Source: an optimization exercise on an open RTL-to-GDS flow (aim: small area). Production flows keep margins and buffers that such runs may drop.
RTL that was checked went through simulation tests only; none was proved equivalent to the original.
Not every run is shown, and edits may drop behaviour that the tests do not exercise.
Function not checked in runs 6 to 10: the RTL went through the layout flow alone.

**Run 1: congestion heat map**

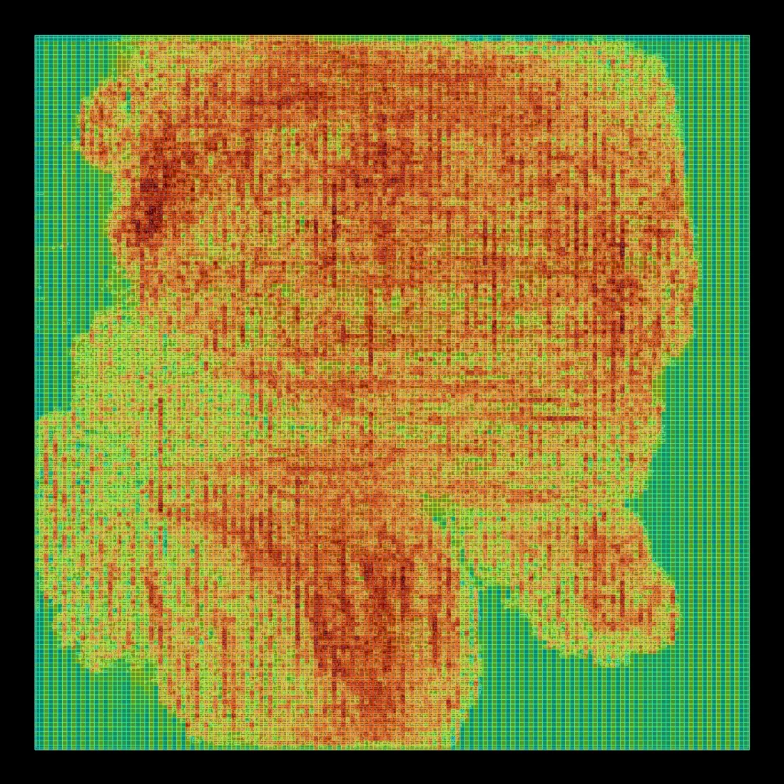
**Run 1: port wiring**

Bar = 200 um.
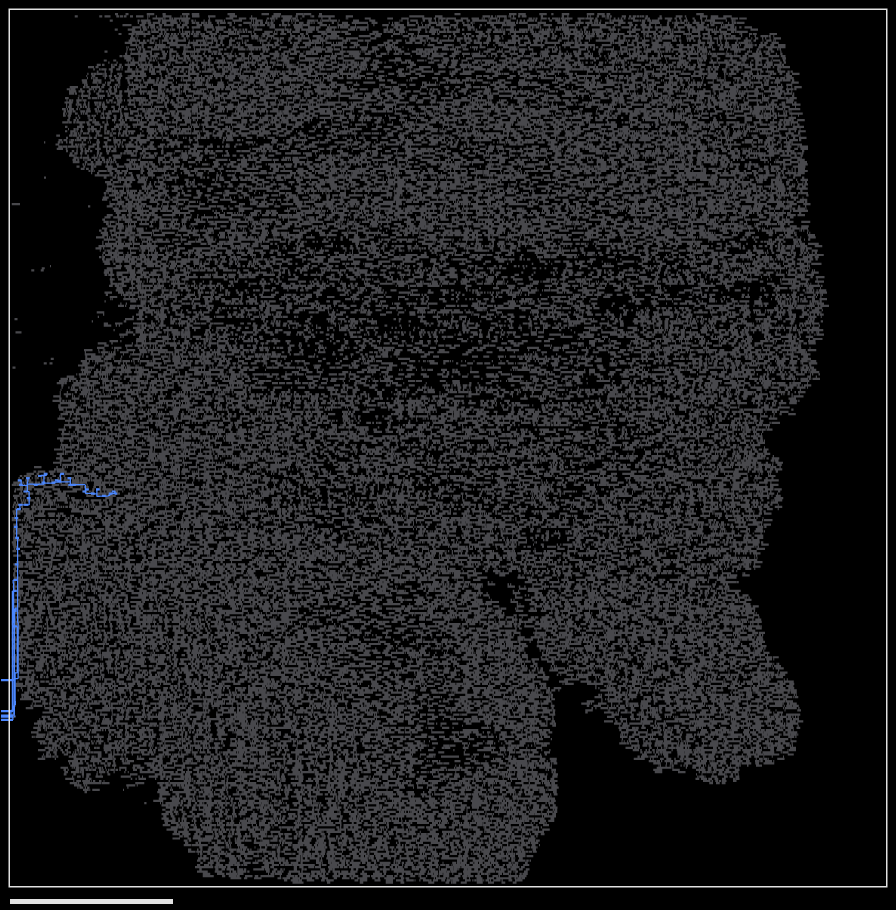
**Run 1: placement by cell class**

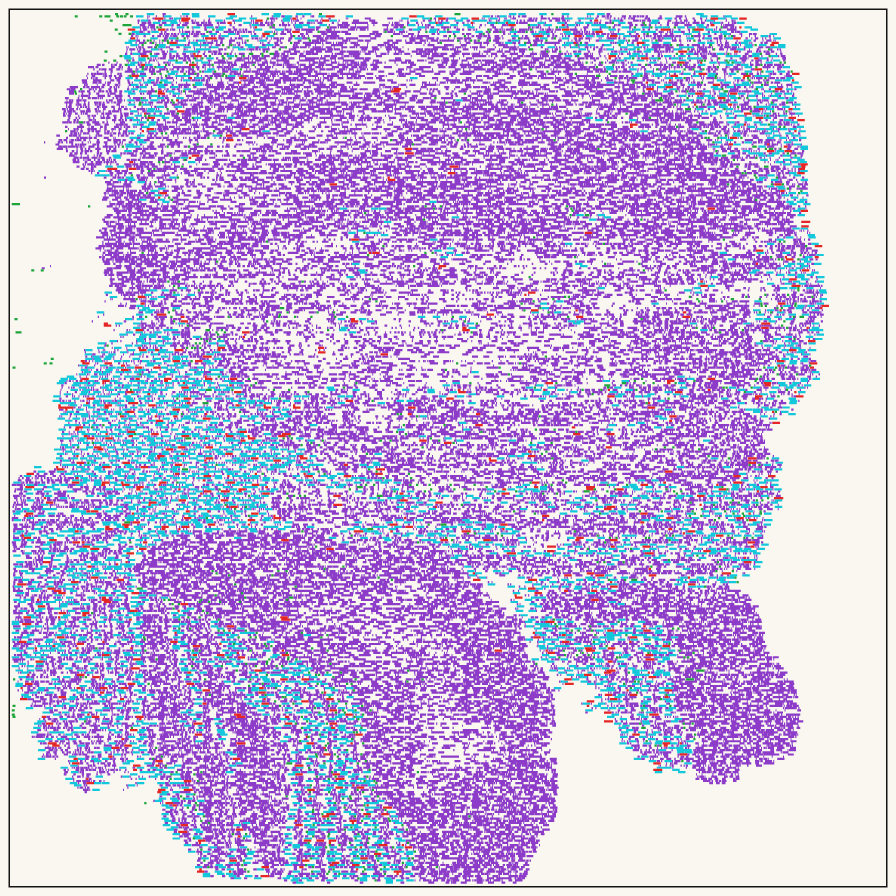
==> design.v <==
module fix2float #(
    parameter INT_BITS  = 4,     
    parameter FRAC_BITS = 30     
) (
    input  wire [INT_BITS+FRAC_BITS:0] fixed_i,
    output reg  [31:0] float_o
);
    parameter TOTAL_BITS = INT_BITS + FRAC_BITS + 1;     
    reg                  sign;       
    reg [7:0]            exp;        
    reg [22:0]           mant;       
    reg [TOTAL_BITS-2:0] abs_fixed;  
    reg [TOTAL_BITS-2:0] norm_mant;  
    integer lead_zero;  
    integer i;
    integer msb;        
    always @(*) begin
        i         = 0;
        abs_fixed = 0;
        lead_zero = 0;
        msb       = 0;
        exp       = 8'd0;
        norm_mant = 0;
        mant      = 23'd0;
        sign = fixed_i[TOTAL_BITS-1];      
        if (fixed_i[TOTAL_BITS-2:0] == 0) begin
            float_o = {sign, 31'b0};   
        end else begin
            abs_fixed = sign ? -fixed_i[TOTAL_BITS-2:0] : fixed_i[TOTAL_BITS-2:0];   
            for (i = 1; i <= TOTAL_BITS-2; i = i + 1) begin
                if (abs_fixed[i] == 1'b1)
                    msb = i;
            end
            lead_zero = (msb != 0) ? TOTAL_BITS-2 - msb : 0;
            exp = 127 + msb - FRAC_BITS;     
            norm_mant = abs_fixed << (lead_zero + 1'b1);     
            mant = norm_mant[TOTAL_BITS-2:TOTAL_BITS-24];    
            float_o = {sign, exp, mant};  
        end
    end
endmodule
`timescale 1ns/1ps
module cic_filter (
    input                       clk         , 
    input                       rstn        , 
    input       signed [4:0]    dat_in      ,
    output  reg signed [34:0]   dat_out     ,
    output  reg                 clk_vld_out            
);
reg     signed  [34:0]  section_out1    ; 
reg     signed  [34:0]  section_out2    ;
reg     signed  [34:0]  section_out3    ;
reg     signed  [34:0]  section_out4    ;
reg     signed  [34:0]  section_out5    ;
reg     signed  [34:0]  section_out5_r  ;
reg     signed  [34:0]  section_out5_2r ;
reg     signed  [34:0]  section_out6_r  ;
reg     signed  [34:0]  section_out7_r  ;
reg     signed  [34:0]  section_out8_r  ;
reg     signed  [34:0]  section_out9_r  ;
wire    signed  [34:0]  section_out6    ;
wire    signed  [34:0]  section_out7    ;
wire    signed  [34:0]  section_out8    ;
wire    signed  [34:0]  section_out9    ;
wire    signed  [34:0]  section_out10   ;
reg     [5:0]   cur_cnt         ;
wire            phase_1         ;
always @(posedge clk or negedge rstn)
begin
    if (!rstn)
    begin
        section_out1 <= 35'd0;
        section_out2 <= 35'd0;
        section_out3 <= 35'd0;
        section_out4 <= 35'd0;
        section_out5 <= 35'd0;
    end
    else
    begin
        section_out1 <= dat_in       + section_out1;
        section_out2 <= section_out1 + section_out2;
        section_out3 <= section_out2 + section_out3;
        section_out4 <= section_out3 + section_out4;
        section_out5 <= section_out4 + section_out5;
    end
end
always @(posedge clk or negedge rstn)
begin
    if (!rstn)
        cur_cnt <= 6'd0;
    else 
        cur_cnt <= cur_cnt + 6'd1;
end
assign  phase_1 = (cur_cnt == 6'd1);
assign section_out6  = section_out5_r - section_out5_2r;
assign section_out7  = section_out6   - section_out6_r ;
assign section_out8  = section_out7   - section_out7_r ;
assign section_out9  = section_out8   - section_out8_r ;
assign section_out10 = section_out9   - section_out9_r ;
always @(posedge clk or negedge rstn)
begin
    if (!rstn)
    begin
        section_out5_r  <= 35'd0;
        section_out5_2r <= 35'd0;
        section_out6_r  <= 35'd0;
        section_out7_r  <= 35'd0;
        section_out8_r  <= 35'd0;
        section_out9_r  <= 35'd0;
    end
    else if (phase_1)
    begin
        section_out5_r  <= section_out5;
        section_out5_2r <= section_out5_r;
        section_out6_r  <= section_out6;
        section_out7_r  <= section_out7;
        section_out8_r  <= section_out8;
        section_out9_r  <= section_out9;
    end
end 
always @(posedge clk or negedge rstn)
begin
    if (!rstn)
        dat_out <= 35'd0;
    else if (phase_1)
        dat_out <= section_out10;
end 
always @(posedge clk or negedge rstn)
begin
    if (!rstn)
        clk_vld_out <= 1'b0;
    else
        clk_vld_out <= phase_1;
end 
endmodule  
`timescale 1ns/1ps
module cic_comp_filter (
    input                       clk         ,
    input                       rstn        ,
    input                       clk_vld_in  ,
    input       signed  [34:0]  dat_in      ,
    output  reg                 clk_vld_out ,
    output  reg signed  [34:0]  dat_out
);
    reg     signed  [34:0]      dat_r[13:0]    ;
    wire    signed  [64:0]      dat2[7:0]      ;
    wire    signed  [64:0]      dat3           ;
    wire    signed  [34:0]      dat4           ;
    reg                         cnt            ;
    wire                        clk_vld_out_pre;
    always @(posedge clk or negedge rstn) begin
        if (!rstn) begin
            dat_r[0]    <= 35'd0;
            dat_r[1]    <= 35'd0;
            dat_r[2]    <= 35'd0;
            dat_r[3]    <= 35'd0;
            dat_r[4]    <= 35'd0;
            dat_r[5]    <= 35'd0;
            dat_r[6]    <= 35'd0;
            dat_r[7]    <= 35'd0;
            dat_r[8]    <= 35'd0;
            dat_r[9]    <= 35'd0;
            dat_r[10]   <= 35'd0;
            dat_r[11]   <= 35'd0;
            dat_r[12]   <= 35'd0;
            dat_r[13]   <= 35'd0;
        end
        else if (clk_vld_in) begin
            dat_r[0]    <= dat_in   ;
            dat_r[1]    <= dat_r[0] ;
            dat_r[2]    <= dat_r[1] ;
            dat_r[3]    <= dat_r[2] ;
            dat_r[4]    <= dat_r[3] ;
            dat_r[5]    <= dat_r[4] ;
            dat_r[6]    <= dat_r[5] ;
            dat_r[7]    <= dat_r[6] ;
            dat_r[8]    <= dat_r[7] ;
            dat_r[9]    <= dat_r[8] ;
            dat_r[10]   <= dat_r[9] ;
            dat_r[11]   <= dat_r[10];
            dat_r[12]   <= dat_r[11];
            dat_r[13]   <= dat_r[12];
        end
    end
    always @(posedge clk or negedge rstn) begin
        if (!rstn)
            cnt <= 1'b0;
        else if (clk_vld_in)
            cnt <= ~cnt;
    end
    assign clk_vld_out_pre = clk_vld_in & cnt;
    wire signed [34:0] x[0:7];
    assign x[0] = dat_in   + dat_r[13];
    assign x[1] = dat_r[0] + dat_r[12];
    assign x[2] = dat_r[1] + dat_r[11];
    assign x[3] = dat_r[2] + dat_r[10];
    assign x[4] = dat_r[3] + dat_r[9];
    assign x[5] = dat_r[4] + dat_r[8];
    assign x[6] = dat_r[5] + dat_r[7];
    assign x[7] = dat_r[6];
    assign dat2[0] = {{8{x[0][34]}}, x[0], 22'b0}
                   + {{9{x[0][34]}}, x[0], 21'b0}
                   + {{13{x[0][34]}}, x[0], 17'b0}
                   - {{19{x[0][34]}}, x[0], 11'b0}
                   + {{21{x[0][34]}}, x[0], 9'b0}
                   + {{25{x[0][34]}}, x[0], 5'b0}
                   + {{29{x[0][34]}}, x[0], 1'b0};
    assign dat2[1] = {{10{x[1][34]}}, x[1], 20'b0}
                   + {{15{x[1][34]}}, x[1], 15'b0}
                   + {{18{x[1][34]}}, x[1], 12'b0}
                   + {{19{x[1][34]}}, x[1], 11'b0}
                   + {{21{x[1][34]}}, x[1], 9'b0}
                   + {{22{x[1][34]}}, x[1], 8'b0}
                   + {{24{x[1][34]}}, x[1], 6'b0}
                   - {{27{x[1][34]}}, x[1], 3'b0}
                   + {{29{x[1][34]}}, x[1], 1'b0};
    assign dat2[2] = {{5{x[2][34]}}, x[2], 25'b0}
                   + {{10{x[2][34]}}, x[2], 20'b0}
                   + {{13{x[2][34]}}, x[2], 17'b0}
                   + {{14{x[2][34]}}, x[2], 16'b0}
                   + {{17{x[2][34]}}, x[2], 13'b0}
                   + {{18{x[2][34]}}, x[2], 12'b0}
                   - {{21{x[2][34]}}, x[2], 9'b0}
                   + {{23{x[2][34]}}, x[2], 7'b0}
                   + {{29{x[2][34]}}, x[2], 1'b0};
    assign dat2[3] = {{7{x[3][34]}}, x[3], 23'b0}
                   + {{12{x[3][34]}}, x[3], 18'b0}
                   - {{16{x[3][34]}}, x[3], 14'b0}
                   + {{17{x[3][34]}}, x[3], 13'b0}
                   - {{20{x[3][34]}}, x[3], 10'b0}
                   + {{22{x[3][34]}}, x[3], 8'b0}
                   + {{26{x[3][34]}}, x[3], 4'b0}
                   + {{29{x[3][34]}}, x[3], 1'b0}
                   + {x[3]};
    assign dat2[4] = {{4{x[4][34]}}, x[4], 26'b0}
                   + {{5{x[4][34]}}, x[4], 25'b0}
                   + {{6{x[4][34]}}, x[4], 24'b0}
                   - {{10{x[4][34]}}, x[4], 20'b0}
                   + {{13{x[4][34]}}, x[4], 17'b0}
                   + {{17{x[4][34]}}, x[4], 13'b0}
                   + {{19{x[4][34]}}, x[4], 11'b0}
                   + {{21{x[4][34]}}, x[4], 9'b0}
                   - {{24{x[4][34]}}, x[4], 6'b0}
                   + {{29{x[4][34]}}, x[4], 1'b0}
                   + {x[4]};
    assign dat2[5] = {{5{x[5][34]}}, x[5], 25'b0}
                   + {{6{x[5][34]}}, x[5], 24'b0}
                   + {{9{x[5][34]}}, x[5], 21'b0}
                   + {{11{x[5][34]}}, x[5], 19'b0}
                   + {{12{x[5][34]}}, x[5], 18'b0}
                   + {{20{x[5][34]}}, x[5], 10'b0}
                   + {{23{x[5][34]}}, x[5], 7'b0}
                   + {{25{x[5][34]}}, x[5], 5'b0}
                   + {{26{x[5][34]}}, x[5], 4'b0}
                   + {x[5]};
    assign dat2[6] = {{2{x[6][34]}}, x[6], 28'b0}
                   + {{4{x[6][34]}}, x[6], 26'b0}
                   + {{6{x[6][34]}}, x[6], 24'b0}
                   + {{8{x[6][34]}}, x[6], 22'b0}
                   - {{12{x[6][34]}}, x[6], 18'b0}
                   + {{13{x[6][34]}}, x[6], 17'b0}
                   - {{16{x[6][34]}}, x[6], 14'b0}
                   + {{18{x[6][34]}}, x[6], 12'b0}
                   + {{19{x[6][34]}}, x[6], 11'b0}
                   + {{20{x[6][34]}}, x[6], 10'b0}
                   - {{23{x[6][34]}}, x[6], 7'b0}
                   + {{24{x[6][34]}}, x[6], 6'b0}
                   - {{29{x[6][34]}}, x[6], 1'b0};
    assign dat2[7] = {{1{x[7][34]}}, x[7], 29'b0}
                   + {{4{x[7][34]}}, x[7], 26'b0}
                   + {{6{x[7][34]}}, x[7], 24'b0}
                   + {{7{x[7][34]}}, x[7], 23'b0}
                   - {{10{x[7][34]}}, x[7], 20'b0}
                   + {{14{x[7][34]}}, x[7], 16'b0}
                   - {{17{x[7][34]}}, x[7], 13'b0}
                   + {{20{x[7][34]}}, x[7], 10'b0}
                   + {{25{x[7][34]}}, x[7], 5'b0}
                   + {{26{x[7][34]}}, x[7], 4'b0}
                   - {{29{x[7][34]}}, x[7], 1'b0};
    assign dat3 = - dat2[0]
                  - dat2[1]
                  + dat2[2]
                  + dat2[3]
                  - dat2[4]
                  - dat2[5]
                  + dat2[6]
                  + dat2[7];
    assign dat4 = dat3 >>> 30;
    always @(posedge clk or negedge rstn) begin
        if (!rstn)
            dat_out <= 35'd0;
        else if (clk_vld_out_pre)
            dat_out <= dat4;
    end
    always @(posedge clk or negedge rstn) begin
        if (!rstn)
            clk_vld_out <= 1'b0;
        else
            clk_vld_out <= clk_vld_out_pre;
    end
endmodule
`timescale 1ns/1ps
module hb1_filter (
    input                       clk         ,
    input                       rstn        ,
    input                       clk_vld_in  ,
    input       signed  [34:0]  dat_in      ,
    output  reg                 clk_vld_out ,
    output  reg signed  [34:0]  dat_out
);
    reg     signed  [34:0]      dat0_r[3:0]     ;
    reg     signed  [34:0]      dat1_r[1:0]     ;
    wire    signed  [64:0]      dat2[2:0]       ;
    wire    signed  [64:0]      dat3            ;
    wire    signed  [34:0]      dat4            ;
    reg                         cnt             ;
    wire                        clk_vld_out_0   ;
    wire                        clk_vld_out_1   ;
    always @(posedge clk or negedge rstn) begin
        if (!rstn)
        begin
            dat1_r[0]    <= 35'd0;
            dat1_r[1]    <= 35'd0;
        end
        else if (clk_vld_out_1)
        begin
            dat1_r[0]    <= dat_in      ;
            dat1_r[1]    <= dat1_r[0]   ;
        end
    end
    always @(posedge clk or negedge rstn) begin
        if (!rstn)
        begin
            dat0_r[0]    <= 35'd0;
            dat0_r[1]    <= 35'd0;
            dat0_r[2]    <= 35'd0;
            dat0_r[3]    <= 35'd0;
        end
        else if (clk_vld_out_0)
        begin
            dat0_r[0]    <= dat_in      ;
            dat0_r[1]    <= dat0_r[0]   ;
            dat0_r[2]    <= dat0_r[1]   ;
            dat0_r[3]    <= dat0_r[2]   ;
        end
    end
    always @(posedge clk or negedge rstn) begin
        if (!rstn)
            cnt <= 1'b0;
        else if (clk_vld_in)
            cnt <= ~cnt;
    end
    assign clk_vld_out_0 = clk_vld_in & (~cnt);
    assign clk_vld_out_1 = clk_vld_in & cnt;
    wire signed [34:0] x[0:2];
    assign x[0] = dat0_r[0] + dat0_r[3];
    assign x[1] = dat0_r[1] + dat0_r[2];
    assign x[2] = dat1_r[1];
    assign dat2[0] = {{5{x[0][34]}}, x[0], 25'b0}
                   + {{6{x[0][34]}}, x[0], 24'b0}
                   + {{8{x[0][34]}}, x[0], 22'b0}
                   - {{12{x[0][34]}}, x[0], 18'b0}
                   + {{14{x[0][34]}}, x[0], 16'b0}
                   + {{16{x[0][34]}}, x[0], 14'b0}
                   + {{17{x[0][34]}}, x[0], 13'b0}
                   + {{19{x[0][34]}}, x[0], 11'b0}
                   + {{20{x[0][34]}}, x[0], 10'b0}
                   + {{22{x[0][34]}}, x[0], 8'b0}
                   + {{25{x[0][34]}}, x[0], 5'b0}
                   + {{26{x[0][34]}}, x[0], 4'b0}
                   + {{29{x[0][34]}}, x[0], 1'b0};
    assign dat2[1] = {{2{x[1][34]}}, x[1], 28'b0}
                   + {{5{x[1][34]}}, x[1], 25'b0}
                   + {{6{x[1][34]}}, x[1], 24'b0}
                   - {{9{x[1][34]}}, x[1], 21'b0}
                   + {{13{x[1][34]}}, x[1], 17'b0}
                   + {{16{x[1][34]}}, x[1], 14'b0}
                   + {{23{x[1][34]}}, x[1], 7'b0}
                   + {{27{x[1][34]}}, x[1], 3'b0}
                   + {{28{x[1][34]}}, x[1], 2'b0};
    assign dat2[2] = {{1{x[2][34]}}, x[2], 29'b0};
    assign dat3 = -dat2[0] +dat2[1] +dat2[2];
    assign dat4 = dat3 >>> 30;
    always @(posedge clk or negedge rstn) begin
        if (!rstn)
            dat_out <= 35'd0;
        else if (clk_vld_out_1)
            dat_out <= dat4;
    end
    always @(posedge clk or negedge rstn) begin
        if (!rstn)
            clk_vld_out <= 1'b0;
        else
            clk_vld_out <= clk_vld_out_1;
    end
endmodule
`timescale 1ns/1ps
module hb2_filter (
    input                       clk         ,
    input                       rstn        ,
    input                       clk_vld_in  ,
    input       signed  [34:0]  dat_in      ,
    output  reg                 clk_vld_out ,
    output  reg signed  [34:0]  dat_out
);
    reg     signed  [34:0]      dat0_r[37:0]    ;
    reg     signed  [34:0]      dat1_r[18:0]    ;
    wire    signed  [64:0]      dat2[19:0]      ;
    wire    signed  [64:0]      dat3            ;
    wire    signed  [34:0]      dat4            ;
    reg                         cnt             ;
    wire                        clk_vld_out_0   ;
    wire                        clk_vld_out_1   ;
    genvar                      ii              ;
    always @(posedge clk or negedge rstn) begin
        if (!rstn)
            dat1_r[0]    <= 35'd0;
        else if (clk_vld_out_1)
            dat1_r[0]    <= dat_in;
    end
    generate
    for (ii=1;ii<=18;ii=ii+1)
    always @(posedge clk or negedge rstn) begin
        if (!rstn)
            dat1_r[ii]  <= 35'd0;
        else if (clk_vld_out_1)
            dat1_r[ii]  <= dat1_r[ii-1];
    end
    endgenerate
    always @(posedge clk or negedge rstn) begin
        if (!rstn)
            dat0_r[0]    <= 35'd0;
        else if (clk_vld_out_0)
            dat0_r[0]    <= dat_in;
    end
    generate
    for (ii=1;ii<=37;ii=ii+1)
    always @(posedge clk or negedge rstn) begin
        if (!rstn)
            dat0_r[ii]  <= 35'd0;
        else if (clk_vld_out_0)
            dat0_r[ii]  <= dat0_r[ii-1];
    end
    endgenerate
    always @(posedge clk or negedge rstn) begin
        if (!rstn)
            cnt <= 1'b0;
        else if (clk_vld_in)
            cnt <= ~cnt;
    end
    assign clk_vld_out_0 = clk_vld_in & (~cnt);
    assign clk_vld_out_1 = clk_vld_in & cnt;
    wire signed [34:0] x[0:19];
    assign x[0]  =  dat0_r[0]  + dat0_r[37];
    assign x[1]  =  dat0_r[1]  + dat0_r[36];
    assign x[2]  =  dat0_r[2]  + dat0_r[35];
    assign x[3]  =  dat0_r[3]  + dat0_r[34];
    assign x[4]  =  dat0_r[4]  + dat0_r[33];
    assign x[5]  =  dat0_r[5]  + dat0_r[32];
    assign x[6]  =  dat0_r[6]  + dat0_r[31];
    assign x[7]  =  dat0_r[7]  + dat0_r[30];
    assign x[8]  =  dat0_r[8]  + dat0_r[29];
    assign x[9]  =  dat0_r[9]  + dat0_r[28];
    assign x[10] =  dat0_r[10] + dat0_r[27];
    assign x[11] =  dat0_r[11] + dat0_r[26];
    assign x[12] =  dat0_r[12] + dat0_r[25];
    assign x[13] =  dat0_r[13] + dat0_r[24];
    assign x[14] =  dat0_r[14] + dat0_r[23];
    assign x[15] =  dat0_r[15] + dat0_r[22];
    assign x[16] =  dat0_r[16] + dat0_r[21];
    assign x[17] =  dat0_r[17] + dat0_r[20];
    assign x[18] =  dat0_r[18] + dat0_r[19];
    assign x[19] =  dat1_r[18];
    assign dat2[0] = {{18{x[0][34]}}, x[0], 12'b0}
                   - {{22{x[0][34]}}, x[0], 8'b0}
                   + {{25{x[0][34]}}, x[0], 5'b0}
                   - {{29{x[0][34]}}, x[0], 1'b0};
    assign dat2[1] = {{16{x[1][34]}}, x[1], 14'b0}
                   - {{23{x[1][34]}}, x[1], 7'b0}
                   + {{25{x[1][34]}}, x[1], 5'b0}
                   + {{26{x[1][34]}}, x[1], 4'b0}
                   + {x[1]};
    assign dat2[2] = {{15{x[2][34]}}, x[2], 15'b0}
                   + {{16{x[2][34]}}, x[2], 14'b0}
                   - {{20{x[2][34]}}, x[2], 10'b0}
                   + {{22{x[2][34]}}, x[2], 8'b0}
                   + {{23{x[2][34]}}, x[2], 7'b0}
                   + {{25{x[2][34]}}, x[2], 5'b0}
                   + {{27{x[2][34]}}, x[2], 3'b0}
                   + {x[2]};
    assign dat2[3] = {{13{x[3][34]}}, x[3], 17'b0}
                   - {{16{x[3][34]}}, x[3], 14'b0}
                   + {{18{x[3][34]}}, x[3], 12'b0}
                   + {{21{x[3][34]}}, x[3], 9'b0}
                   - {{24{x[3][34]}}, x[3], 6'b0}
                   + {{26{x[3][34]}}, x[3], 4'b0}
                   + {{27{x[3][34]}}, x[3], 3'b0}
                   + {{29{x[3][34]}}, x[3], 1'b0}
                   + {x[3]};
    assign dat2[4] = {{12{x[4][34]}}, x[4], 18'b0}
                   - {{17{x[4][34]}}, x[4], 13'b0}
                   + {{18{x[4][34]}}, x[4], 12'b0}
                   - {{22{x[4][34]}}, x[4], 8'b0}
                   + {{25{x[4][34]}}, x[4], 5'b0}
                   - {{28{x[4][34]}}, x[4], 2'b0};
    assign dat2[5] = {{11{x[5][34]}}, x[5], 19'b0}
                   - {{15{x[5][34]}}, x[5], 15'b0}
                   + {{16{x[5][34]}}, x[5], 14'b0}
                   - {{21{x[5][34]}}, x[5], 9'b0}
                   + {{25{x[5][34]}}, x[5], 5'b0}
                   + {{28{x[5][34]}}, x[5], 2'b0}
                   + {x[5]};
    assign dat2[6] = {{10{x[6][34]}}, x[6], 20'b0}
                   - {{13{x[6][34]}}, x[6], 17'b0}
                   + {{17{x[6][34]}}, x[6], 13'b0}
                   + {{19{x[6][34]}}, x[6], 11'b0}
                   + {{22{x[6][34]}}, x[6], 8'b0}
                   + {{23{x[6][34]}}, x[6], 7'b0}
                   + {{29{x[6][34]}}, x[6], 1'b0}
                   + {x[6]};
    assign dat2[7] = {{10{x[7][34]}}, x[7], 20'b0}
                   + {{11{x[7][34]}}, x[7], 19'b0}
                   + {{16{x[7][34]}}, x[7], 14'b0}
                   + {{17{x[7][34]}}, x[7], 13'b0}
                   + {{19{x[7][34]}}, x[7], 11'b0}
                   + {{22{x[7][34]}}, x[7], 8'b0}
                   + {{25{x[7][34]}}, x[7], 5'b0}
                   + {{26{x[7][34]}}, x[7], 4'b0}
                   + {{27{x[7][34]}}, x[7], 3'b0}
                   - {x[7]};
    assign dat2[8] = {{9{x[8][34]}}, x[8], 21'b0}
                   + {{11{x[8][34]}}, x[8], 19'b0}
                   + {{18{x[8][34]}}, x[8], 12'b0}
                   - {{22{x[8][34]}}, x[8], 8'b0}
                   + {{25{x[8][34]}}, x[8], 5'b0}
                   + {{27{x[8][34]}}, x[8], 3'b0}
                   + {x[8]};
    assign dat2[9] = {{8{x[9][34]}}, x[9], 22'b0}
                   - {{14{x[9][34]}}, x[9], 16'b0}
                   + {{18{x[9][34]}}, x[9], 12'b0}
                   + {{19{x[9][34]}}, x[9], 11'b0}
                   + {{24{x[9][34]}}, x[9], 6'b0}
                   + {{26{x[9][34]}}, x[9], 4'b0}
                   + {{27{x[9][34]}}, x[9], 3'b0}
                   + {x[9]};
    assign dat2[10] = {{8{x[10][34]}}, x[10], 22'b0}
                    + {{9{x[10][34]}}, x[10], 21'b0}
                    + {{19{x[10][34]}}, x[10], 11'b0}
                    + {{20{x[10][34]}}, x[10], 10'b0}
                    + {{27{x[10][34]}}, x[10], 3'b0}
                    - {x[10]};
    assign dat2[11] = {{7{x[11][34]}}, x[11], 23'b0}
                    + {{10{x[11][34]}}, x[11], 20'b0}
                    - {{13{x[11][34]}}, x[11], 17'b0}
                    + {{16{x[11][34]}}, x[11], 14'b0}
                    - {{20{x[11][34]}}, x[11], 10'b0}
                    + {{23{x[11][34]}}, x[11], 7'b0}
                    + {{24{x[11][34]}}, x[11], 6'b0}
                    + {{26{x[11][34]}}, x[11], 4'b0}
                    + {{27{x[11][34]}}, x[11], 3'b0}
                    + {{29{x[11][34]}}, x[11], 1'b0};
    assign dat2[12] = {{7{x[12][34]}}, x[12], 23'b0}
                    + {{8{x[12][34]}}, x[12], 22'b0}
                    + {{10{x[12][34]}}, x[12], 20'b0}
                    - {{13{x[12][34]}}, x[12], 17'b0}
                    + {{16{x[12][34]}}, x[12], 14'b0}
                    + {{18{x[12][34]}}, x[12], 12'b0}
                    + {{19{x[12][34]}}, x[12], 11'b0}
                    + {{25{x[12][34]}}, x[12], 5'b0}
                    + {{27{x[12][34]}}, x[12], 3'b0}
                    + {x[12]};
    assign dat2[13] = {{6{x[13][34]}}, x[13], 24'b0}
                    + {{9{x[13][34]}}, x[13], 21'b0}
                    + {{11{x[13][34]}}, x[13], 19'b0}
                    - {{15{x[13][34]}}, x[13], 15'b0}
                    + {{17{x[13][34]}}, x[13], 13'b0}
                    + {{19{x[13][34]}}, x[13], 11'b0}
                    + {{20{x[13][34]}}, x[13], 10'b0}
                    + {{22{x[13][34]}}, x[13], 8'b0}
                    + {{23{x[13][34]}}, x[13], 7'b0}
                    - {{26{x[13][34]}}, x[13], 4'b0}
                    + {{28{x[13][34]}}, x[13], 2'b0};
    assign dat2[14] = {{6{x[14][34]}}, x[14], 24'b0}
                    + {{7{x[14][34]}}, x[14], 23'b0}
                    + {{9{x[14][34]}}, x[14], 21'b0}
                    + {{11{x[14][34]}}, x[14], 19'b0}
                    - {{14{x[14][34]}}, x[14], 16'b0}
                    + {{16{x[14][34]}}, x[14], 14'b0}
                    + {{18{x[14][34]}}, x[14], 12'b0}
                    - {{23{x[14][34]}}, x[14], 7'b0};
    assign dat2[15] = {{5{x[15][34]}}, x[15], 25'b0}
                    + {{8{x[15][34]}}, x[15], 22'b0}
                    + {{9{x[15][34]}}, x[15], 21'b0}
                    + {{11{x[15][34]}}, x[15], 19'b0}
                    + {{15{x[15][34]}}, x[15], 15'b0}
                    + {{16{x[15][34]}}, x[15], 14'b0}
                    - {{21{x[15][34]}}, x[15], 9'b0}
                    + {{27{x[15][34]}}, x[15], 3'b0}
                    + {{29{x[15][34]}}, x[15], 1'b0}
                    + {x[15]};
    assign dat2[16] = {{4{x[16][34]}}, x[16], 26'b0}
                    - {{7{x[16][34]}}, x[16], 23'b0}
                    + {{9{x[16][34]}}, x[16], 21'b0}
                    + {{10{x[16][34]}}, x[16], 20'b0}
                    + {{12{x[16][34]}}, x[16], 18'b0}
                    - {{15{x[16][34]}}, x[16], 15'b0}
                    + {{20{x[16][34]}}, x[16], 10'b0}
                    + {{22{x[16][34]}}, x[16], 8'b0}
                    + {{24{x[16][34]}}, x[16], 6'b0};
    assign dat2[17] = {{4{x[17][34]}}, x[17], 26'b0}
                    + {{5{x[17][34]}}, x[17], 25'b0}
                    + {{7{x[17][34]}}, x[17], 23'b0}
                    + {{10{x[17][34]}}, x[17], 20'b0}
                    - {{14{x[17][34]}}, x[17], 16'b0}
                    + {{15{x[17][34]}}, x[17], 15'b0}
                    - {{18{x[17][34]}}, x[17], 12'b0}
                    + {{20{x[17][34]}}, x[17], 10'b0}
                    + {{21{x[17][34]}}, x[17], 9'b0}
                    + {{23{x[17][34]}}, x[17], 7'b0}
                    + {{25{x[17][34]}}, x[17], 5'b0}
                    + {{26{x[17][34]}}, x[17], 4'b0}
                    + {{28{x[17][34]}}, x[17], 2'b0}
                    + {x[17]};
    assign dat2[18] = {{2{x[18][34]}}, x[18], 28'b0}
                    + {{4{x[18][34]}}, x[18], 26'b0}
                    + {{8{x[18][34]}}, x[18], 22'b0}
                    + {{11{x[18][34]}}, x[18], 19'b0}
                    + {{13{x[18][34]}}, x[18], 17'b0}
                    + {{14{x[18][34]}}, x[18], 16'b0}
                    + {{16{x[18][34]}}, x[18], 14'b0}
                    + {{20{x[18][34]}}, x[18], 10'b0}
                    + {{23{x[18][34]}}, x[18], 7'b0}
                    - {{27{x[18][34]}}, x[18], 3'b0}
                    + {{29{x[18][34]}}, x[18], 1'b0}
                    + {x[18]};
    assign dat2[19] = {{1{x[19][34]}}, x[19], 29'b0};
    assign dat3 = dat2[0]
                - dat2[1]
                + dat2[2]
                - dat2[3]
                + dat2[4]
                - dat2[5]
                + dat2[6]
                - dat2[7]
                + dat2[8]
                - dat2[9]
                + dat2[10]
                - dat2[11]
                + dat2[12]
                - dat2[13]
                + dat2[14]
                - dat2[15]
                + dat2[16]
                - dat2[17]
                + dat2[18]
                + dat2[19];
    assign dat4 = dat3 >>> 30;
    always @(posedge clk or negedge rstn) begin
        if (!rstn)
            dat_out <= 35'd0;
        else if (clk_vld_out_1)
            dat_out <= dat4;
    end
    always @(posedge clk or negedge rstn) begin
        if (!rstn)
            clk_vld_out <= 1'b0;
        else
            clk_vld_out <= clk_vld_out_1;
    end
endmodule
`timescale 1ns/1ps
module adc_top (
    input  wire                clk,
    input  wire                rstn,
    input  wire signed [4:0]   dat_in,
    output wire                clk_vld_out,
    output wire signed [31:0]  dat_out
);
    wire signed [34:0] cic_dat_out;
    wire signed        cic_clk_vld_out;
    cic_filter u_cic_filter (
        .clk         ( clk             ),
        .rstn        ( rstn            ),
        .dat_in      ( dat_in          ),
        .dat_out     ( cic_dat_out     ),
        .clk_vld_out ( cic_clk_vld_out )
    );
    wire signed        comp_clk_vld_out;
    wire signed [34:0] comp_dat_out;
    cic_comp_filter u_cic_comp_filter (
        .clk         ( clk              ) ,
        .rstn        ( rstn             ) ,
        .clk_vld_in  ( cic_clk_vld_out  ) ,
        .dat_in      ( cic_dat_out      ) ,
        .clk_vld_out ( comp_clk_vld_out ) ,
        .dat_out     ( comp_dat_out     )
    );
    wire                 hb1_clk_vld_out;
    wire signed  [34:0]  hb1_dat_out;
    hb1_filter u_hb1_filter (
        .clk         ( clk              ) ,
        .rstn        ( rstn             ) ,
        .clk_vld_in  ( comp_clk_vld_out ) ,
        .dat_in      ( comp_dat_out     ) ,
        .clk_vld_out ( hb1_clk_vld_out  ) ,
        .dat_out     ( hb1_dat_out      )
    );
    wire signed  [34:0]  hb2_dat_out;
    hb2_filter u_hb2_filter (
        .clk         ( clk             ) ,
        .rstn        ( rstn            ) ,
        .clk_vld_in  ( hb1_clk_vld_out ) ,
        .dat_in      ( hb1_dat_out     ) ,
        .clk_vld_out ( clk_vld_out     ) ,
        .dat_out     ( hb2_dat_out     )
    );
    fix2float u_fix2float (
    .fixed_i ( hb2_dat_out ),
    .float_o ( dat_out     )
);
endmodule
==> run.sh <==
#!/bin/bash
# synth_recipe.tcl (not shown) runs the flow's synth.tcl, then flattens the netlist and writes it again
# the make line also repeats each setting of config.mk as NAME=value (left out here)
make -C /OpenROAD-flow-scripts/flow DESIGN_CONFIG=/design/flow/config.mk WORK_HOME=/design/flow/orfs CLKGATE_MAP_FILE= SYNTH_SCRIPT=/design/flow/synth_recipe.tcl finish
==> config.mk <==
export PLATFORM = sky130hd
export DESIGN_NAME = adc_top
export DESIGN_NICKNAME = adc_top
export VERILOG_FILES = /design/flow/design.v
export SDC_FILE = /design/flow/constraint.sdc
export NUM_CORES = 8
export LEC_CHECK = 0
export CAP_MARGIN = 20
export CORE_MARGIN = 2
export CORE_UTILIZATION = 40
export SLEW_MARGIN = 20
==> constraint.sdc <==
create_clock -name core_clock -period 30.0 [get_ports {clk}]
set_input_delay 6.0000 -clock core_clock [delete_from_list [all_inputs] [get_ports {clk}]]
set_output_delay 6.0000 -clock core_clock [all_outputs]
set_load 0.01 [all_outputs]
==> impl_metrics.env, run 1 <==
export IMPL_antenna_found_initial=80
export IMPL_hold_viol_final=0
export IMPL_min_path_type="flip-flop to flip-flop"
export IMPL_clock_area_frac=0.0274
export IMPL_run_status="finished clean"
export IMPL_initial_core_util=0.401
export IMPL_first_pass_iters=7
export IMPL_slowest_delay_ns=0.89
export IMPL_cts_setup_buffers=0
export IMPL_worst_hold_slack_ns=0.379
export IMPL_overflow=0
export IMPL_maxUsedRoutingLayer="met5"
export IMPL_reg2reg_from="u_hb2_filter.dat0_r[35][1]$_DFFE_PN0P_"
export IMPL_drc_errors=0
export IMPL_insertion_delay_ns=1.16
export IMPL_syn_to_final_growth_pct=8.97
export IMPL_num_rows=394
export IMPL_cp_depth=67
export IMPL_finalCriticalPeriod_ns=20.80
export IMPL_ant_nets=0
export IMPL_largest_register_ffs=1330
export IMPL_grt_busiest_layer="met2"
export IMPL_wl_met1_um=756000
export IMPL_skew_ns=0.129
export IMPL_n_all_buffers=1075
export IMPL_synth_nets=59700
export IMPL_holdBufCountCts=0
export IMPL_routabilityCongestion=1.03
export IMPL_buf_share=0.0168
export IMPL_cts_made_buffers=399
export IMPL_synth_compound_area_share=0.0703
export IMPL_dieHeight_um=1080
export IMPL_nets=60500
export IMPL_final_area_mm2=0.503
export IMPL_syn_inst=46500
export IMPL_cts_sinks=3233
-- 'congestion heat map' (at the start) --
grt met1 use: 0.436
total track usage: 0.307

-- 'port wiring' (at the start) --
colour	port	bits	direction	edge	end cells	buffers	wire
blue	dat_in	5	input	west	36	5	1080 um

-- 'placement by cell class' (at the start) --
colour	class	cells
red	clock drivers and dummy loads	722
cyan	flops	3233
green	other buffers and delay cells	1075
purple	all other logic	42540

==> run 2: a larger rewrite; changed files in full <==
==> design.v <==
`timescale 1ns/1ps
module fix2float (
    input               clk,
    input       [5:0]   ph,
    input               start,
    input               din,
    input               sign,
    output      [31:0]  float_o
);
    reg        rd;
    reg        any;
    reg [22:0] sr;
    reg [22:0] mant;
    reg [7:0]  expo;
    reg        sg;
    wire act  = start && (ph != 6'd0);
    wire st   = start && (ph == 6'd1);
    wire anye = st ? 1'b0 : any;
    wire ab   = rd ^ (sign & anye);
    always @(posedge clk) begin
        rd  <= din;
        any <= anye | rd;
        sr  <= {act & ab, sr[22:1]};
        if (st) begin
            mant <= 23'd0;
            expo <= 8'd0;
            sg   <= sign;
        end
        if (act && ab) begin
            mant <= sr;
            expo <= 8'd96 + {2'd0, ph};
        end
    end
    assign float_o = {sg, expo, mant};
endmodule
`timescale 1ns/1ps
module cic_filter (
    input                   clk,
    input                   rstn,
    input  signed [4:0]     dat_in,
    input         [5:0]     ph,
    input                   cap,
    input                   rend,
    input                   pass,
    input                   clr,
    output                  y
);
    reg signed [34:0] s1, s2, s3, s4, a5;
    reg        [34:0] c;         
    reg        [4:0]  chi;       
    reg               rep;       
    wire [34:0] n1, n2, n3, n4, n5;
    rca #(35) r1 (.a(s1), .b({{30{dat_in[4]}}, dat_in}), .ci(1'b0), .s(n1));
    rca #(35) r2 (.a(s2), .b(s1), .ci(1'b0), .s(n2));
    rca #(35) r3 (.a(s3), .b(s2), .ci(1'b0), .s(n3));
    rca #(35) r4 (.a(s4), .b(s3), .ci(1'b0), .s(n4));
    rca #(35) r5 (.a(a5 & {35{~cap}}), .b(s4), .ci(1'b0), .s(n5));
    always @(posedge clk or negedge rstn) begin
        if (!rstn) begin
            s1 <= 35'd0; s2 <= 35'd0; s3 <= 35'd0; s4 <= 35'd0; a5 <= 35'd0;
        end else begin
            s1 <= n1; s2 <= n2; s3 <= n3; s4 <= n4; a5 <= n5;
        end
    end
    always @(posedge clk) begin
        if (cap) begin
            c   <= a5;
            chi <= c[34:30];
        end
        if (rend)
            rep <= 1'b0;
        else if (cap)
            rep <= 1'b1;
    end
    wire d0 = (rep && ph >= 6'd30) ? chi[ph - 6'd30] : c[ph];
    reg  [34:0] l1, l2, l3, l4;
    reg  [3:0]  bc;
    wire        first = (ph == 6'd0);
    wire [3:0]  cin = first ? 4'b1111 : bc;
    wire        a1 = d0;
    wire        p1 = l1[0], p2 = l2[0], p3 = l3[0], p4 = l4[0];
    wire        d1 = a1 ^ ~p1 ^ cin[0];
    wire        d2 = d1 ^ ~p2 ^ cin[1];
    wire        d3 = d2 ^ ~p3 ^ cin[2];
    wire        d4 = d3 ^ ~p4 ^ cin[3];
    always @(posedge clk) begin
        bc[0] <= (a1 & ~p1) | (a1 & cin[0]) | (~p1 & cin[0]);
        bc[1] <= (d1 & ~p2) | (d1 & cin[1]) | (~p2 & cin[1]);
        bc[2] <= (d2 & ~p3) | (d2 & cin[2]) | (~p3 & cin[2]);
        bc[3] <= (d3 & ~p4) | (d3 & cin[3]) | (~p4 & cin[3]);
        l1 <= {~clr & (pass ? a1 : p1), l1[34:1]};
        l2 <= {~clr & (pass ? d1 : p2), l2[34:1]};
        l3 <= {~clr & (pass ? d2 : p3), l3[34:1]};
        l4 <= {~clr & (pass ? d3 : p4), l4[34:1]};
    end
    assign y = d4;
endmodule
`timescale 1ns/1ps
module cic_comp_filter (
    input               clk,
    input       [5:0]   ph,
    input               clr,
    input               pB,
    input               pA,
    input               pQ,
    input               ystr,
    input       [13:0]  cl,
    input       [2:0]   hl_e,
    input       [1:0]   hl_o,
    output              str
);
    wire sgn = (ph == 6'd34);
    wire rb  = (ph == 6'd0);
    reg a1, b1, a2, b2, a3, b3, a4, b4;
    always @* begin
        a1 = 1'b0; b1 = 1'b0; a2 = 1'b0; b2 = 1'b0;
        a3 = 1'b0; b3 = 1'b0; a4 = 1'b0; b4 = 1'b0;
        if (pB) begin
            a1 = ystr;   b1 = cl[13];
            a2 = cl[0];  b2 = cl[12];
            a3 = cl[1];  b3 = cl[11];
            a4 = cl[2];  b4 = cl[10];
        end
        if (pA) begin
            a1 = cl[4];  b1 = cl[10];
            a2 = cl[5];  b2 = cl[9];
            a3 = cl[6];  b3 = cl[8];
            a4 = cl[7];
        end
        if (pQ) begin
            a1 = str;     b1 = hl_e[2];
            a2 = hl_e[0]; b2 = hl_e[1];
            a3 = hl_o[1];
        end
    end
    reg  [3:0] cy;
    wire [3:0] ci = rb ? 4'd0 : cy;
    wire s1 = a1 ^ b1 ^ ci[0];
    wire s2 = a2 ^ b2 ^ ci[1];
    wire s3 = a3 ^ b3 ^ ci[2];
    wire s4 = a4 ^ b4 ^ ci[3];
    always @(posedge clk) begin
        cy[0] <= (a1 & b1) | (a1 & ci[0]) | (b1 & ci[0]);
        cy[1] <= (a2 & b2) | (a2 & ci[1]) | (b2 & ci[1]);
        cy[2] <= (a3 & b3) | (a3 & ci[2]) | (b3 & ci[2]);
        cy[3] <= (a4 & b4) | (a4 & ci[3]) | (b4 & ci[3]);
    end
    reg [32:0] x12;
    always @* begin
        x12 = 33'd0;
        if (pB) begin
            case ({sgn, s1, s2})
                3'b000: x12 = 33'sd0;
                3'b001: x12 = -33'sd1088314;
                3'b010: x12 = -33'sd6421026;
                3'b011: x12 = -33'sd7509340;
                3'b100: x12 = 33'sd0;
                3'b101: x12 = 33'sd1088314;
                3'b110: x12 = 33'sd6421026;
                3'b111: x12 = 33'sd7509340;
            endcase
        end
        if (pA) begin
            case ({sgn, s1, s2})
                3'b000: x12 = 33'sd0;
                3'b001: x12 = -33'sd53216433;
                3'b010: x12 = -33'sd116533699;
                3'b011: x12 = -33'sd169750132;
                3'b100: x12 = 33'sd0;
                3'b101: x12 = 33'sd53216431;
                3'b110: x12 = 33'sd116533697;
                3'b111: x12 = 33'sd169750128;
            endcase
        end
        if (pQ) begin
            case ({sgn, s1, s2})
                3'b000: x12 = 33'sd0;
                3'b001: x12 = 33'sd316817548;
                3'b010: x12 = -33'sd54357298;
                3'b011: x12 = 33'sd262460250;
                3'b100: x12 = 33'sd0;
                3'b101: x12 = -33'sd316817548;
                3'b110: x12 = 33'sd54357298;
                3'b111: x12 = -33'sd262460250;
            endcase
        end
    end
    reg [32:0] x34;
    always @* begin
        x34 = 33'd0;
        if (pB) begin
            case ({sgn, s3, s4})
                3'b000: x34 = 33'sd0;
                3'b001: x34 = 33'sd8641811;
                3'b010: x34 = 33'sd34811522;
                3'b011: x34 = 33'sd43453333;
                3'b100: x34 = 33'sd0;
                3'b101: x34 = -33'sd8641809;
                3'b110: x34 = -33'sd34811522;
                3'b111: x34 = -33'sd43453331;
            endcase
        end
        if (pA) begin
            case ({sgn, s3, s4})
                3'b000: x34 = 33'sd0;
                3'b001: x34 = 33'sd628155438;
                3'b010: x34 = 33'sd356375486;
                3'b011: x34 = 33'sd984530924;
                3'b100: x34 = 33'sd0;
                3'b101: x34 = -33'sd628155438;
                3'b110: x34 = -33'sd356375486;
                3'b111: x34 = -33'sd984530924;
            endcase
        end
        if (pQ) begin
            case ({sgn, s3, s4})
                3'b000: x34 = 33'sd0;
                3'b001: x34 = 33'sd0;
                3'b010: x34 = 33'sd536870912;
                3'b011: x34 = 33'sd536870912;
                3'b100: x34 = 33'sd0;
                3'b101: x34 = 33'sd0;
                3'b110: x34 = -33'sd536870912;
                3'b111: x34 = -33'sd536870912;
            endcase
        end
    end
    wire first = pB | pQ;
    reg  signed [31:0] acc;
    reg         [34:0] lr;
    reg         [29:0] hr;
    reg         [4:0]  dly;
    reg                pfirst;
    wire               lb = ~first & lr[0];
    wire        [32:0] ae = rb ? 33'd0 : {acc[31], acc};
    wire        [32:0] sum;
    wire [32:0] cs_s, cs_k;
    csa #(33) c0 (.a(ae), .b(x12), .c(x34), .s(cs_s), .k(cs_k));
    rca #(33) ra (.a(cs_s), .b(cs_k), .ci(lb), .s(sum));
    wire        [29:0] hn;
    rca #(30) rh (.a(hr & {30{~pfirst}}), .b(acc[29:0]), .ci(1'b0), .s(hn));
    always @(posedge clk) begin
        acc <= sum[32:1];
        lr  <= {sum[0], lr[34:1]};
        dly <= {sum[0], dly[4:1]};
        if (rb)
            hr <= hn;
        if (sgn)
            pfirst <= first;
    end
    assign str = (ph < 6'd5) ? dly[0] : hr[ph - 6'd5];
endmodule
`timescale 1ns/1ps
module hb1_filter (
    input           clk,
    input           clr,
    input           ystr,
    input           shift_c,
    input           str,
    input           shift_e,
    input           shift_o,
    output [13:0]   cl,
    output [2:0]    hl_e,
    output [1:0]    hl_o
);
    wire [13:0] lco;
    genvar g_lc;
    generate for (g_lc = 0; g_lc < 14; g_lc = g_lc + 1) begin : gl_lc
        reg [34:0] r;
        wire nb;
        if (g_lc == 0) begin : h
            assign nb = shift_c ? ystr : r[0];
        end else begin : t
            assign nb = shift_c ? lco[g_lc-1] : r[0];
        end
        always @(posedge clk)
            r <= {~clr & nb, r[34:1]};
        assign lco[g_lc] = r[0];
    end endgenerate
    wire [2:0] leo;
    genvar g_le;
    generate for (g_le = 0; g_le < 3; g_le = g_le + 1) begin : gl_le
        reg [34:0] r;
        wire nb;
        if (g_le == 0) begin : h
            assign nb = shift_e ? str : r[0];
        end else begin : t
            assign nb = shift_e ? leo[g_le-1] : r[0];
        end
        always @(posedge clk)
            r <= {~clr & nb, r[34:1]};
        assign leo[g_le] = r[0];
    end endgenerate
    wire [1:0] loo;
    genvar g_lo;
    generate for (g_lo = 0; g_lo < 2; g_lo = g_lo + 1) begin : gl_lo
        reg [34:0] r;
        wire nb;
        if (g_lo == 0) begin : h
            assign nb = shift_o ? str : r[0];
        end else begin : t
            assign nb = shift_o ? loo[g_lo-1] : r[0];
        end
        always @(posedge clk)
            r <= {~clr & nb, r[34:1]};
        assign loo[g_lo] = r[0];
    end endgenerate
    assign cl   = lco;
    assign hl_e = leo;
    assign hl_o = loo;
endmodule
`timescale 1ns/1ps
module hb2_filter (
    input           clk,
    input           rstn,
    input   [5:0]   ph,
    input           clr,
    input           v_evt,
    input           w_evt,
    input           din,
    output          str,
    output          sign
);
    wire sgn = (ph == 6'd34);
    wire rb  = (ph == 6'd0);
    wire [36:0] leo;
    genvar g_le;
    generate for (g_le = 0; g_le < 37; g_le = g_le + 1) begin : gl_le
        reg [34:0] r;
        wire nb;
        if (g_le == 0) begin : h
            assign nb = v_evt ? din : r[0];
        end else begin : t
            assign nb = v_evt ? leo[g_le-1] : r[0];
        end
        always @(posedge clk)
            r <= {~clr & nb, r[34:1]};
        assign leo[g_le] = r[0];
    end endgenerate
    wire [17:0] loo;
    genvar g_lo;
    generate for (g_lo = 0; g_lo < 18; g_lo = g_lo + 1) begin : gl_lo
        reg [34:0] r;
        wire nb;
        if (g_lo == 0) begin : h
            assign nb = w_evt ? din : r[0];
        end else begin : t
            assign nb = w_evt ? loo[g_lo-1] : r[0];
        end
        always @(posedge clk)
            r <= {~clr & nb, r[34:1]};
        assign loo[g_lo] = r[0];
    end endgenerate
    reg [3:0] p;
    reg       f;
    wire go = ~clr & (((p != 4'd6) && (p != 4'd9)) || ((p == 4'd6) && w_evt) || ((p == 4'd9) && v_evt));
    always @(posedge clk or negedge rstn) begin
        if (!rstn) begin
            p <= 4'd7;
            f <= 1'b1;
        end else if (sgn && go) begin
            p <= (p == 4'd9) ? 4'd0 : p + 4'd1;
            f <= (p == 4'd9);
        end
    end
    reg a1, b1, a2, b2;
    always @* begin
        a1 = 1'b0; b1 = 1'b0; a2 = 1'b0; b2 = 1'b0;
        if (go) begin
            case (p)
                4'd9: begin a1 = din; b1 = leo[36]; end
                default: begin a1 = leo[p]; b1 = leo[35 - p]; end
            endcase
            case (p)
                4'd6: begin a2 = loo[17]; b2 = 1'b0; end
                4'd7: begin a2 = leo[15]; b2 = leo[20]; end
                4'd8: begin a2 = leo[16]; b2 = leo[19]; end
                4'd9: begin a2 = leo[17]; b2 = leo[18]; end
                default: begin a2 = leo[9 + p]; b2 = leo[26 - p]; end
            endcase
        end
    end
    reg  [1:0] cy;
    wire [1:0] ci = rb ? 2'd0 : cy;
    wire s1 = a1 ^ b1 ^ ci[0];
    wire s2 = a2 ^ b2 ^ ci[1];
    always @(posedge clk) begin
        cy[0] <= (a1 & b1) | (a1 & ci[0]) | (b1 & ci[0]);
        cy[1] <= (a2 & b2) | (a2 & ci[1]) | (b2 & ci[1]);
    end
    reg [31:0] k1;
    always @* begin
        k1 = 32'sd0;
        if (go)
        case (p)
            4'd0: k1 = sgn ? 32'sd16303 : -32'sd16305;
            4'd1: k1 = sgn ? -32'sd48551 : 32'sd48553;
            4'd2: k1 = sgn ? 32'sd119257 : -32'sd119259;
            4'd3: k1 = sgn ? -32'sd257820 : 32'sd257820;
            4'd4: k1 = sgn ? 32'sd507427 : -32'sd507429;
            4'd5: k1 = sgn ? -32'sd928129 : 32'sd928131;
            4'd6: k1 = sgn ? 32'sd1599801 : -32'sd1599799;
            4'd7: k1 = sgn ? -32'sd2625319 : 32'sd2625321;
            4'd8: k1 = sgn ? 32'sd4134999 : -32'sd4135001;
            4'd9: k1 = sgn ? -32'sd3870 : 32'sd3870;
            default: k1 = 32'sd0;
        endcase
    end
    wire [31:0] x1 = s1 ? k1 : 32'd0;
    reg [31:0] k2;
    always @* begin
        k2 = 32'sd0;
        if (go)
        case (p)
            4'd0: k2 = sgn ? -32'sd6294537 : 32'sd6294535;
            4'd1: k2 = sgn ? 32'sd9321690 : -32'sd9321690;
            4'd2: k2 = sgn ? -32'sd13522983 : 32'sd13522985;
            4'd3: k2 = sgn ? 32'sd19377524 : -32'sd19377524;
            4'd4: k2 = sgn ? -32'sd27742080 : 32'sd27742080;
            4'd5: k2 = sgn ? 32'sd40418825 : -32'sd40418827;
            4'd6: k2 = sgn ? -32'sd536870912 : 32'sd536870912;
            4'd7: k2 = sgn ? -32'sd62096704 : 32'sd62096704;
            4'd8: k2 = sgn ? 32'sd110065331 : -32'sd110065333;
            4'd9: k2 = sgn ? -32'sd340477049 : 32'sd340477051;
            default: k2 = 32'sd0;
        endcase
    end
    wire [31:0] x2 = s2 ? k2 : 32'd0;
    wire first = go & f;
    reg  signed [30:0] acc;
    reg         [34:0] lr;
    reg         [29:0] hr;
    reg         [4:0]  dly;
    reg                pfirst;
    wire               lb = ~first & lr[0];
    wire        [31:0] ae = rb ? 32'd0 : {acc[30], acc};
    wire        [31:0] sum;
    wire [31:0] ta_s, ta_k;
    csa #(32) c0 (.a(ae), .b(x1), .c(x2), .s(ta_s), .k(ta_k));
    rca #(32) ra (.a(ta_s), .b(ta_k), .ci(lb), .s(sum));
    wire        [29:0] hn;
    rca #(30) rh (.a(hr & {30{~pfirst}}), .b(acc[29:0]), .ci(1'b0), .s(hn));
    always @(posedge clk) begin
        acc <= sum[31:1];
        lr  <= {sum[0], lr[34:1]};
        dly <= {sum[0], dly[4:1]};
        if (rb)
            hr <= hn;
        if (sgn)
            pfirst <= first;
    end
    assign str  = (ph < 6'd5) ? dly[0] : hr[ph - 6'd5];
    assign sign = hr[29];
endmodule
`timescale 1ns/1ps
module adc_top (
    input  wire                clk,
    input  wire                rstn,
    input  wire signed [4:0]   dat_in,
    output wire                clk_vld_out,
    output wire signed [31:0]  dat_out
);
    reg  [8:0] cnt;       
    reg  [5:0] ph;        
    reg        clr;       
    reg        vld;
    always @(posedge clk or negedge rstn) begin
        if (!rstn) begin
            cnt <= 9'd0;
            ph  <= 6'd0;
            clr <= 1'b1;
            vld <= 1'b0;
        end else begin
            cnt <= cnt + 9'd1;
            ph  <= (ph == 6'd34) ? 6'd0 : ph + 6'd1;
            if (ph == 6'd34)
                clr <= 1'b0;
            vld <= (cnt == 9'd452);
        end
    end
    wire rend = (ph == 6'd34);         
    wire cap  = (cnt[5:0] == 6'd1);    
    reg       cpend;
    reg [2:0] ckk;
    reg       e0v, e1v, e2v, e3v, e4v;
    reg [2:0] e0k, e1k, e2k, e3k, e4k;
    always @(posedge clk or negedge rstn) begin
        if (!rstn) begin
            cpend <= 1'b0; ckk <= 3'd0;
            e0v <= 1'b0; e1v <= 1'b0; e2v <= 1'b0; e3v <= 1'b0; e4v <= 1'b0;
            e0k <= 3'd0; e1k <= 3'd0; e2k <= 3'd0; e3k <= 3'd0; e4k <= 3'd0;
        end else if (rend) begin
            e0v <= cpend | cap;
            e0k <= cap ? cnt[8:6] : ckk;
            cpend <= 1'b0;
            e1v <= e0v; e1k <= e0k;
            e2v <= e1v; e2k <= e1k;
            e3v <= e2v; e3k <= e2k;
            e4v <= e3v; e4k <= e3k;
        end else if (cap) begin
            cpend <= 1'b1;
            ckk   <= cnt[8:6];
        end
    end
    wire ystr;                  
    wire e1str;                 
    wire e2str;                 
    wire e2sign;
    cic_filter u_cic (
        .clk(clk), .rstn(rstn), .dat_in(dat_in), .ph(ph), .cap(cap),
        .rend(rend), .pass(e0v), .clr(clr), .y(ystr)
    );
    wire [13:0] cl;             
    wire [2:0]  hl_e;           
    wire [1:0]  hl_o;           
    cic_comp_filter u_comp (
        .clk(clk), .ph(ph), .clr(clr),
        .pB(e0v & ~e0k[0]), .pA(e1v & ~e1k[0]), .pQ(e2v & (e2k[1:0] == 2'd0)),
        .ystr(ystr), .cl(cl), .hl_e(hl_e), .hl_o(hl_o), .str(e1str)
    );
    hb1_filter u_hb1 (
        .clk(clk), .clr(clr), .ystr(ystr), .shift_c(e0v),
        .str(e1str), .shift_e(e2v & (e2k[1:0] == 2'd0)), .shift_o(e2v & (e2k[1:0] == 2'd2)),
        .cl(cl), .hl_e(hl_e), .hl_o(hl_o)
    );
    hb2_filter u_hb2 (
        .clk(clk), .rstn(rstn), .ph(ph), .clr(clr),
        .v_evt(e3v & (e3k == 3'd0)), .w_evt(e3v & (e3k == 3'd4)),
        .din(e1str), .str(e2str), .sign(e2sign)
    );
    fix2float u_fix2float (
        .clk(clk), .ph(ph), .start(e4v & (e4k == 3'd0)),
        .din(e2str), .sign(e2sign), .float_o(dat_out)
    );
    assign clk_vld_out = vld;
endmodule
module rca #(parameter W = 35) (
    input  [W-1:0] a,
    input  [W-1:0] b,
    input          ci,
    output [W-1:0] s
);
    wire [W:0] c;
    assign c[0] = ci;
    genvar i;
    generate for (i = 0; i < W; i = i + 1) begin : g
        assign s[i]   = a[i] ^ b[i] ^ c[i];
        assign c[i+1] = (a[i] & b[i]) | (a[i] & c[i]) | (b[i] & c[i]);
    end endgenerate
endmodule
module csa #(parameter W = 35) (
    input  [W-1:0] a,
    input  [W-1:0] b,
    input  [W-1:0] c,
    output [W-1:0] s,
    output [W-1:0] k
);
    assign s = a ^ b ^ c;
    assign k = {(a[W-2:0] & b[W-2:0]) | (a[W-2:0] & c[W-2:0]) | (b[W-2:0] & c[W-2:0]), 1'b0};
endmodule
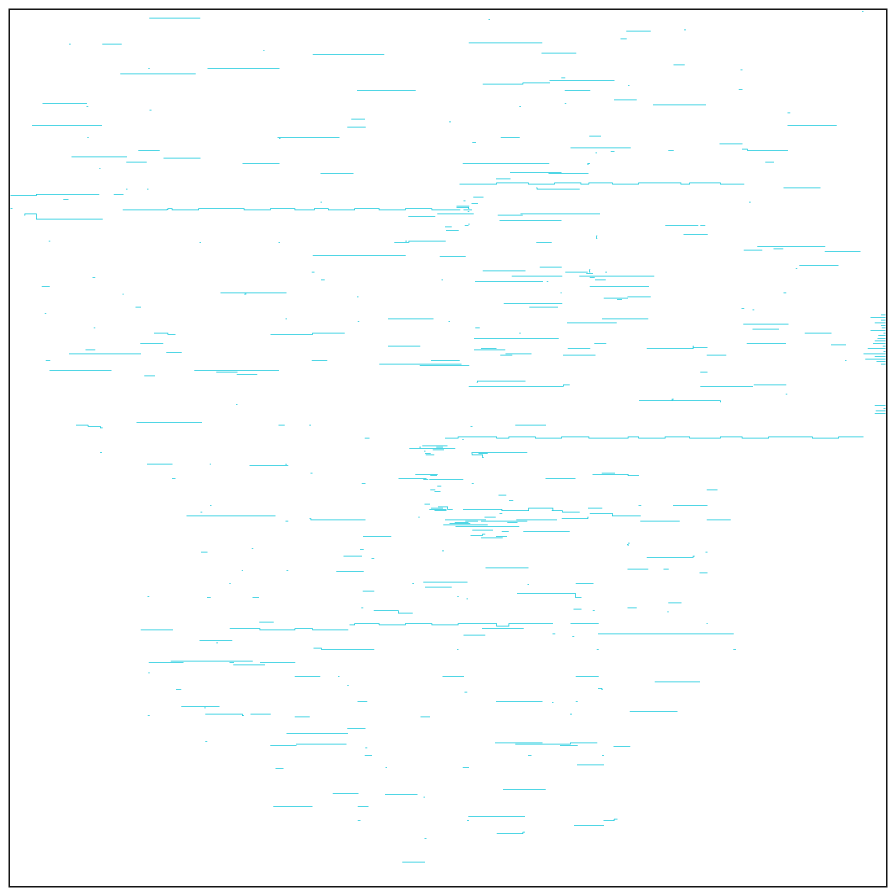
**Above:** run 2 (signal wires on met3).
main direction	horizontal
share of all routed wire	4.4%
nets with wire on the layer	166

==> run 2 against run 1 <==
- clock-buffer cell count fell by 93
- cell area fell by 81%
- setup slack improved by 0.78 ns
- register-to-register slack improved by 1.4 ns
- synthesized cell count fell by 89%
- wire length fell by 93%
- clock skew fell by 0.051 ns
- maximum frequency rose by 3.9%
- highest routed layer is now met4
- via count fell by 90%
==> impl_metrics.env, run 2 <==
export IMPL_run_status="finished clean"
export IMPL_reg2reg_slack_ns=10.62
export IMPL_dieHeight_um=460
export IMPL_yosysTopAreaCellShare=0.699
export IMPL_n_all_buffers=71
export IMPL_buf_share=0.00650
export IMPL_cts_made_buffers=318
export IMPL_h_tree_depth=5
export IMPL_nClkBuffers=452
export IMPL_diodes=6
export IMPL_first_pass_iters=5
export IMPL_holdBufCountCts=0
export IMPL_synth_fa_ha_area_frac=0.0907
export IMPL_insertion_delay_ns=0.93
export IMPL_skew_ns=0.0773
export IMPL_ant_nets=0
export IMPL_final_area_mm2=0.0971
export IMPL_maxUsedRoutingLayer="met4"
export IMPL_wl_met1_um=61000
export IMPL_rsz0062_at_grt="false"
export IMPL_antenna_found_initial=7
export IMPL_cts_setup_buffers=0
export IMPL_min_path_type="flip-flop to flip-flop"
export IMPL_initial_core_util=0.402
export IMPL_grtUsageMet1=0.173
export IMPL_syn_inst=5018
export IMPL_overflow=0
export IMPL_worst_hold_slack_ns=0.256
export IMPL_inverters=171
export IMPL_synth_nets=5414
export IMPL_grt_busiest_layer="met1"
export IMPL_cts_sinks=3253
export IMPL_hold_viol_final=0
export IMPL_nets=5689
export IMPL_slew_headroom=0.324
export IMPL_routabilityCongestion=0.833
export IMPL_finalMaxSlewViolations=0
export IMPL_largest_register_ffs=1295
export IMPL_drc_errors=0
export IMPL_synth_compound_area_share=0.0218
export IMPL_finalCriticalPeriod_ns=20.02
export IMPL_synth_common_cells="2899 x dfxtp_1, 355 x fa_1, 272 x nand2_1"
export IMPL_clock_area_frac=0.108
export IMPL_use_met2=0.165
export IMPL_cts_buffer_depth=4
export IMPL_grt_util_all_layers=0.117
export IMPL_cp_depth=39
export IMPL_syn_to_final_growth_pct=17.0
export IMPL_reg2reg_from="ph[0]$_DFF_PN0_"
export IMPL_dp_cells=7677
export IMPL_slowest_delay_ns=0.45
export IMPL_num_rows=167
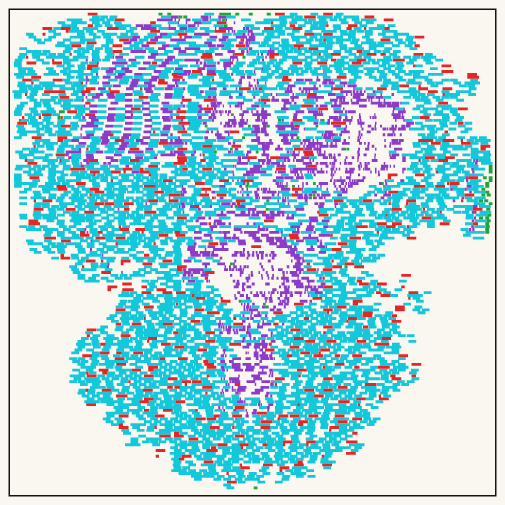
**Above:** run 2 (placement by cell class).
colour	class	cells
purple	all other logic	1649
green	other buffers and delay cells	71
red	clock drivers and dummy loads	551
cyan	flops	3253

==> run 3: changes to the inputs <==
--- a/config.mk
+++ b/config.mk
@@ -10,2 +10,4 @@
 export CORE_UTILIZATION = 40
+export CTS_BUF_LIST = sky130_fd_sc_hd__clkbuf_8
+export CTS_CLUSTER_SIZE = 24
 export SLEW_MARGIN = 20
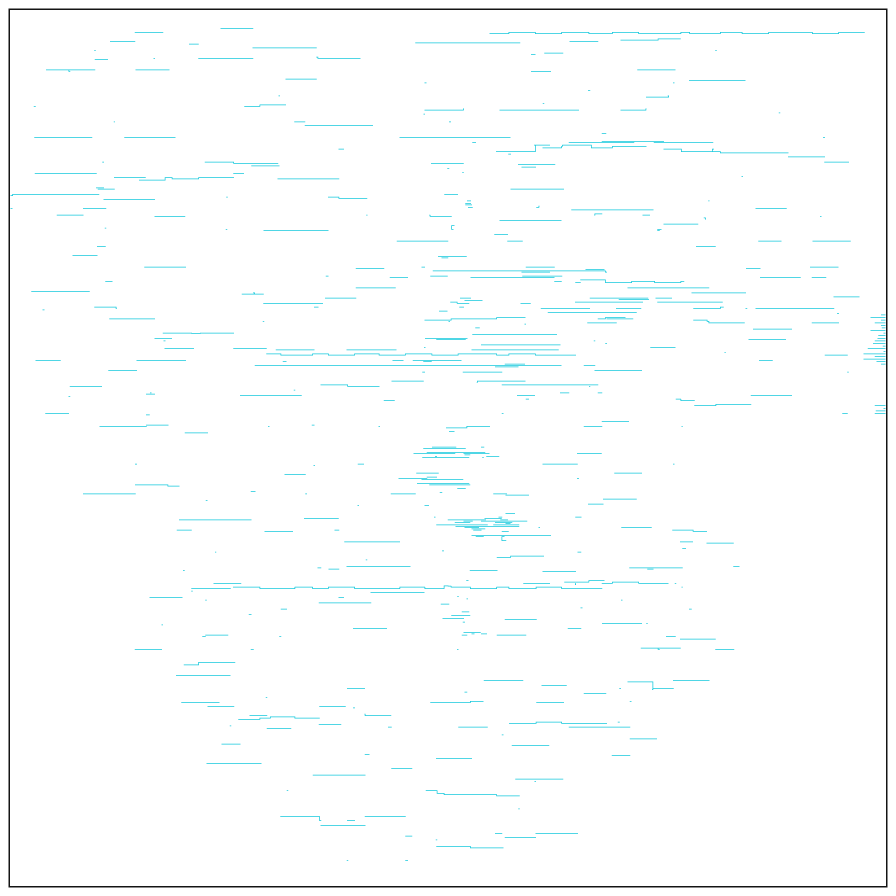
**Above:** run 3 (signal wires on met3).
share of all routed wire	5.5%
main direction	horizontal
nets with wire on the layer	176
wire length on this layer	6640 um

==> run 3 against run 2 <==
- core utilization shrank 0.52 points
- critical path type unchanged
- first-iteration DRC count down 3.2%
- highest routed layer unchanged
==> impl_metrics.env, run 3 <==
export IMPL_cts_setup_buffers=0
export IMPL_wl_met1_um=60700
export IMPL_insertion_delay_ns=1.10
export IMPL_min_path_type="flip-flop to flip-flop"
export IMPL_grt_util_all_layers=0.118
export IMPL_clkTransAtPathRegs_ns=0.06
export IMPL_run_status="finished clean"
export IMPL_timing_final_crit_share=0.661
export IMPL_skew_ns=0.125
export IMPL_placed_area_mm2=0.0866
export IMPL_dp_cells=7677
export IMPL_finalCriticalPeriod_ns=19.84
export IMPL_synth_fa_ha_area_frac=0.0907
export IMPL_diodes=4
export IMPL_yosysTopAreaCellShare=0.699
export IMPL_rsz0062_at_grt="false"
export IMPL_n_all_buffers=72
export IMPL_routabilityCongestion=0.833
export IMPL_reg2reg_slack_ns=10.59
export IMPL_overflow=0
export IMPL_dieHeight_um=460
export IMPL_drc_errors=0
export IMPL_reg2reg_from="ph[0]$_DFF_PN0_"
export IMPL_finalMaxSlewViolations=0
export IMPL_slowest_delay_ns=0.44
export IMPL_cts_sinks=3253
export IMPL_final_area_mm2=0.0960
export IMPL_use_met2=0.164
export IMPL_synth_nets=5414
export IMPL_cts_made_buffers=473
export IMPL_syn_inst=5018
export IMPL_num_rows=167
export IMPL_cp_depth=39
export IMPL_slew_headroom=0.300
export IMPL_nClkBuffers=586
export IMPL_h_tree_depth=5
export IMPL_synth_compound_area_share=0.0218
export IMPL_cts_buffer_depth=4
export IMPL_grtUsageMet1=0.171
export IMPL_dr_wl_met2_um=50000
export IMPL_ant_nets=0
export IMPL_holdBufCountCts=0
export IMPL_synth_common_cells="2899 x dfxtp_1, 355 x fa_1, 272 x nand2_1"
export IMPL_stdcell_count=8501
export IMPL_nets=5845
export IMPL_initial_core_util=0.402
export IMPL_grt_busiest_layer="met1"
export IMPL_largest_register_ffs=1295
export IMPL_buf_share=0.00686
export IMPL_inverters=171
export IMPL_hold_viol_final=0
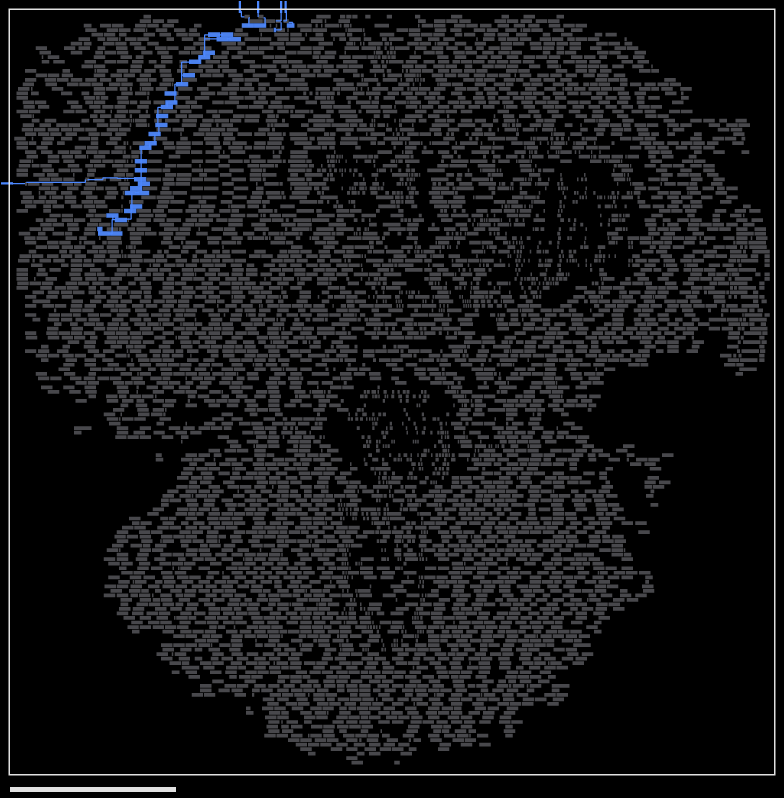
**Above:** run 3 (port wiring).
Bar = 100 um.
colour	port	bits	direction	edge	end cells	buffers	wire
blue	dat_in	5	input	4 north, 1 west	35	6	297 um

==> run 4: changes to the inputs <==
--- a/config.mk
+++ b/config.mk
@@ -10,4 +10,4 @@
 export CORE_UTILIZATION = 40
-export CTS_BUF_LIST = sky130_fd_sc_hd__clkbuf_8
-export CTS_CLUSTER_SIZE = 24
+export CTS_CLUSTER_DIAMETER = 120
+export CTS_CLUSTER_SIZE = 28
 export SLEW_MARGIN = 20
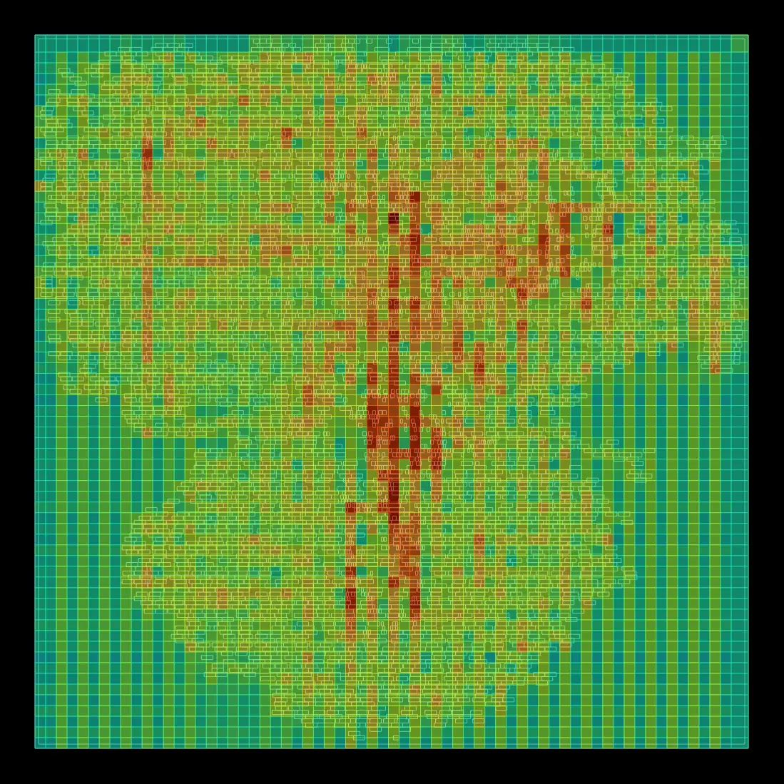
**Above:** run 4 (congestion heat map).
total track usage: 0.111
most used routing layer: met1
WL/cell: 14.5 um
grt met1 use: 0.171

==> run 4 against run 3 <==
- synthesized cell count unchanged
- core utilization decreased by 2.7 points
- wire length decreased by 5.7%
- critical path type unchanged
- worst hold slack improved by 0.038 ns
==> impl_metrics.env, run 4 <==
export IMPL_largest_register_ffs=1295
export IMPL_run_status="finished clean"
export IMPL_finalMaxSlewViolations=0
export IMPL_use_met2=0.157
export IMPL_nets=5506
export IMPL_wl_met1_um=59400
export IMPL_synth_compound_area_share=0.0218
export IMPL_diodes=3
export IMPL_clkTransAtPathRegs_ns=0.09
export IMPL_finalCriticalPeriod_ns=20.15
export IMPL_cts_made_buffers=134
export IMPL_cts_buffer_depth=3
export IMPL_insertion_delay_ns=0.83
export IMPL_synth_nets=5414
export IMPL_reg2reg_slack_ns=10.64
export IMPL_dp_cells=7677
export IMPL_dieHeight_um=460
export IMPL_inverters=171
export IMPL_ant_nets=0
export IMPL_placed_area_mm2=0.0866
export IMPL_synth_common_cells="2899 x dfxtp_1, 355 x fa_1, 272 x nand2_1"
export IMPL_num_rows=167
export IMPL_slowest_delay_ns=0.45
export IMPL_n_all_buffers=72
export IMPL_buf_share=0.00728
export IMPL_cts_sinks=3253
export IMPL_slew_headroom=0.310
export IMPL_min_path_type="flip-flop to flip-flop"
export IMPL_cts_setup_buffers=0
export IMPL_synth_fa_ha_area_frac=0.0907
export IMPL_nClkBuffers=168
export IMPL_hold_viol_final=0
export IMPL_drc_errors=0
export IMPL_syn_inst=5018
export IMPL_overflow=0
export IMPL_skew_ns=0.0605
export IMPL_dr_wl_met2_um=47000
export IMPL_stdcell_count=7862
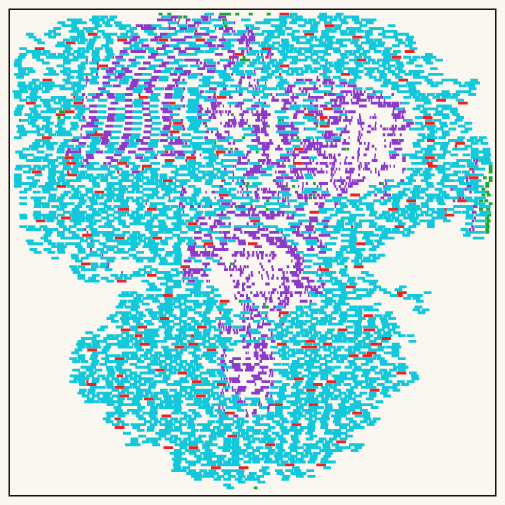
**Above:** run 4 (placement by cell class).
colour	class	cells
red	clock drivers and dummy loads	181
purple	all other logic	1649
cyan	flops	3253
green	other buffers and delay cells	72

==> run 5: changes to the inputs <==
--- a/config.mk
+++ b/config.mk
@@ -9,5 +9,5 @@
 export CORE_MARGIN = 2
-export CORE_UTILIZATION = 40
-export CTS_CLUSTER_DIAMETER = 120
-export CTS_CLUSTER_SIZE = 28
+export CORE_UTILIZATION = 60
+export CTS_CLUSTER_DIAMETER = 100
+export CTS_CLUSTER_SIZE = 30
 export SLEW_MARGIN = 20
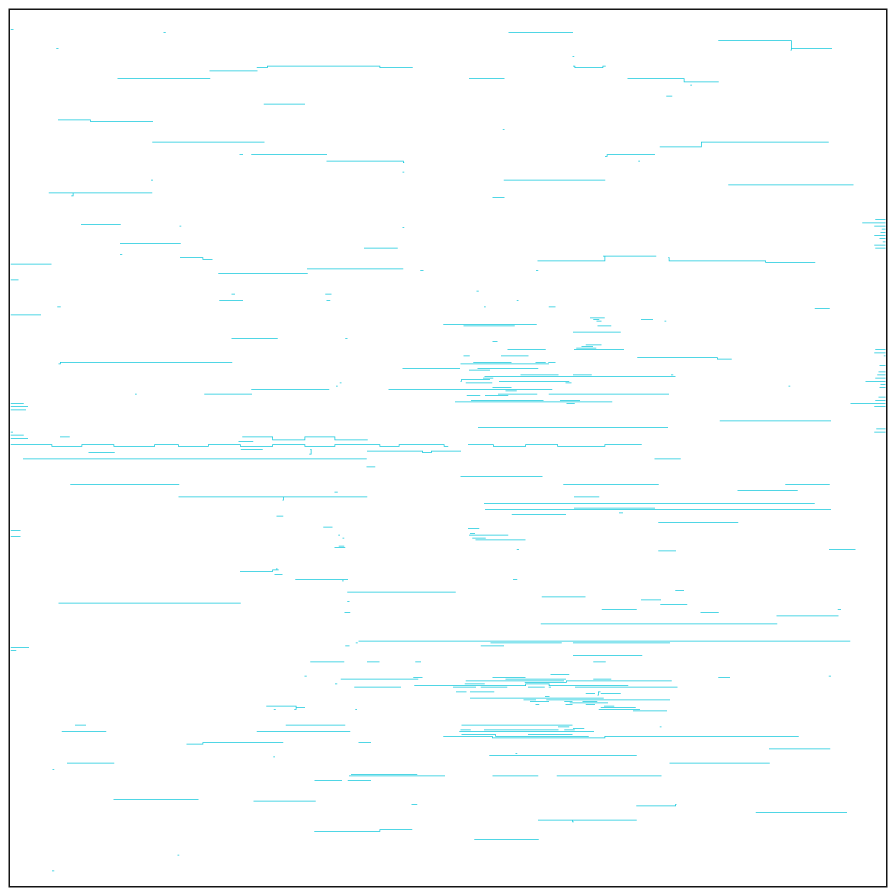
**Above:** run 5 (signal wires on met3).
share of all routed wire	5.2%
nets with wire on the layer	163
wire length on this layer	5960 um
main direction	horizontal
longest straight run	211 um

==> run 5 against run 4 <==
- first-iteration DRC count shrank 4.7%
- area after synthesis is the same
- clock-buffer cell count shrank 13
- worst hold slack gained 0.026 ns
- highest routed layer unchanged
- core utilization grew 21 points
==> impl_metrics.env, run 5 <==
export IMPL_slew_headroom=0.301
export IMPL_grt_util_all_layers=0.168
export IMPL_synth_fa_ha_area_frac=0.0907
export IMPL_wl_per_cell_um=16.6
export IMPL_use_met2=0.233
export IMPL_buf_share=0.00721
export IMPL_ant_nets=0
export IMPL_drc_errors=0
export IMPL_clkTransAtPathRegs_ns=0.10
export IMPL_syn_inst=5018
export IMPL_n_all_buffers=72
export IMPL_dp_cells=6768
export IMPL_hold_viol_final=0
export IMPL_dr_wl_met2_um=46400
export IMPL_synth_common_cells="2899 x dfxtp_1, 355 x fa_1, 272 x nand2_1"
export IMPL_cts_made_buffers=120
export IMPL_insertion_delay_ns=0.78
export IMPL_reg2reg_slack_ns=10.87
export IMPL_grtUsageMet1=0.268
export IMPL_cts_setup_buffers=0
export IMPL_run_status="finished clean"
export IMPL_synth_nets=5414
export IMPL_slowest_delay_ns=0.45
export IMPL_finalCriticalPeriod_ns=20.15
export IMPL_cts_sinks=3253
export IMPL_largest_register_ffs=1295
export IMPL_overflow=0
export IMPL_min_path_type="flip-flop to flip-flop"
export IMPL_skew_ns=0.0477
export IMPL_nets=5492
export IMPL_diodes=4
export IMPL_num_rows=136
export IMPL_synth_compound_area_share=0.0218
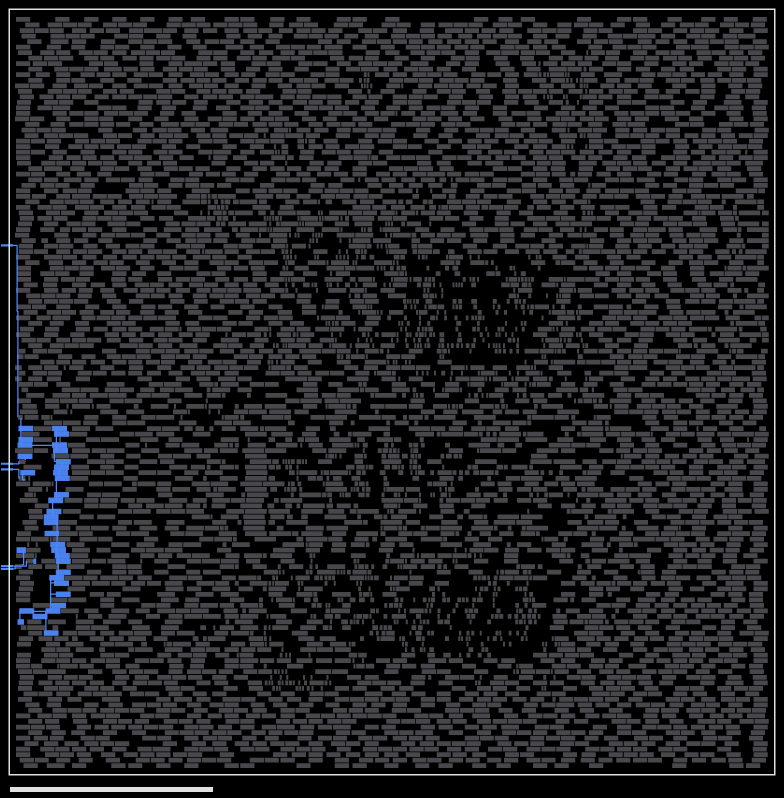
**Above:** run 5 (port wiring).
Bar = 100 um.
colour	port	bits	direction	edge	end cells	buffers	wire
blue	dat_in	5	input	west	35	5	286 um

==> run 6: changes to the inputs <==
--- a/design.v
+++ b/design.v
@@ -240,3 +240,3 @@
     wire        [29:0] hn;
-    rca #(30) rh (.a(hr & {30{~pfirst}}), .b(acc[29:0]), .ci(1'b0), .s(hn));
+    rca #(30) rh (.a(hr & {30{~(rb & pfirst)}}), .b(acc[29:0] & {30{rb}}), .ci(1'b0), .s(hn));
     always @(posedge clk) begin
@@ -245,4 +245,3 @@
         dly <= {sum[0], dly[4:1]};
-        if (rb)
-            hr <= hn;
+        hr <= hn;
         if (sgn)
@@ -441,3 +440,3 @@
     wire        [29:0] hn;
-    rca #(30) rh (.a(hr & {30{~pfirst}}), .b(acc[29:0]), .ci(1'b0), .s(hn));
+    rca #(30) rh (.a(hr & {30{~(rb & pfirst)}}), .b(acc[29:0] & {30{rb}}), .ci(1'b0), .s(hn));
     always @(posedge clk) begin
@@ -446,4 +445,3 @@
         dly <= {sum[0], dly[4:1]};
-        if (rb)
-            hr <= hn;
+        hr <= hn;
         if (sgn)
@@ -484,4 +482,5 @@
     reg [2:0] ckk;
-    reg       e0v, e1v, e2v, e3v, e4v;
-    reg [2:0] e0k, e1k, e2k, e3k, e4k;
+    reg       e0v, e1e, e2e, e3v, e3w, e4v;
+    reg [2:0] e0k;
+    reg [1:0] e1k, e2k;
     always @(posedge clk or negedge rstn) begin
@@ -489,4 +488,4 @@
             cpend <= 1'b0; ckk <= 3'd0;
-            e0v <= 1'b0; e1v <= 1'b0; e2v <= 1'b0; e3v <= 1'b0; e4v <= 1'b0;
-            e0k <= 3'd0; e1k <= 3'd0; e2k <= 3'd0; e3k <= 3'd0; e4k <= 3'd0;
+            e0v <= 1'b0; e1e <= 1'b0; e2e <= 1'b0; e3v <= 1'b0; e3w <= 1'b0; e4v <= 1'b0;
+            e0k <= 3'd0; e1k <= 2'd0; e2k <= 2'd0;
         end else if (rend) begin
@@ -495,6 +494,7 @@
             cpend <= 1'b0;
-            e1v <= e0v; e1k <= e0k;
-            e2v <= e1v; e2k <= e1k;
-            e3v <= e2v; e3k <= e2k;
-            e4v <= e3v; e4k <= e3k;
+            e1e <= e0v & ~e0k[0]; e1k <= e0k[2:1];
+            e2e <= e1e;           e2k <= e1k;
+            e3v <= e2e & (e2k == 2'd0);
+            e3w <= e2e & (e2k == 2'd2);
+            e4v <= e3v;
         end else if (cap) begin
@@ -517,3 +517,3 @@
         .clk(clk), .ph(ph), .clr(clr),
-        .pB(e0v & ~e0k[0]), .pA(e1v & ~e1k[0]), .pQ(e2v & (e2k[1:0] == 2'd0)),
+        .pB(e0v & ~e0k[0]), .pA(e1e), .pQ(e2e & ~e2k[0]),
         .ystr(ystr), .cl(cl), .hl_e(hl_e), .hl_o(hl_o), .str(e1str)
@@ -522,3 +522,3 @@
         .clk(clk), .clr(clr), .ystr(ystr), .shift_c(e0v),
-        .str(e1str), .shift_e(e2v & (e2k[1:0] == 2'd0)), .shift_o(e2v & (e2k[1:0] == 2'd2)),
+        .str(e1str), .shift_e(e2e & ~e2k[0]), .shift_o(e2e & e2k[0]),
         .cl(cl), .hl_e(hl_e), .hl_o(hl_o)
@@ -527,3 +527,3 @@
         .clk(clk), .rstn(rstn), .ph(ph), .clr(clr),
-        .v_evt(e3v & (e3k == 3'd0)), .w_evt(e3v & (e3k == 3'd4)),
+        .v_evt(e3v), .w_evt(e3w),
         .din(e1str), .str(e2str), .sign(e2sign)
@@ -531,3 +531,3 @@
     fix2float u_fix2float (
-        .clk(clk), .ph(ph), .start(e4v & (e4k == 3'd0)),
+        .clk(clk), .ph(ph), .start(e4v),
         .din(e2str), .sign(e2sign), .float_o(dat_out)
--- a/config.mk
+++ b/config.mk
@@ -10,4 +10,5 @@
 export CORE_UTILIZATION = 60
-export CTS_CLUSTER_DIAMETER = 100
-export CTS_CLUSTER_SIZE = 30
+export CTS_CLUSTER_DIAMETER = 60
+export CTS_CLUSTER_SIZE = 34
+export PLACE_DENSITY = 0.75
 export SLEW_MARGIN = 20
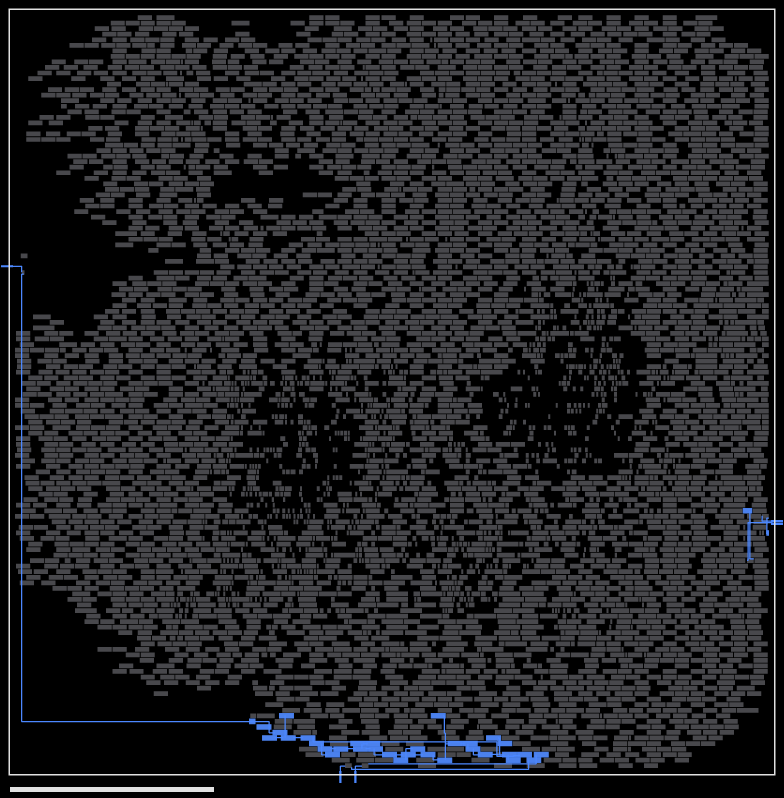
**Above:** run 6 (port wiring).
Bar = 100 um.
colour	port	bits	direction	edge	end cells	buffers	wire
blue	dat_in	5	input	2 east, 2 south, 1 west	35	6	863 um

==> run 6 against run 5 <==
- still clean on timing, DRC and antenna
- via count down 0.15%
- clock-buffer cell count rose by 6
- synthesized cell count fell by 0.62%
- critical path type unchanged
==> impl_metrics.env, run 6 <==
export IMPL_n_all_buffers=69
export IMPL_grtUsageMet1=0.257
export IMPL_cts_sinks=3246
export IMPL_drive_above_1_share=0.0636
export IMPL_synth_fa_ha_area_frac=0.0912
export IMPL_largest_register_ffs=1295
export IMPL_finalCriticalPeriod_ns=20.42
export IMPL_top_regs="u_hb2.gl_le.r (1295), u_hb2.gl_lo.r (630), u_hb1.gl_lc.r (490)"
export IMPL_nets=5478
export IMPL_synth_nets=5383
export IMPL_hold_viol_final=0
export IMPL_synth_enable_flop_cells=73
export IMPL_drtIter0Drc=2214
export IMPL_stdcell_count=6972
export IMPL_post_route_util=0.656
export IMPL_syn_inst=4987
export IMPL_grt_util_all_layers=0.174
export IMPL_crit_slowest_cell="fa_1"
export IMPL_reg2reg_slack_ns=9.86
export IMPL_slew_headroom=0.297
export IMPL_synth_common_cells="2959 x dfxtp_1, 355 x fa_1, 241 x and2_1"
export IMPL_synth_top_area_cell="dfxtp_1"
export IMPL_ant_nets=0
export IMPL_clkTransAtPathRegs_ns=0.12
export IMPL_run_status="finished clean"
export IMPL_clockRootBuffer="clkbuf_16"
export IMPL_worst_ep_required_time_ns=30.68
export IMPL_buf_share=0.00685
export IMPL_slowest_delay_ns=0.45
export IMPL_grt_first_pass_wirelength_um=191000
export IMPL_yosysMostFrequentCell="dfxtp_1"
export IMPL_io_pins=40
export IMPL_use_met2=0.264
export IMPL_drc_errors=0
export IMPL_synth_compound_area_share=0.0184
export IMPL_overflow=0
export IMPL_skew_ns=0.0463
export IMPL_dr_wl_met2_um=52300
export IMPL_diodes=1
export IMPL_finalMaxSlewViolations=0
export IMPL_cts_setup_buffers=0
export IMPL_min_path_type="flip-flop to flip-flop"
export IMPL_dp_cells=6734
export IMPL_initial_core_util=0.603
export IMPL_wl_per_cell_um=16.9
export IMPL_fillerInstances=9188
export IMPL_cts_made_buffers=140
export IMPL_multi_input_area_share=0.164
export IMPL_wl_um=118000
export IMPL_synthMuxAreaShare=0.0245
export IMPL_insertion_delay_ns=0.81
export IMPL_num_rows=136
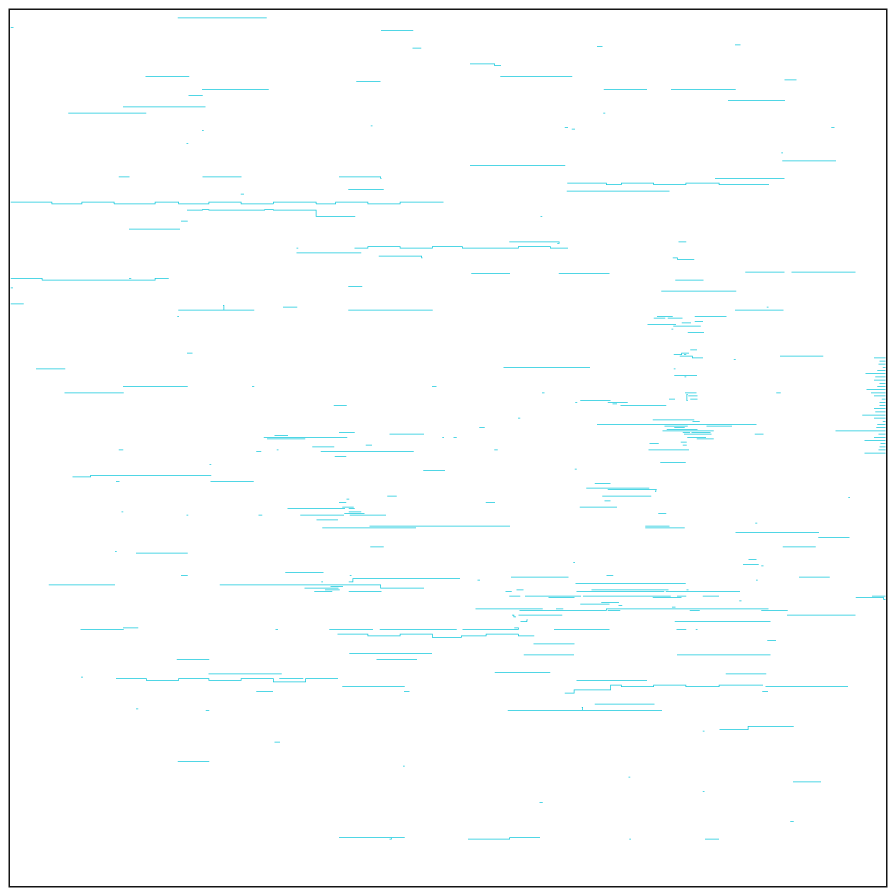
**Above:** run 6 (signal wires on met3).
share of all routed wire	3.8%
wire length on this layer	4450 um
nets with wire on the layer	152
longest straight run	69.2 um
main direction	horizontal

==> run 7: changes to the inputs <==
--- a/config.mk
+++ b/config.mk
@@ -10,5 +10,4 @@
 export CORE_UTILIZATION = 60
-export CTS_CLUSTER_DIAMETER = 60
-export CTS_CLUSTER_SIZE = 34
-export PLACE_DENSITY = 0.75
+export CTS_CLUSTER_DIAMETER = 100
+export CTS_CLUSTER_SIZE = 30
 export SLEW_MARGIN = 20
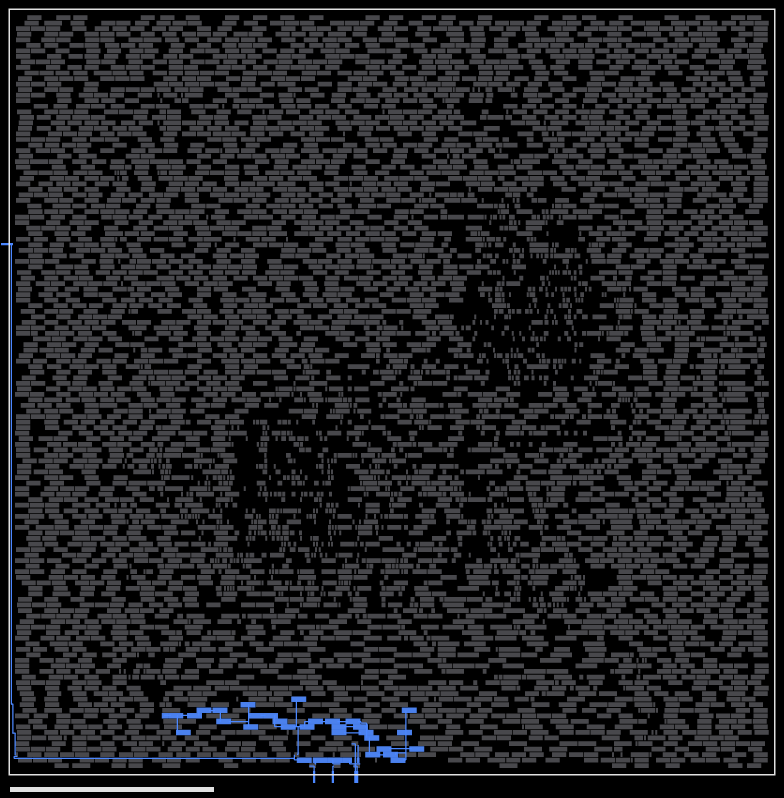
**Above:** run 7 (port wiring).
Bar = 100 um.
colour	port	bits	direction	edge	end cells	buffers	wire
blue	dat_in	5	input	4 south, 1 west	35	6	639 um

==> run 7 against run 6 <==
- still clean
- die area did not move
- maximum frequency rose by 1.0%
- critical path type unchanged
- largest cell class unchanged
==> impl_metrics.env, run 7 <==
export IMPL_synth_top_area_cell="dfxtp_1"
export IMPL_hold_viol_final=0
export IMPL_drc_errors=0
export IMPL_drive_above_1_share=0.0463
export IMPL_reg2reg_slack_ns=10.07
export IMPL_dp_cells=6731
export IMPL_yosysMostFrequentCell="dfxtp_1"
export IMPL_wl_per_cell_um=16.1
export IMPL_initial_core_util=0.603
export IMPL_overflow=0
export IMPL_stdcell_count=6889
export IMPL_run_status="finished clean"
export IMPL_finalCriticalPeriod_ns=20.21
export IMPL_multi_input_area_share=0.167
export IMPL_synth_compound_area_share=0.0184
export IMPL_synthMuxAreaShare=0.0245
export IMPL_insertion_delay_ns=0.79
export IMPL_nets=5454
export IMPL_slowest_delay_ns=0.48
export IMPL_synth_fa_ha_area_frac=0.0912
export IMPL_drtIter0Drc=1879
export IMPL_synth_nets=5383
export IMPL_num_rows=136
export IMPL_cts_setup_buffers=0
export IMPL_diodes=2
export IMPL_grtUsageMet1=0.271
export IMPL_fillerInstances=9821
export IMPL_use_met2=0.224
export IMPL_slew_headroom=0.333
export IMPL_finalMaxSlewViolations=0
export IMPL_grt_util_all_layers=0.165
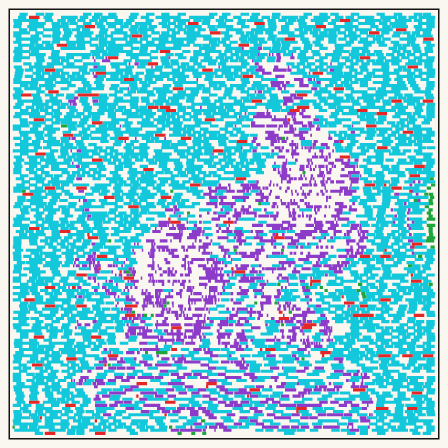
**Above:** run 7 (placement by cell class).
colour	class	cells
purple	all other logic	1625
green	other buffers and delay cells	67
red	clock drivers and dummy loads	155
cyan	flops	3246

==> run 8: changes to the inputs <==
--- a/config.mk
+++ b/config.mk
@@ -9,5 +9,6 @@
 export CORE_MARGIN = 2
-export CORE_UTILIZATION = 60
+export CORE_UTILIZATION = 65
 export CTS_CLUSTER_DIAMETER = 100
 export CTS_CLUSTER_SIZE = 30
+export PLACE_DENSITY = 0.85
 export SLEW_MARGIN = 20
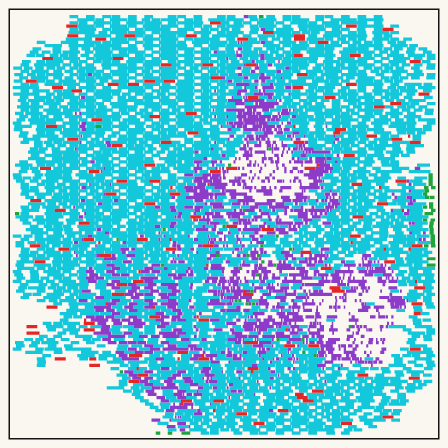
**Above:** run 8 (placement by cell class).
colour	class	cells
cyan	flops	3246
green	other buffers and delay cells	66
red	clock drivers and dummy loads	159
purple	all other logic	1625

==> run 8 against run 7 <==
- via count grew 4.0%
- maximum frequency shrank 0.63%
- sequential cell count unchanged
- clock-buffer cell count up 4
- critical path type unchanged
==> impl_metrics.env, run 8 <==
export IMPL_crit_slowest_cell="fa_1"
export IMPL_placed_area_mm2=0.0848
export IMPL_synth_nets=5383
export IMPL_reg2reg_slack_ns=10.39
export IMPL_diodes=1
export IMPL_num_rows=130
export IMPL_pre_cts_ws_ns=8.73
export IMPL_via_count=33500
export IMPL_drtIter0Drc=2548
export IMPL_slew_headroom=0.248
export IMPL_cts_tree="done"
export IMPL_fillerInstances=7657
export IMPL_yosysMostFrequentCell="dfxtp_1"
export IMPL_ys_flop_type="dfxtp_1"
export IMPL_synth_top_area_cell="dfxtp_1"
export IMPL_wl_per_cell_um=19.6
export IMPL_finalCriticalPeriod_ns=20.34
export IMPL_slowest_delay_ns=0.46
export IMPL_syn_inst=4987
export IMPL_nets=5454
export IMPL_die_area_mm2=0.130
export IMPL_synth_fa_ha_area_frac=0.0912
export IMPL_synthMuxAreaShare=0.0245
export IMPL_multi_input_area_share=0.167
export IMPL_synth_compound_area_share=0.0184
export IMPL_stdcell_count=6747
export IMPL_drive_above_1_share=0.0455
export IMPL_cts_setup_buffers=0
export IMPL_insertion_delay_ns=0.82
export IMPL_timing_fmax_mhz=49.2
export IMPL_grt_util_all_layers=0.210
export IMPL_dp_cells=6587
export IMPL_run_status="finished clean"
export IMPL_overflow=0
export IMPL_hold_viol_final=0
export IMPL_first_pass_iters=8
export IMPL_viasPerCell=4.97
export IMPL_finalMaxSlewViolations=0
export IMPL_drc_errors=0
export IMPL_crit_end="u_cic.s1[34]$_DFF_PN0_"
export IMPL_grtUsageMet1=0.299
export IMPL_inverters=164
export IMPL_initial_core_util=0.656
export IMPL_use_met2=0.334
export IMPL_wl_um=132000
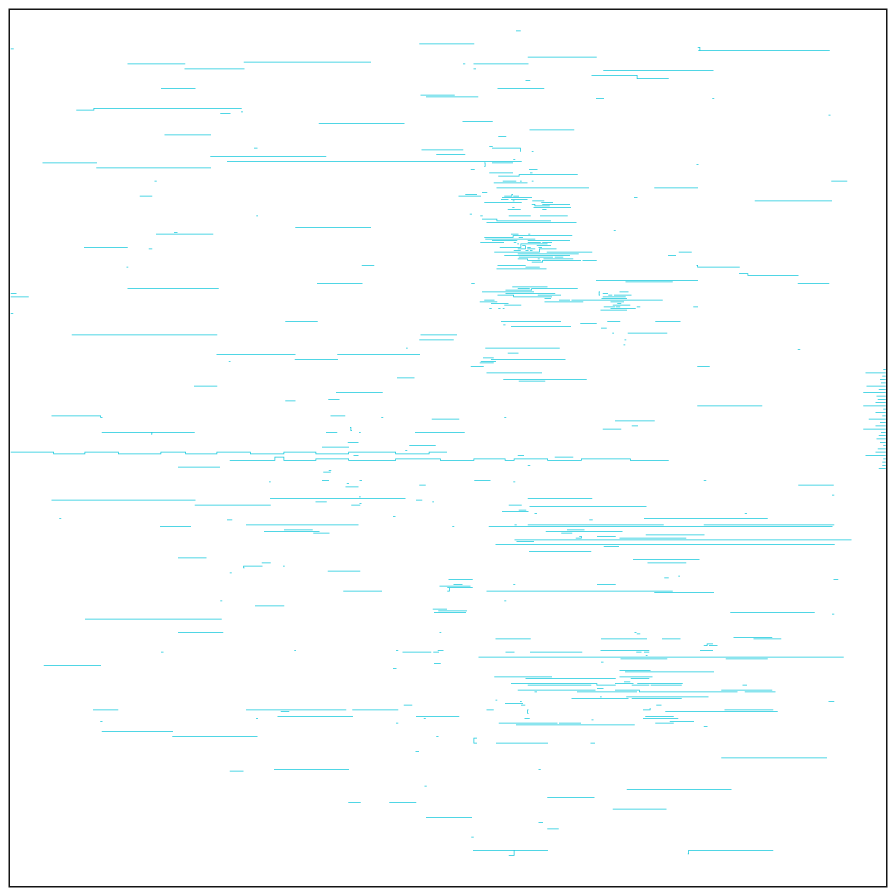
**Above:** run 8 (signal wires on met3).
share of all routed wire	4.8%
main direction	horizontal
wire length on this layer	6320 um

==> run 9: changes to the inputs <==
--- a/config.mk
+++ b/config.mk
@@ -10,5 +10,5 @@
 export CORE_UTILIZATION = 65
-export CTS_CLUSTER_DIAMETER = 100
-export CTS_CLUSTER_SIZE = 30
-export PLACE_DENSITY = 0.85
+export CTS_CLUSTER_DIAMETER = 80
+export CTS_CLUSTER_SIZE = 34
+export PLACE_DENSITY = 0.8
 export SLEW_MARGIN = 20
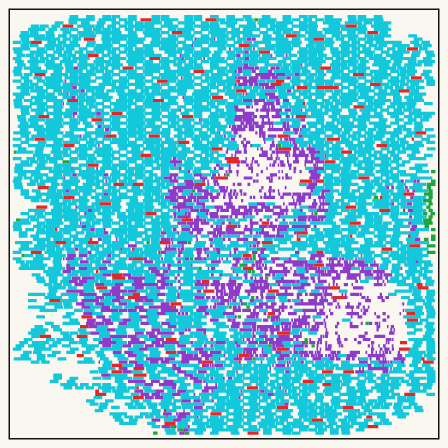
**Above:** run 9 (placement by cell class).
colour	class	cells
red	clock drivers and dummy loads	160
cyan	flops	3246
purple	all other logic	1625
green	other buffers and delay cells	68

==> run 9 against run 8 <==
- still clean
- clock-buffer cell count is 16 lower
- worst hold slack better by 0.0054 ns
- area after synthesis stayed put
- sequential cell count stayed put
- largest cell class unchanged
==> impl_metrics.env, run 9 <==
export IMPL_synth_nets=5383
export IMPL_drc_errors=0
export IMPL_synth_top_area_cell="dfxtp_1"
export IMPL_initial_core_util=0.656
export IMPL_run_status="finished clean"
export IMPL_synthMuxAreaShare=0.0245
export IMPL_wl_per_cell_um=18.7
export IMPL_crit_end="u_cic.s1[34]$_DFF_PN0_"
export IMPL_synth_warnings=6
export IMPL_placed_area_mm2=0.0848
export IMPL_grtUsageMet1=0.293
export IMPL_timing_final_crit_share=0.677
export IMPL_use_met2=0.313
export IMPL_clock_area_frac=0.0397
export IMPL_ys_flop_type="dfxtp_1"
export IMPL_die_area_mm2=0.130
export IMPL_synth_fa_ha_area_frac=0.0912
export IMPL_hold_viol_final=0
export IMPL_insertion_delay_ns=0.79
export IMPL_crit_slowest_cell="fa_1"
export IMPL_first_pass_iters=6
export IMPL_reg2reg_slack_ns=10.49
export IMPL_cts_setup_buffers=0
export IMPL_pre_cts_ws_ns=8.84
export IMPL_drive_above_1_share=0.0488
export IMPL_dp_cells=6589
export IMPL_slew_headroom=0.289
export IMPL_fillerInstances=7858
export IMPL_finalMaxSlewViolations=0
export IMPL_diodes=1
export IMPL_viasPerCell=4.87
export IMPL_yosysMostFrequentCell="dfxtp_1"
export IMPL_via_count=32900
export IMPL_drtIter0Drc=2218
export IMPL_nets=5450
export IMPL_overflow=0
export IMPL_num_rows=130
export IMPL_wl_um=126000
export IMPL_timing_fmax_mhz=49.2
export IMPL_largest_register_ffs=1295
export IMPL_inverters=164
export IMPL_multi_input_area_share=0.166
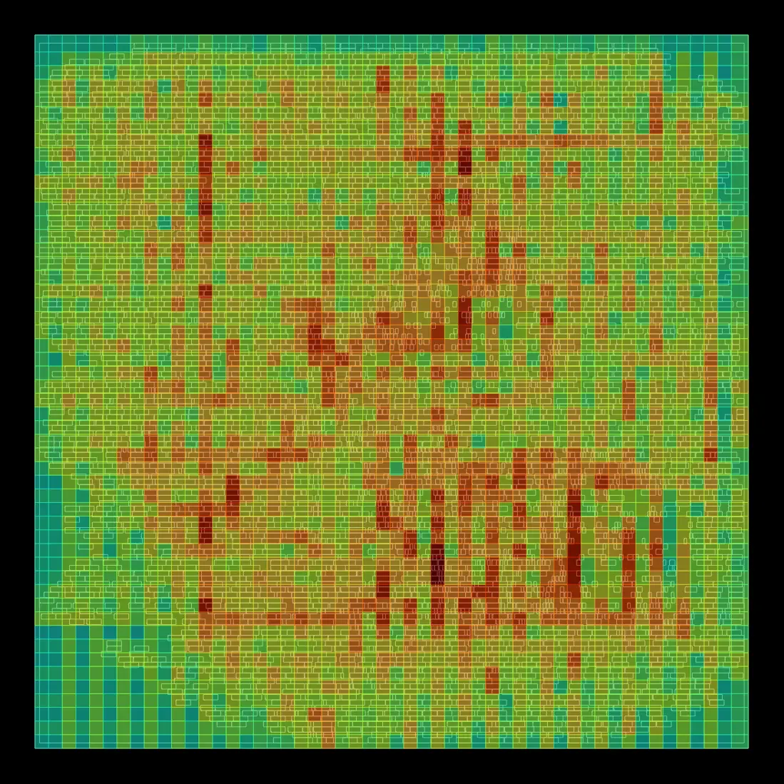
**Above:** run 9 (congestion heat map).
total track usage: 0.200
GR Util met3: 0.0363
utilization after layout: 0.701

==> run 10: changes to the inputs <==
--- a/design.v
+++ b/design.v
@@ -118,12 +118,12 @@
         if (pB) begin
-            a1 = ystr;   b1 = cl[13];
-            a2 = cl[0];  b2 = cl[12];
-            a3 = cl[1];  b3 = cl[11];
-            a4 = cl[2];  b4 = cl[10];
+            a1 = ystr;   b1 = cl[13];     
+            a2 = cl[0];  b2 = cl[12];     
+            a3 = cl[5];  b3 = cl[7];      
+            a4 = cl[6];                   
         end
         if (pA) begin
-            a1 = cl[4];  b1 = cl[10];
-            a2 = cl[5];  b2 = cl[9];
-            a3 = cl[6];  b3 = cl[8];
-            a4 = cl[7];
+            a1 = cl[2];  b1 = cl[12];     
+            a2 = cl[3];  b2 = cl[11];     
+            a3 = cl[4];  b3 = cl[10];     
+            a4 = cl[5];  b4 = cl[9];      
         end
@@ -147,15 +147,15 @@
     end
-    reg [32:0] x12;
+    reg [31:0] x12;
     always @* begin
-        x12 = 33'd0;
+        x12 = 32'd0;
         if (pB) begin
-            case ({sgn, s1, s2})
-                3'b000: x12 = 33'sd0;
-                3'b001: x12 = -33'sd1088314;
-                3'b010: x12 = -33'sd6421026;
-                3'b011: x12 = -33'sd7509340;
-                3'b100: x12 = 33'sd0;
-                3'b101: x12 = 33'sd1088314;
-                3'b110: x12 = 33'sd6421026;
-                3'b111: x12 = 33'sd7509340;
+            case ({sgn, s1, s4})
+                3'b000: x12 = 32'sd0;
+                3'b001: x12 = 32'sd628155438;
+                3'b010: x12 = -32'sd6421026;
+                3'b011: x12 = 32'sd621734412;
+                3'b100: x12 = 32'sd0;
+                3'b101: x12 = -32'sd628155438;
+                3'b110: x12 = 32'sd6421026;
+                3'b111: x12 = -32'sd621734412;
             endcase
@@ -163,11 +163,11 @@
         if (pA) begin
-            case ({sgn, s1, s2})
-                3'b000: x12 = 33'sd0;
-                3'b001: x12 = -33'sd53216433;
-                3'b010: x12 = -33'sd116533699;
-                3'b011: x12 = -33'sd169750132;
-                3'b100: x12 = 33'sd0;
-                3'b101: x12 = 33'sd53216431;
-                3'b110: x12 = 33'sd116533697;
-                3'b111: x12 = 33'sd169750128;
+            case ({sgn, s1, s4})
+                3'b000: x12 = 32'sd0;
+                3'b001: x12 = -32'sd53216433;
+                3'b010: x12 = 32'sd34811522;
+                3'b011: x12 = -32'sd18404911;
+                3'b100: x12 = 32'sd0;
+                3'b101: x12 = 32'sd53216431;
+                3'b110: x12 = -32'sd34811522;
+                3'b111: x12 = 32'sd18404909;
             endcase
@@ -175,11 +175,11 @@
         if (pQ) begin
-            case ({sgn, s1, s2})
-                3'b000: x12 = 33'sd0;
-                3'b001: x12 = 33'sd316817548;
-                3'b010: x12 = -33'sd54357298;
-                3'b011: x12 = 33'sd262460250;
-                3'b100: x12 = 33'sd0;
-                3'b101: x12 = -33'sd316817548;
-                3'b110: x12 = 33'sd54357298;
-                3'b111: x12 = -33'sd262460250;
+            case ({sgn, s1, s4})
+                3'b000: x12 = 32'sd0;
+                3'b001: x12 = 32'sd0;
+                3'b010: x12 = -32'sd54357298;
+                3'b011: x12 = -32'sd54357298;
+                3'b100: x12 = 32'sd0;
+                3'b101: x12 = 32'sd0;
+                3'b110: x12 = 32'sd54357298;
+                3'b111: x12 = 32'sd54357298;
             endcase
@@ -187,15 +187,15 @@
     end
-    reg [32:0] x34;
+    reg [31:0] x34;
     always @* begin
-        x34 = 33'd0;
+        x34 = 32'd0;
         if (pB) begin
-            case ({sgn, s3, s4})
-                3'b000: x34 = 33'sd0;
-                3'b001: x34 = 33'sd8641811;
-                3'b010: x34 = 33'sd34811522;
-                3'b011: x34 = 33'sd43453333;
-                3'b100: x34 = 33'sd0;
-                3'b101: x34 = -33'sd8641809;
-                3'b110: x34 = -33'sd34811522;
-                3'b111: x34 = -33'sd43453331;
+            case ({sgn, s2, s3})
+                3'b000: x34 = 32'sd0;
+                3'b001: x34 = 32'sd356375486;
+                3'b010: x34 = -32'sd1088314;
+                3'b011: x34 = 32'sd355287172;
+                3'b100: x34 = 32'sd0;
+                3'b101: x34 = -32'sd356375486;
+                3'b110: x34 = 32'sd1088314;
+                3'b111: x34 = -32'sd355287172;
             endcase
@@ -203,11 +203,11 @@
         if (pA) begin
-            case ({sgn, s3, s4})
-                3'b000: x34 = 33'sd0;
-                3'b001: x34 = 33'sd628155438;
-                3'b010: x34 = 33'sd356375486;
-                3'b011: x34 = 33'sd984530924;
-                3'b100: x34 = 33'sd0;
-                3'b101: x34 = -33'sd628155438;
-                3'b110: x34 = -33'sd356375486;
-                3'b111: x34 = -33'sd984530924;
+            case ({sgn, s2, s3})
+                3'b000: x34 = 32'sd0;
+                3'b001: x34 = -32'sd116533699;
+                3'b010: x34 = 32'sd8641811;
+                3'b011: x34 = -32'sd107891888;
+                3'b100: x34 = 32'sd0;
+                3'b101: x34 = 32'sd116533697;
+                3'b110: x34 = -32'sd8641809;
+                3'b111: x34 = 32'sd107891888;
             endcase
@@ -215,11 +215,11 @@
         if (pQ) begin
-            case ({sgn, s3, s4})
-                3'b000: x34 = 33'sd0;
-                3'b001: x34 = 33'sd0;
-                3'b010: x34 = 33'sd536870912;
-                3'b011: x34 = 33'sd536870912;
-                3'b100: x34 = 33'sd0;
-                3'b101: x34 = 33'sd0;
-                3'b110: x34 = -33'sd536870912;
-                3'b111: x34 = -33'sd536870912;
+            case ({sgn, s2, s3})
+                3'b000: x34 = 32'sd0;
+                3'b001: x34 = 32'sd536870912;
+                3'b010: x34 = 32'sd316817548;
+                3'b011: x34 = 32'sd853688460;
+                3'b100: x34 = 32'sd0;
+                3'b101: x34 = -32'sd536870912;
+                3'b110: x34 = -32'sd316817548;
+                3'b111: x34 = -32'sd853688460;
             endcase
@@ -228,3 +228,3 @@
     wire first = pB | pQ;
-    reg  signed [31:0] acc;
+    reg  signed [30:0] acc;
     reg         [34:0] lr;
@@ -234,7 +234,7 @@
     wire               lb = ~first & lr[0];
-    wire        [32:0] ae = rb ? 33'd0 : {acc[31], acc};
-    wire        [32:0] sum;
-    wire [32:0] cs_s, cs_k;
-    csa #(33) c0 (.a(ae), .b(x12), .c(x34), .s(cs_s), .k(cs_k));
-    rca #(33) ra (.a(cs_s), .b(cs_k), .ci(lb), .s(sum));
+    wire        [31:0] ae = rb ? 32'd0 : {acc[30], acc};
+    wire        [31:0] sum;
+    wire [31:0] cs_s, cs_k;
+    csa #(32) c0 (.a(ae), .b(x12), .c(x34), .s(cs_s), .k(cs_k));
+    rca #(32) ra (.a(cs_s), .b(cs_k), .ci(lb), .s(sum));
     wire        [29:0] hn;
@@ -242,3 +242,3 @@
     always @(posedge clk) begin
-        acc <= sum[32:1];
+        acc <= sum[31:1];
         lr  <= {sum[0], lr[34:1]};
==> config.mk (replaced) <==
export PLATFORM = sky130hd
export DESIGN_NAME = adc_top
export DESIGN_NICKNAME = adc_top
export VERILOG_FILES = /design/flow/design.v
export SDC_FILE = /design/flow/constraint.sdc
export NUM_CORES = 8
export LEC_CHECK = 0
export CAP_MARGIN = 0
export CORE_MARGIN = 2
export CORE_UTILIZATION = 60
export CTS_CLUSTER_DIAMETER = 100
export CTS_CLUSTER_SIZE = 30
export SLEW_MARGIN = 0
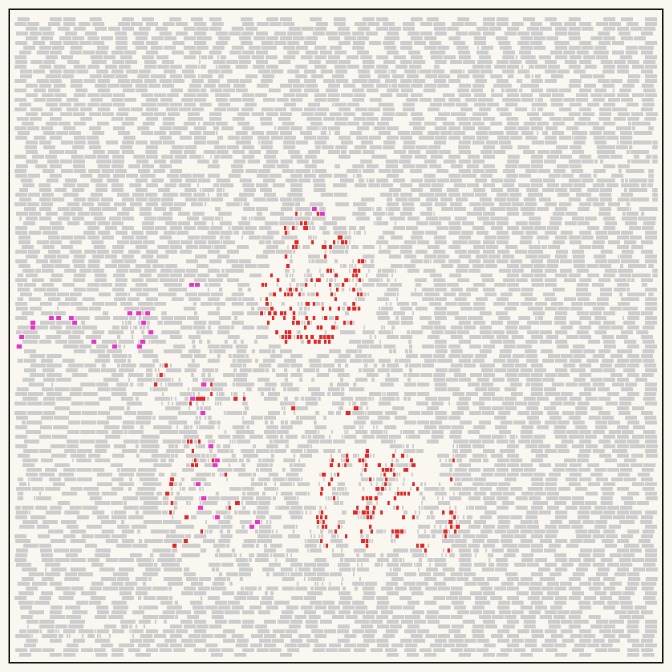
**Above:** run 10 (gate families picked out).
colour	family	cells
magenta	XOR/XNOR gates	33
red	inverting AOI/OAI gates	243

==> run 10 against run 9 <==
- the layout now fails its checks (antenna rules)
- first-iteration DRC count is 18% lower
- sequential cell count shrank 1
- critical path type unchanged
==> impl_metrics.env, run 10 <==
export IMPL_skew_ns=0.0546
export IMPL_wl_um=110000
export IMPL_insertion_delay_ns=0.78
export IMPL_run_status="failed layout checks"
export IMPL_route_met3_wl_um=4190
export IMPL_clock_area_frac=0.0377
export IMPL_drtIter0Drc=1813
export IMPL_synth_area_top_cells="dfxtp_1 72%, fa_1 8.6%, dfrtp_1 6.4%"
export IMPL_synth_fa_ha_area_frac=0.0913
export IMPL_num_rows=135
export IMPL_nets=5396
export IMPL_synthMuxAreaShare=0.0240
export IMPL_overflow=0
export IMPL_synth_nets=5322
export IMPL_regMostFlops="u_hb2.gl_le.r"
export IMPL_ys_flop_type="dfxtp_1"
export IMPL_seq_share=0.760
export IMPL_cts_setup_buffers=0
export IMPL_ant_nets=1
export IMPL_timing_fmax_mhz=49.5
export IMPL_drive_above_1_share=0.0449
export IMPL_synth_warnings=6
export IMPL_timing_final_crit_share=0.674
export IMPL_synth_seq_cells=3245
export IMPL_use_met2=0.225
export IMPL_worst_setup_path_start_kind="input port"
export IMPL_checkFailReasons="antenna rules"
export IMPL_via_count=32200
export IMPL_slew_headroom=0.316
export IMPL_pre_cts_ws_ns=8.83
export IMPL_drc_errors=0
export IMPL_dp_cells=6662
export IMPL_use_met3=0.0256
export IMPL_reg2reg_slack_ns=11.08
export IMPL_placed_area_mm2=0.0845
export IMPL_viasPerCell=4.72
export IMPL_fillerInstances=9796
export IMPL_multi_input_area_share=0.165
export IMPL_finalMaxSlewViolations=0
export IMPL_post_route_util=0.647
export IMPL_yosysMostFrequentCell="dfxtp_1"
export IMPL_die_area_mm2=0.140
export IMPL_synth_compound_area_share=0.0191
export IMPL_wl_per_cell_um=16.2
export IMPL_first_pass_iters=6
export IMPL_synth_top_area_cell="dfxtp_1"
export IMPL_crit_end="u_cic.s1[34]$_DFF_PN0_"
export IMPL_largest_register_ffs=1295
export IMPL_diodes=7
export IMPL_initial_core_util=0.605
export IMPL_grt_util_all_layers=0.162
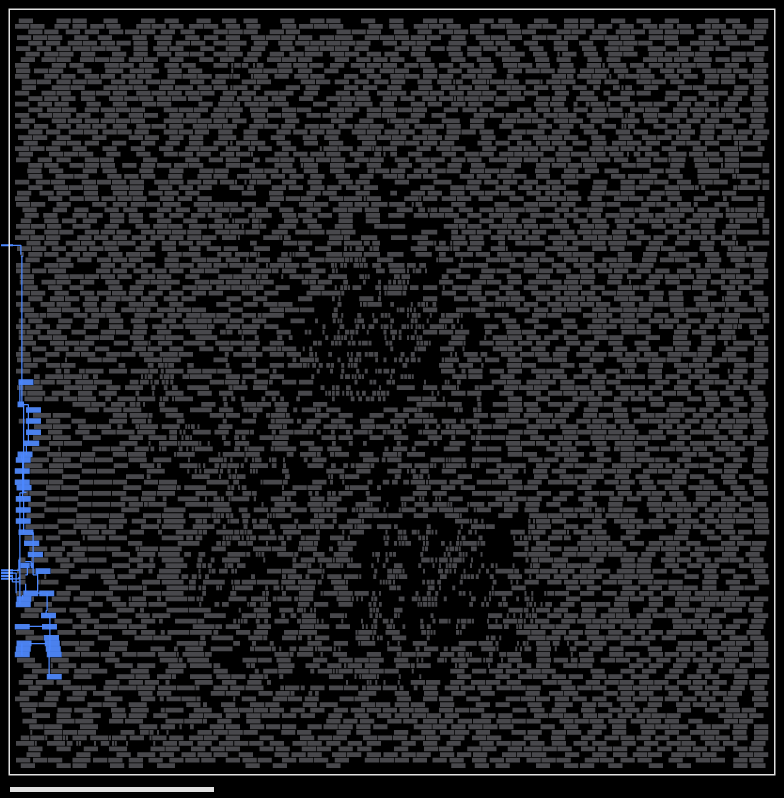
**Above:** run 10 (port wiring).
Bar = 100 um.
colour	port	bits	direction	edge	end cells	buffers	wire
blue	dat_in	5	input	west	35	6	416 um


## Gallery

Gate families picked out.
image #1
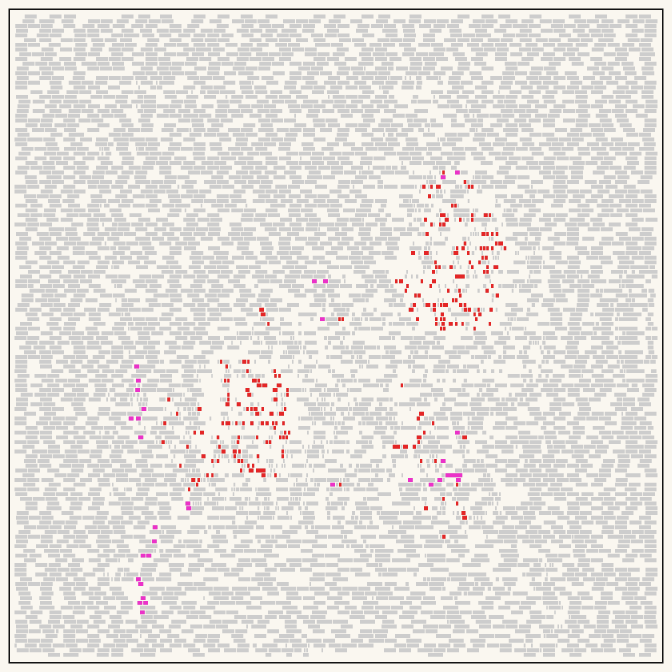
image #2
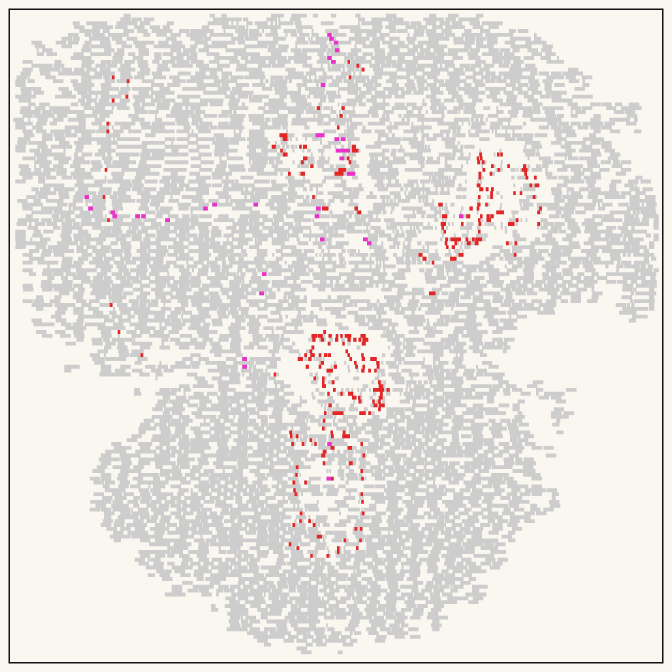
image #3
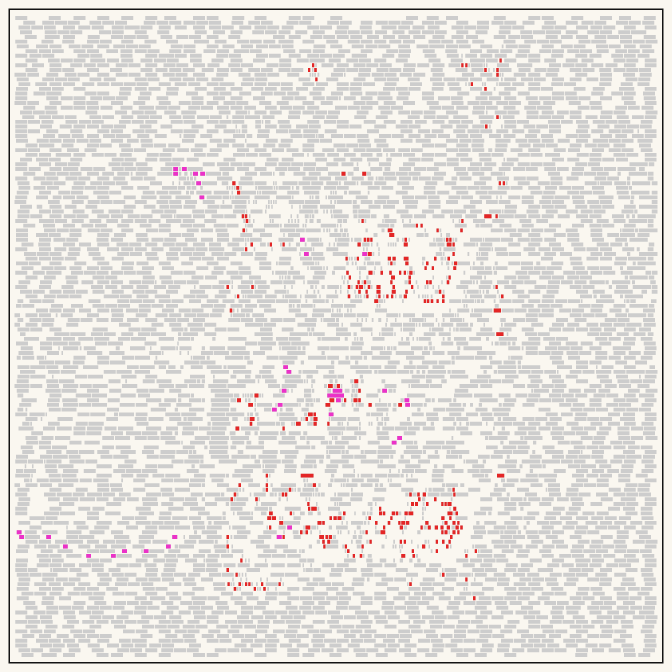
image #4
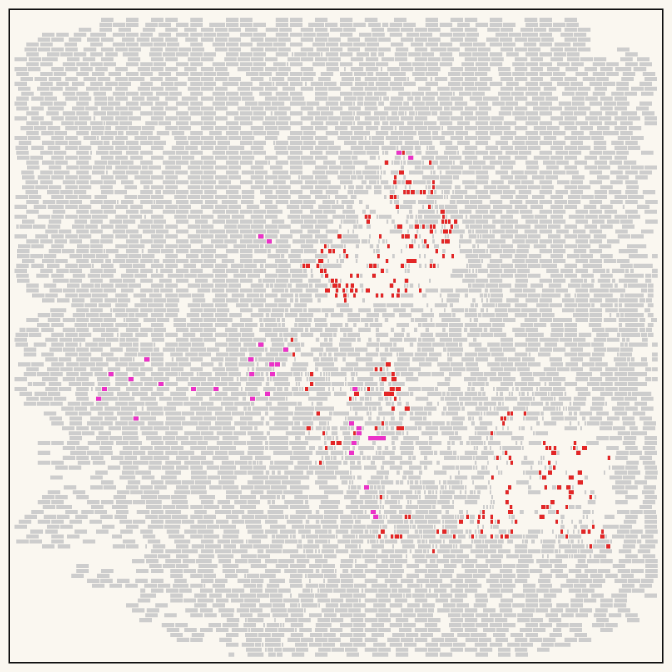
image #5
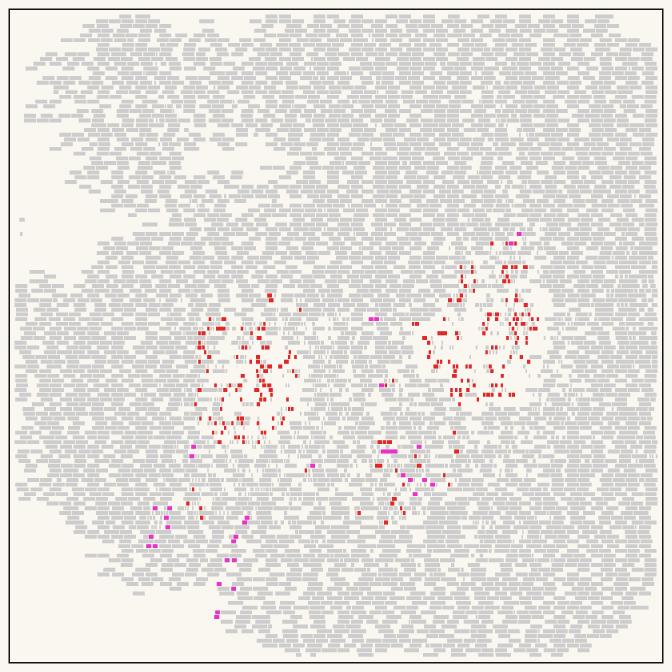
Run 9 is image #4.
Run 7 is image #1.
Run 6 is image #5.
Run 5 is image #3.
Run 3 is image #2.
- most cells: image #2

Key to image #4:
colour	family	cells
magenta	XOR/XNOR gates	32
red	inverting AOI/OAI gates	218


## Gallery

Gate families picked out.
Plate I
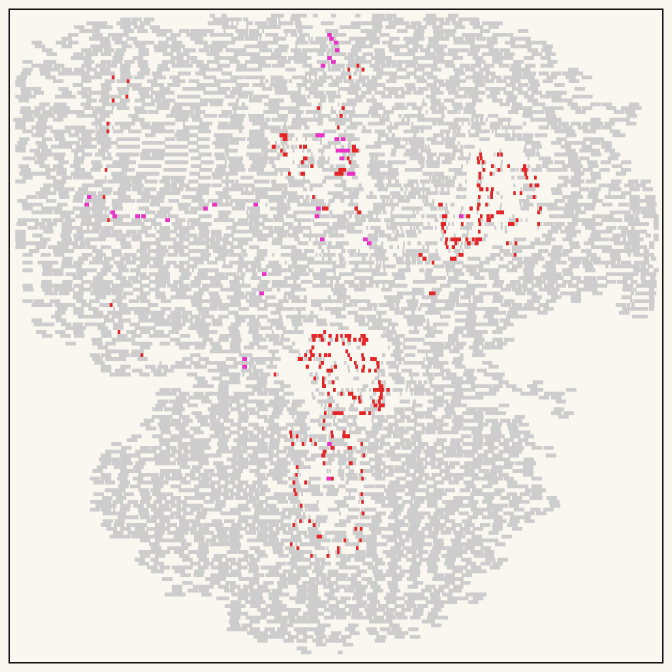
Plate II
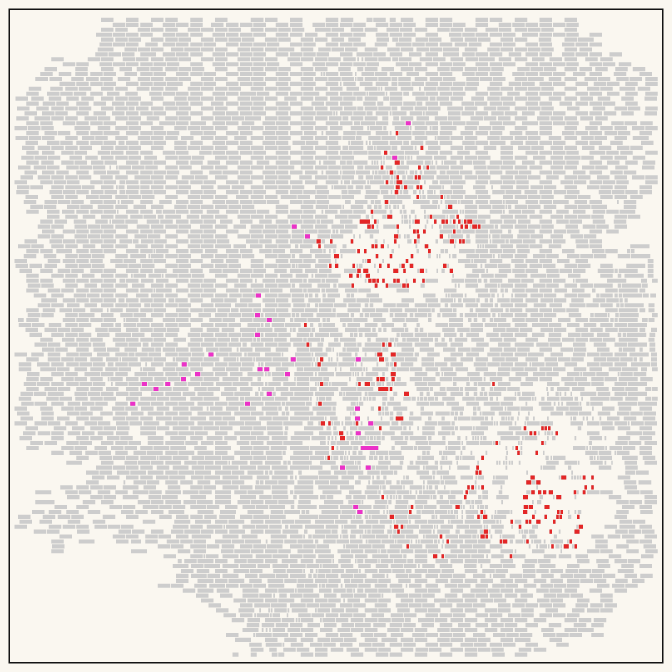
Of these, most cells: Plate I
Plate II -> run 8
Plate I -> run 4

[afterwards: timing with drivers on the ports]
Ports are ideal in the flow. The routed layouts listed here were re-timed in OpenROAD.
Step 1 sets driving cells, clkbuf_16 on the clock port and buf_2 on the other inputs (assumed; they add their load-dependent delay and slew).
Step 2 moves the port delays by t, midway between the first and last clock arrival at a register: inputs arrive t later, outputs are due t later. That takes back most of the time a late clock gives input paths.
Slacks: no drivers / after step 1 / after step 2; pairs: no drivers / after step 1.
| run | t (ns) | slack for setup (ns) | hold slack, ns | slew at the worst register clock pin (ns) |
|---|---|---|---|---|
| run 1 | 1.236 | 9.201 / 9.201 / 9.201 | 0.379 / 0.379 / 0.379 | 0.08 / 0.08 |
| run 2 | 0.972 | 9.981 / 10.045 / 9.073 | 0.256 / 0.256 / 0.256 | 0.07 / 0.07 |
| run 3 | 1.119 | 10.164 / 10.224 / 9.104 | 0.247 / 0.247 / 0.247 | 0.08 / 0.08 |
| run 4 | 0.889 | 9.852 / 9.915 / 9.025 | 0.285 / 0.285 / 0.285 | 0.12 / 0.12 |
| run 5 | 0.829 | 9.855 / 9.908 / 9.079 | 0.311 / 0.311 / 0.311 | 0.12 / 0.12 |
| run 6 | 0.855 | 9.580 / 9.613 / 8.758 | 0.302 / 0.302 / 0.302 | 0.12 / 0.12 |
| run 7 | 0.837 | 9.791 / 9.842 / 9.005 | 0.309 / 0.309 / 0.309 | 0.12 / 0.12 |
| run 8 | 0.839 | 9.662 / 9.711 / 8.872 | 0.282 / 0.282 / 0.282 | 0.12 / 0.12 |
| run 9 | 0.829 | 9.692 / 9.735 / 8.906 | 0.288 / 0.288 / 0.288 | 0.12 / 0.12 |
| run 10 | 0.825 | 9.788 / 9.840 / 9.015 | 0.311 / 0.311 / 0.311 | 0.12 / 0.12 |
For run 3, which loses most, drivers alone change the setup slack by +0.060 ns; drivers and shift together by -1.060 ns.
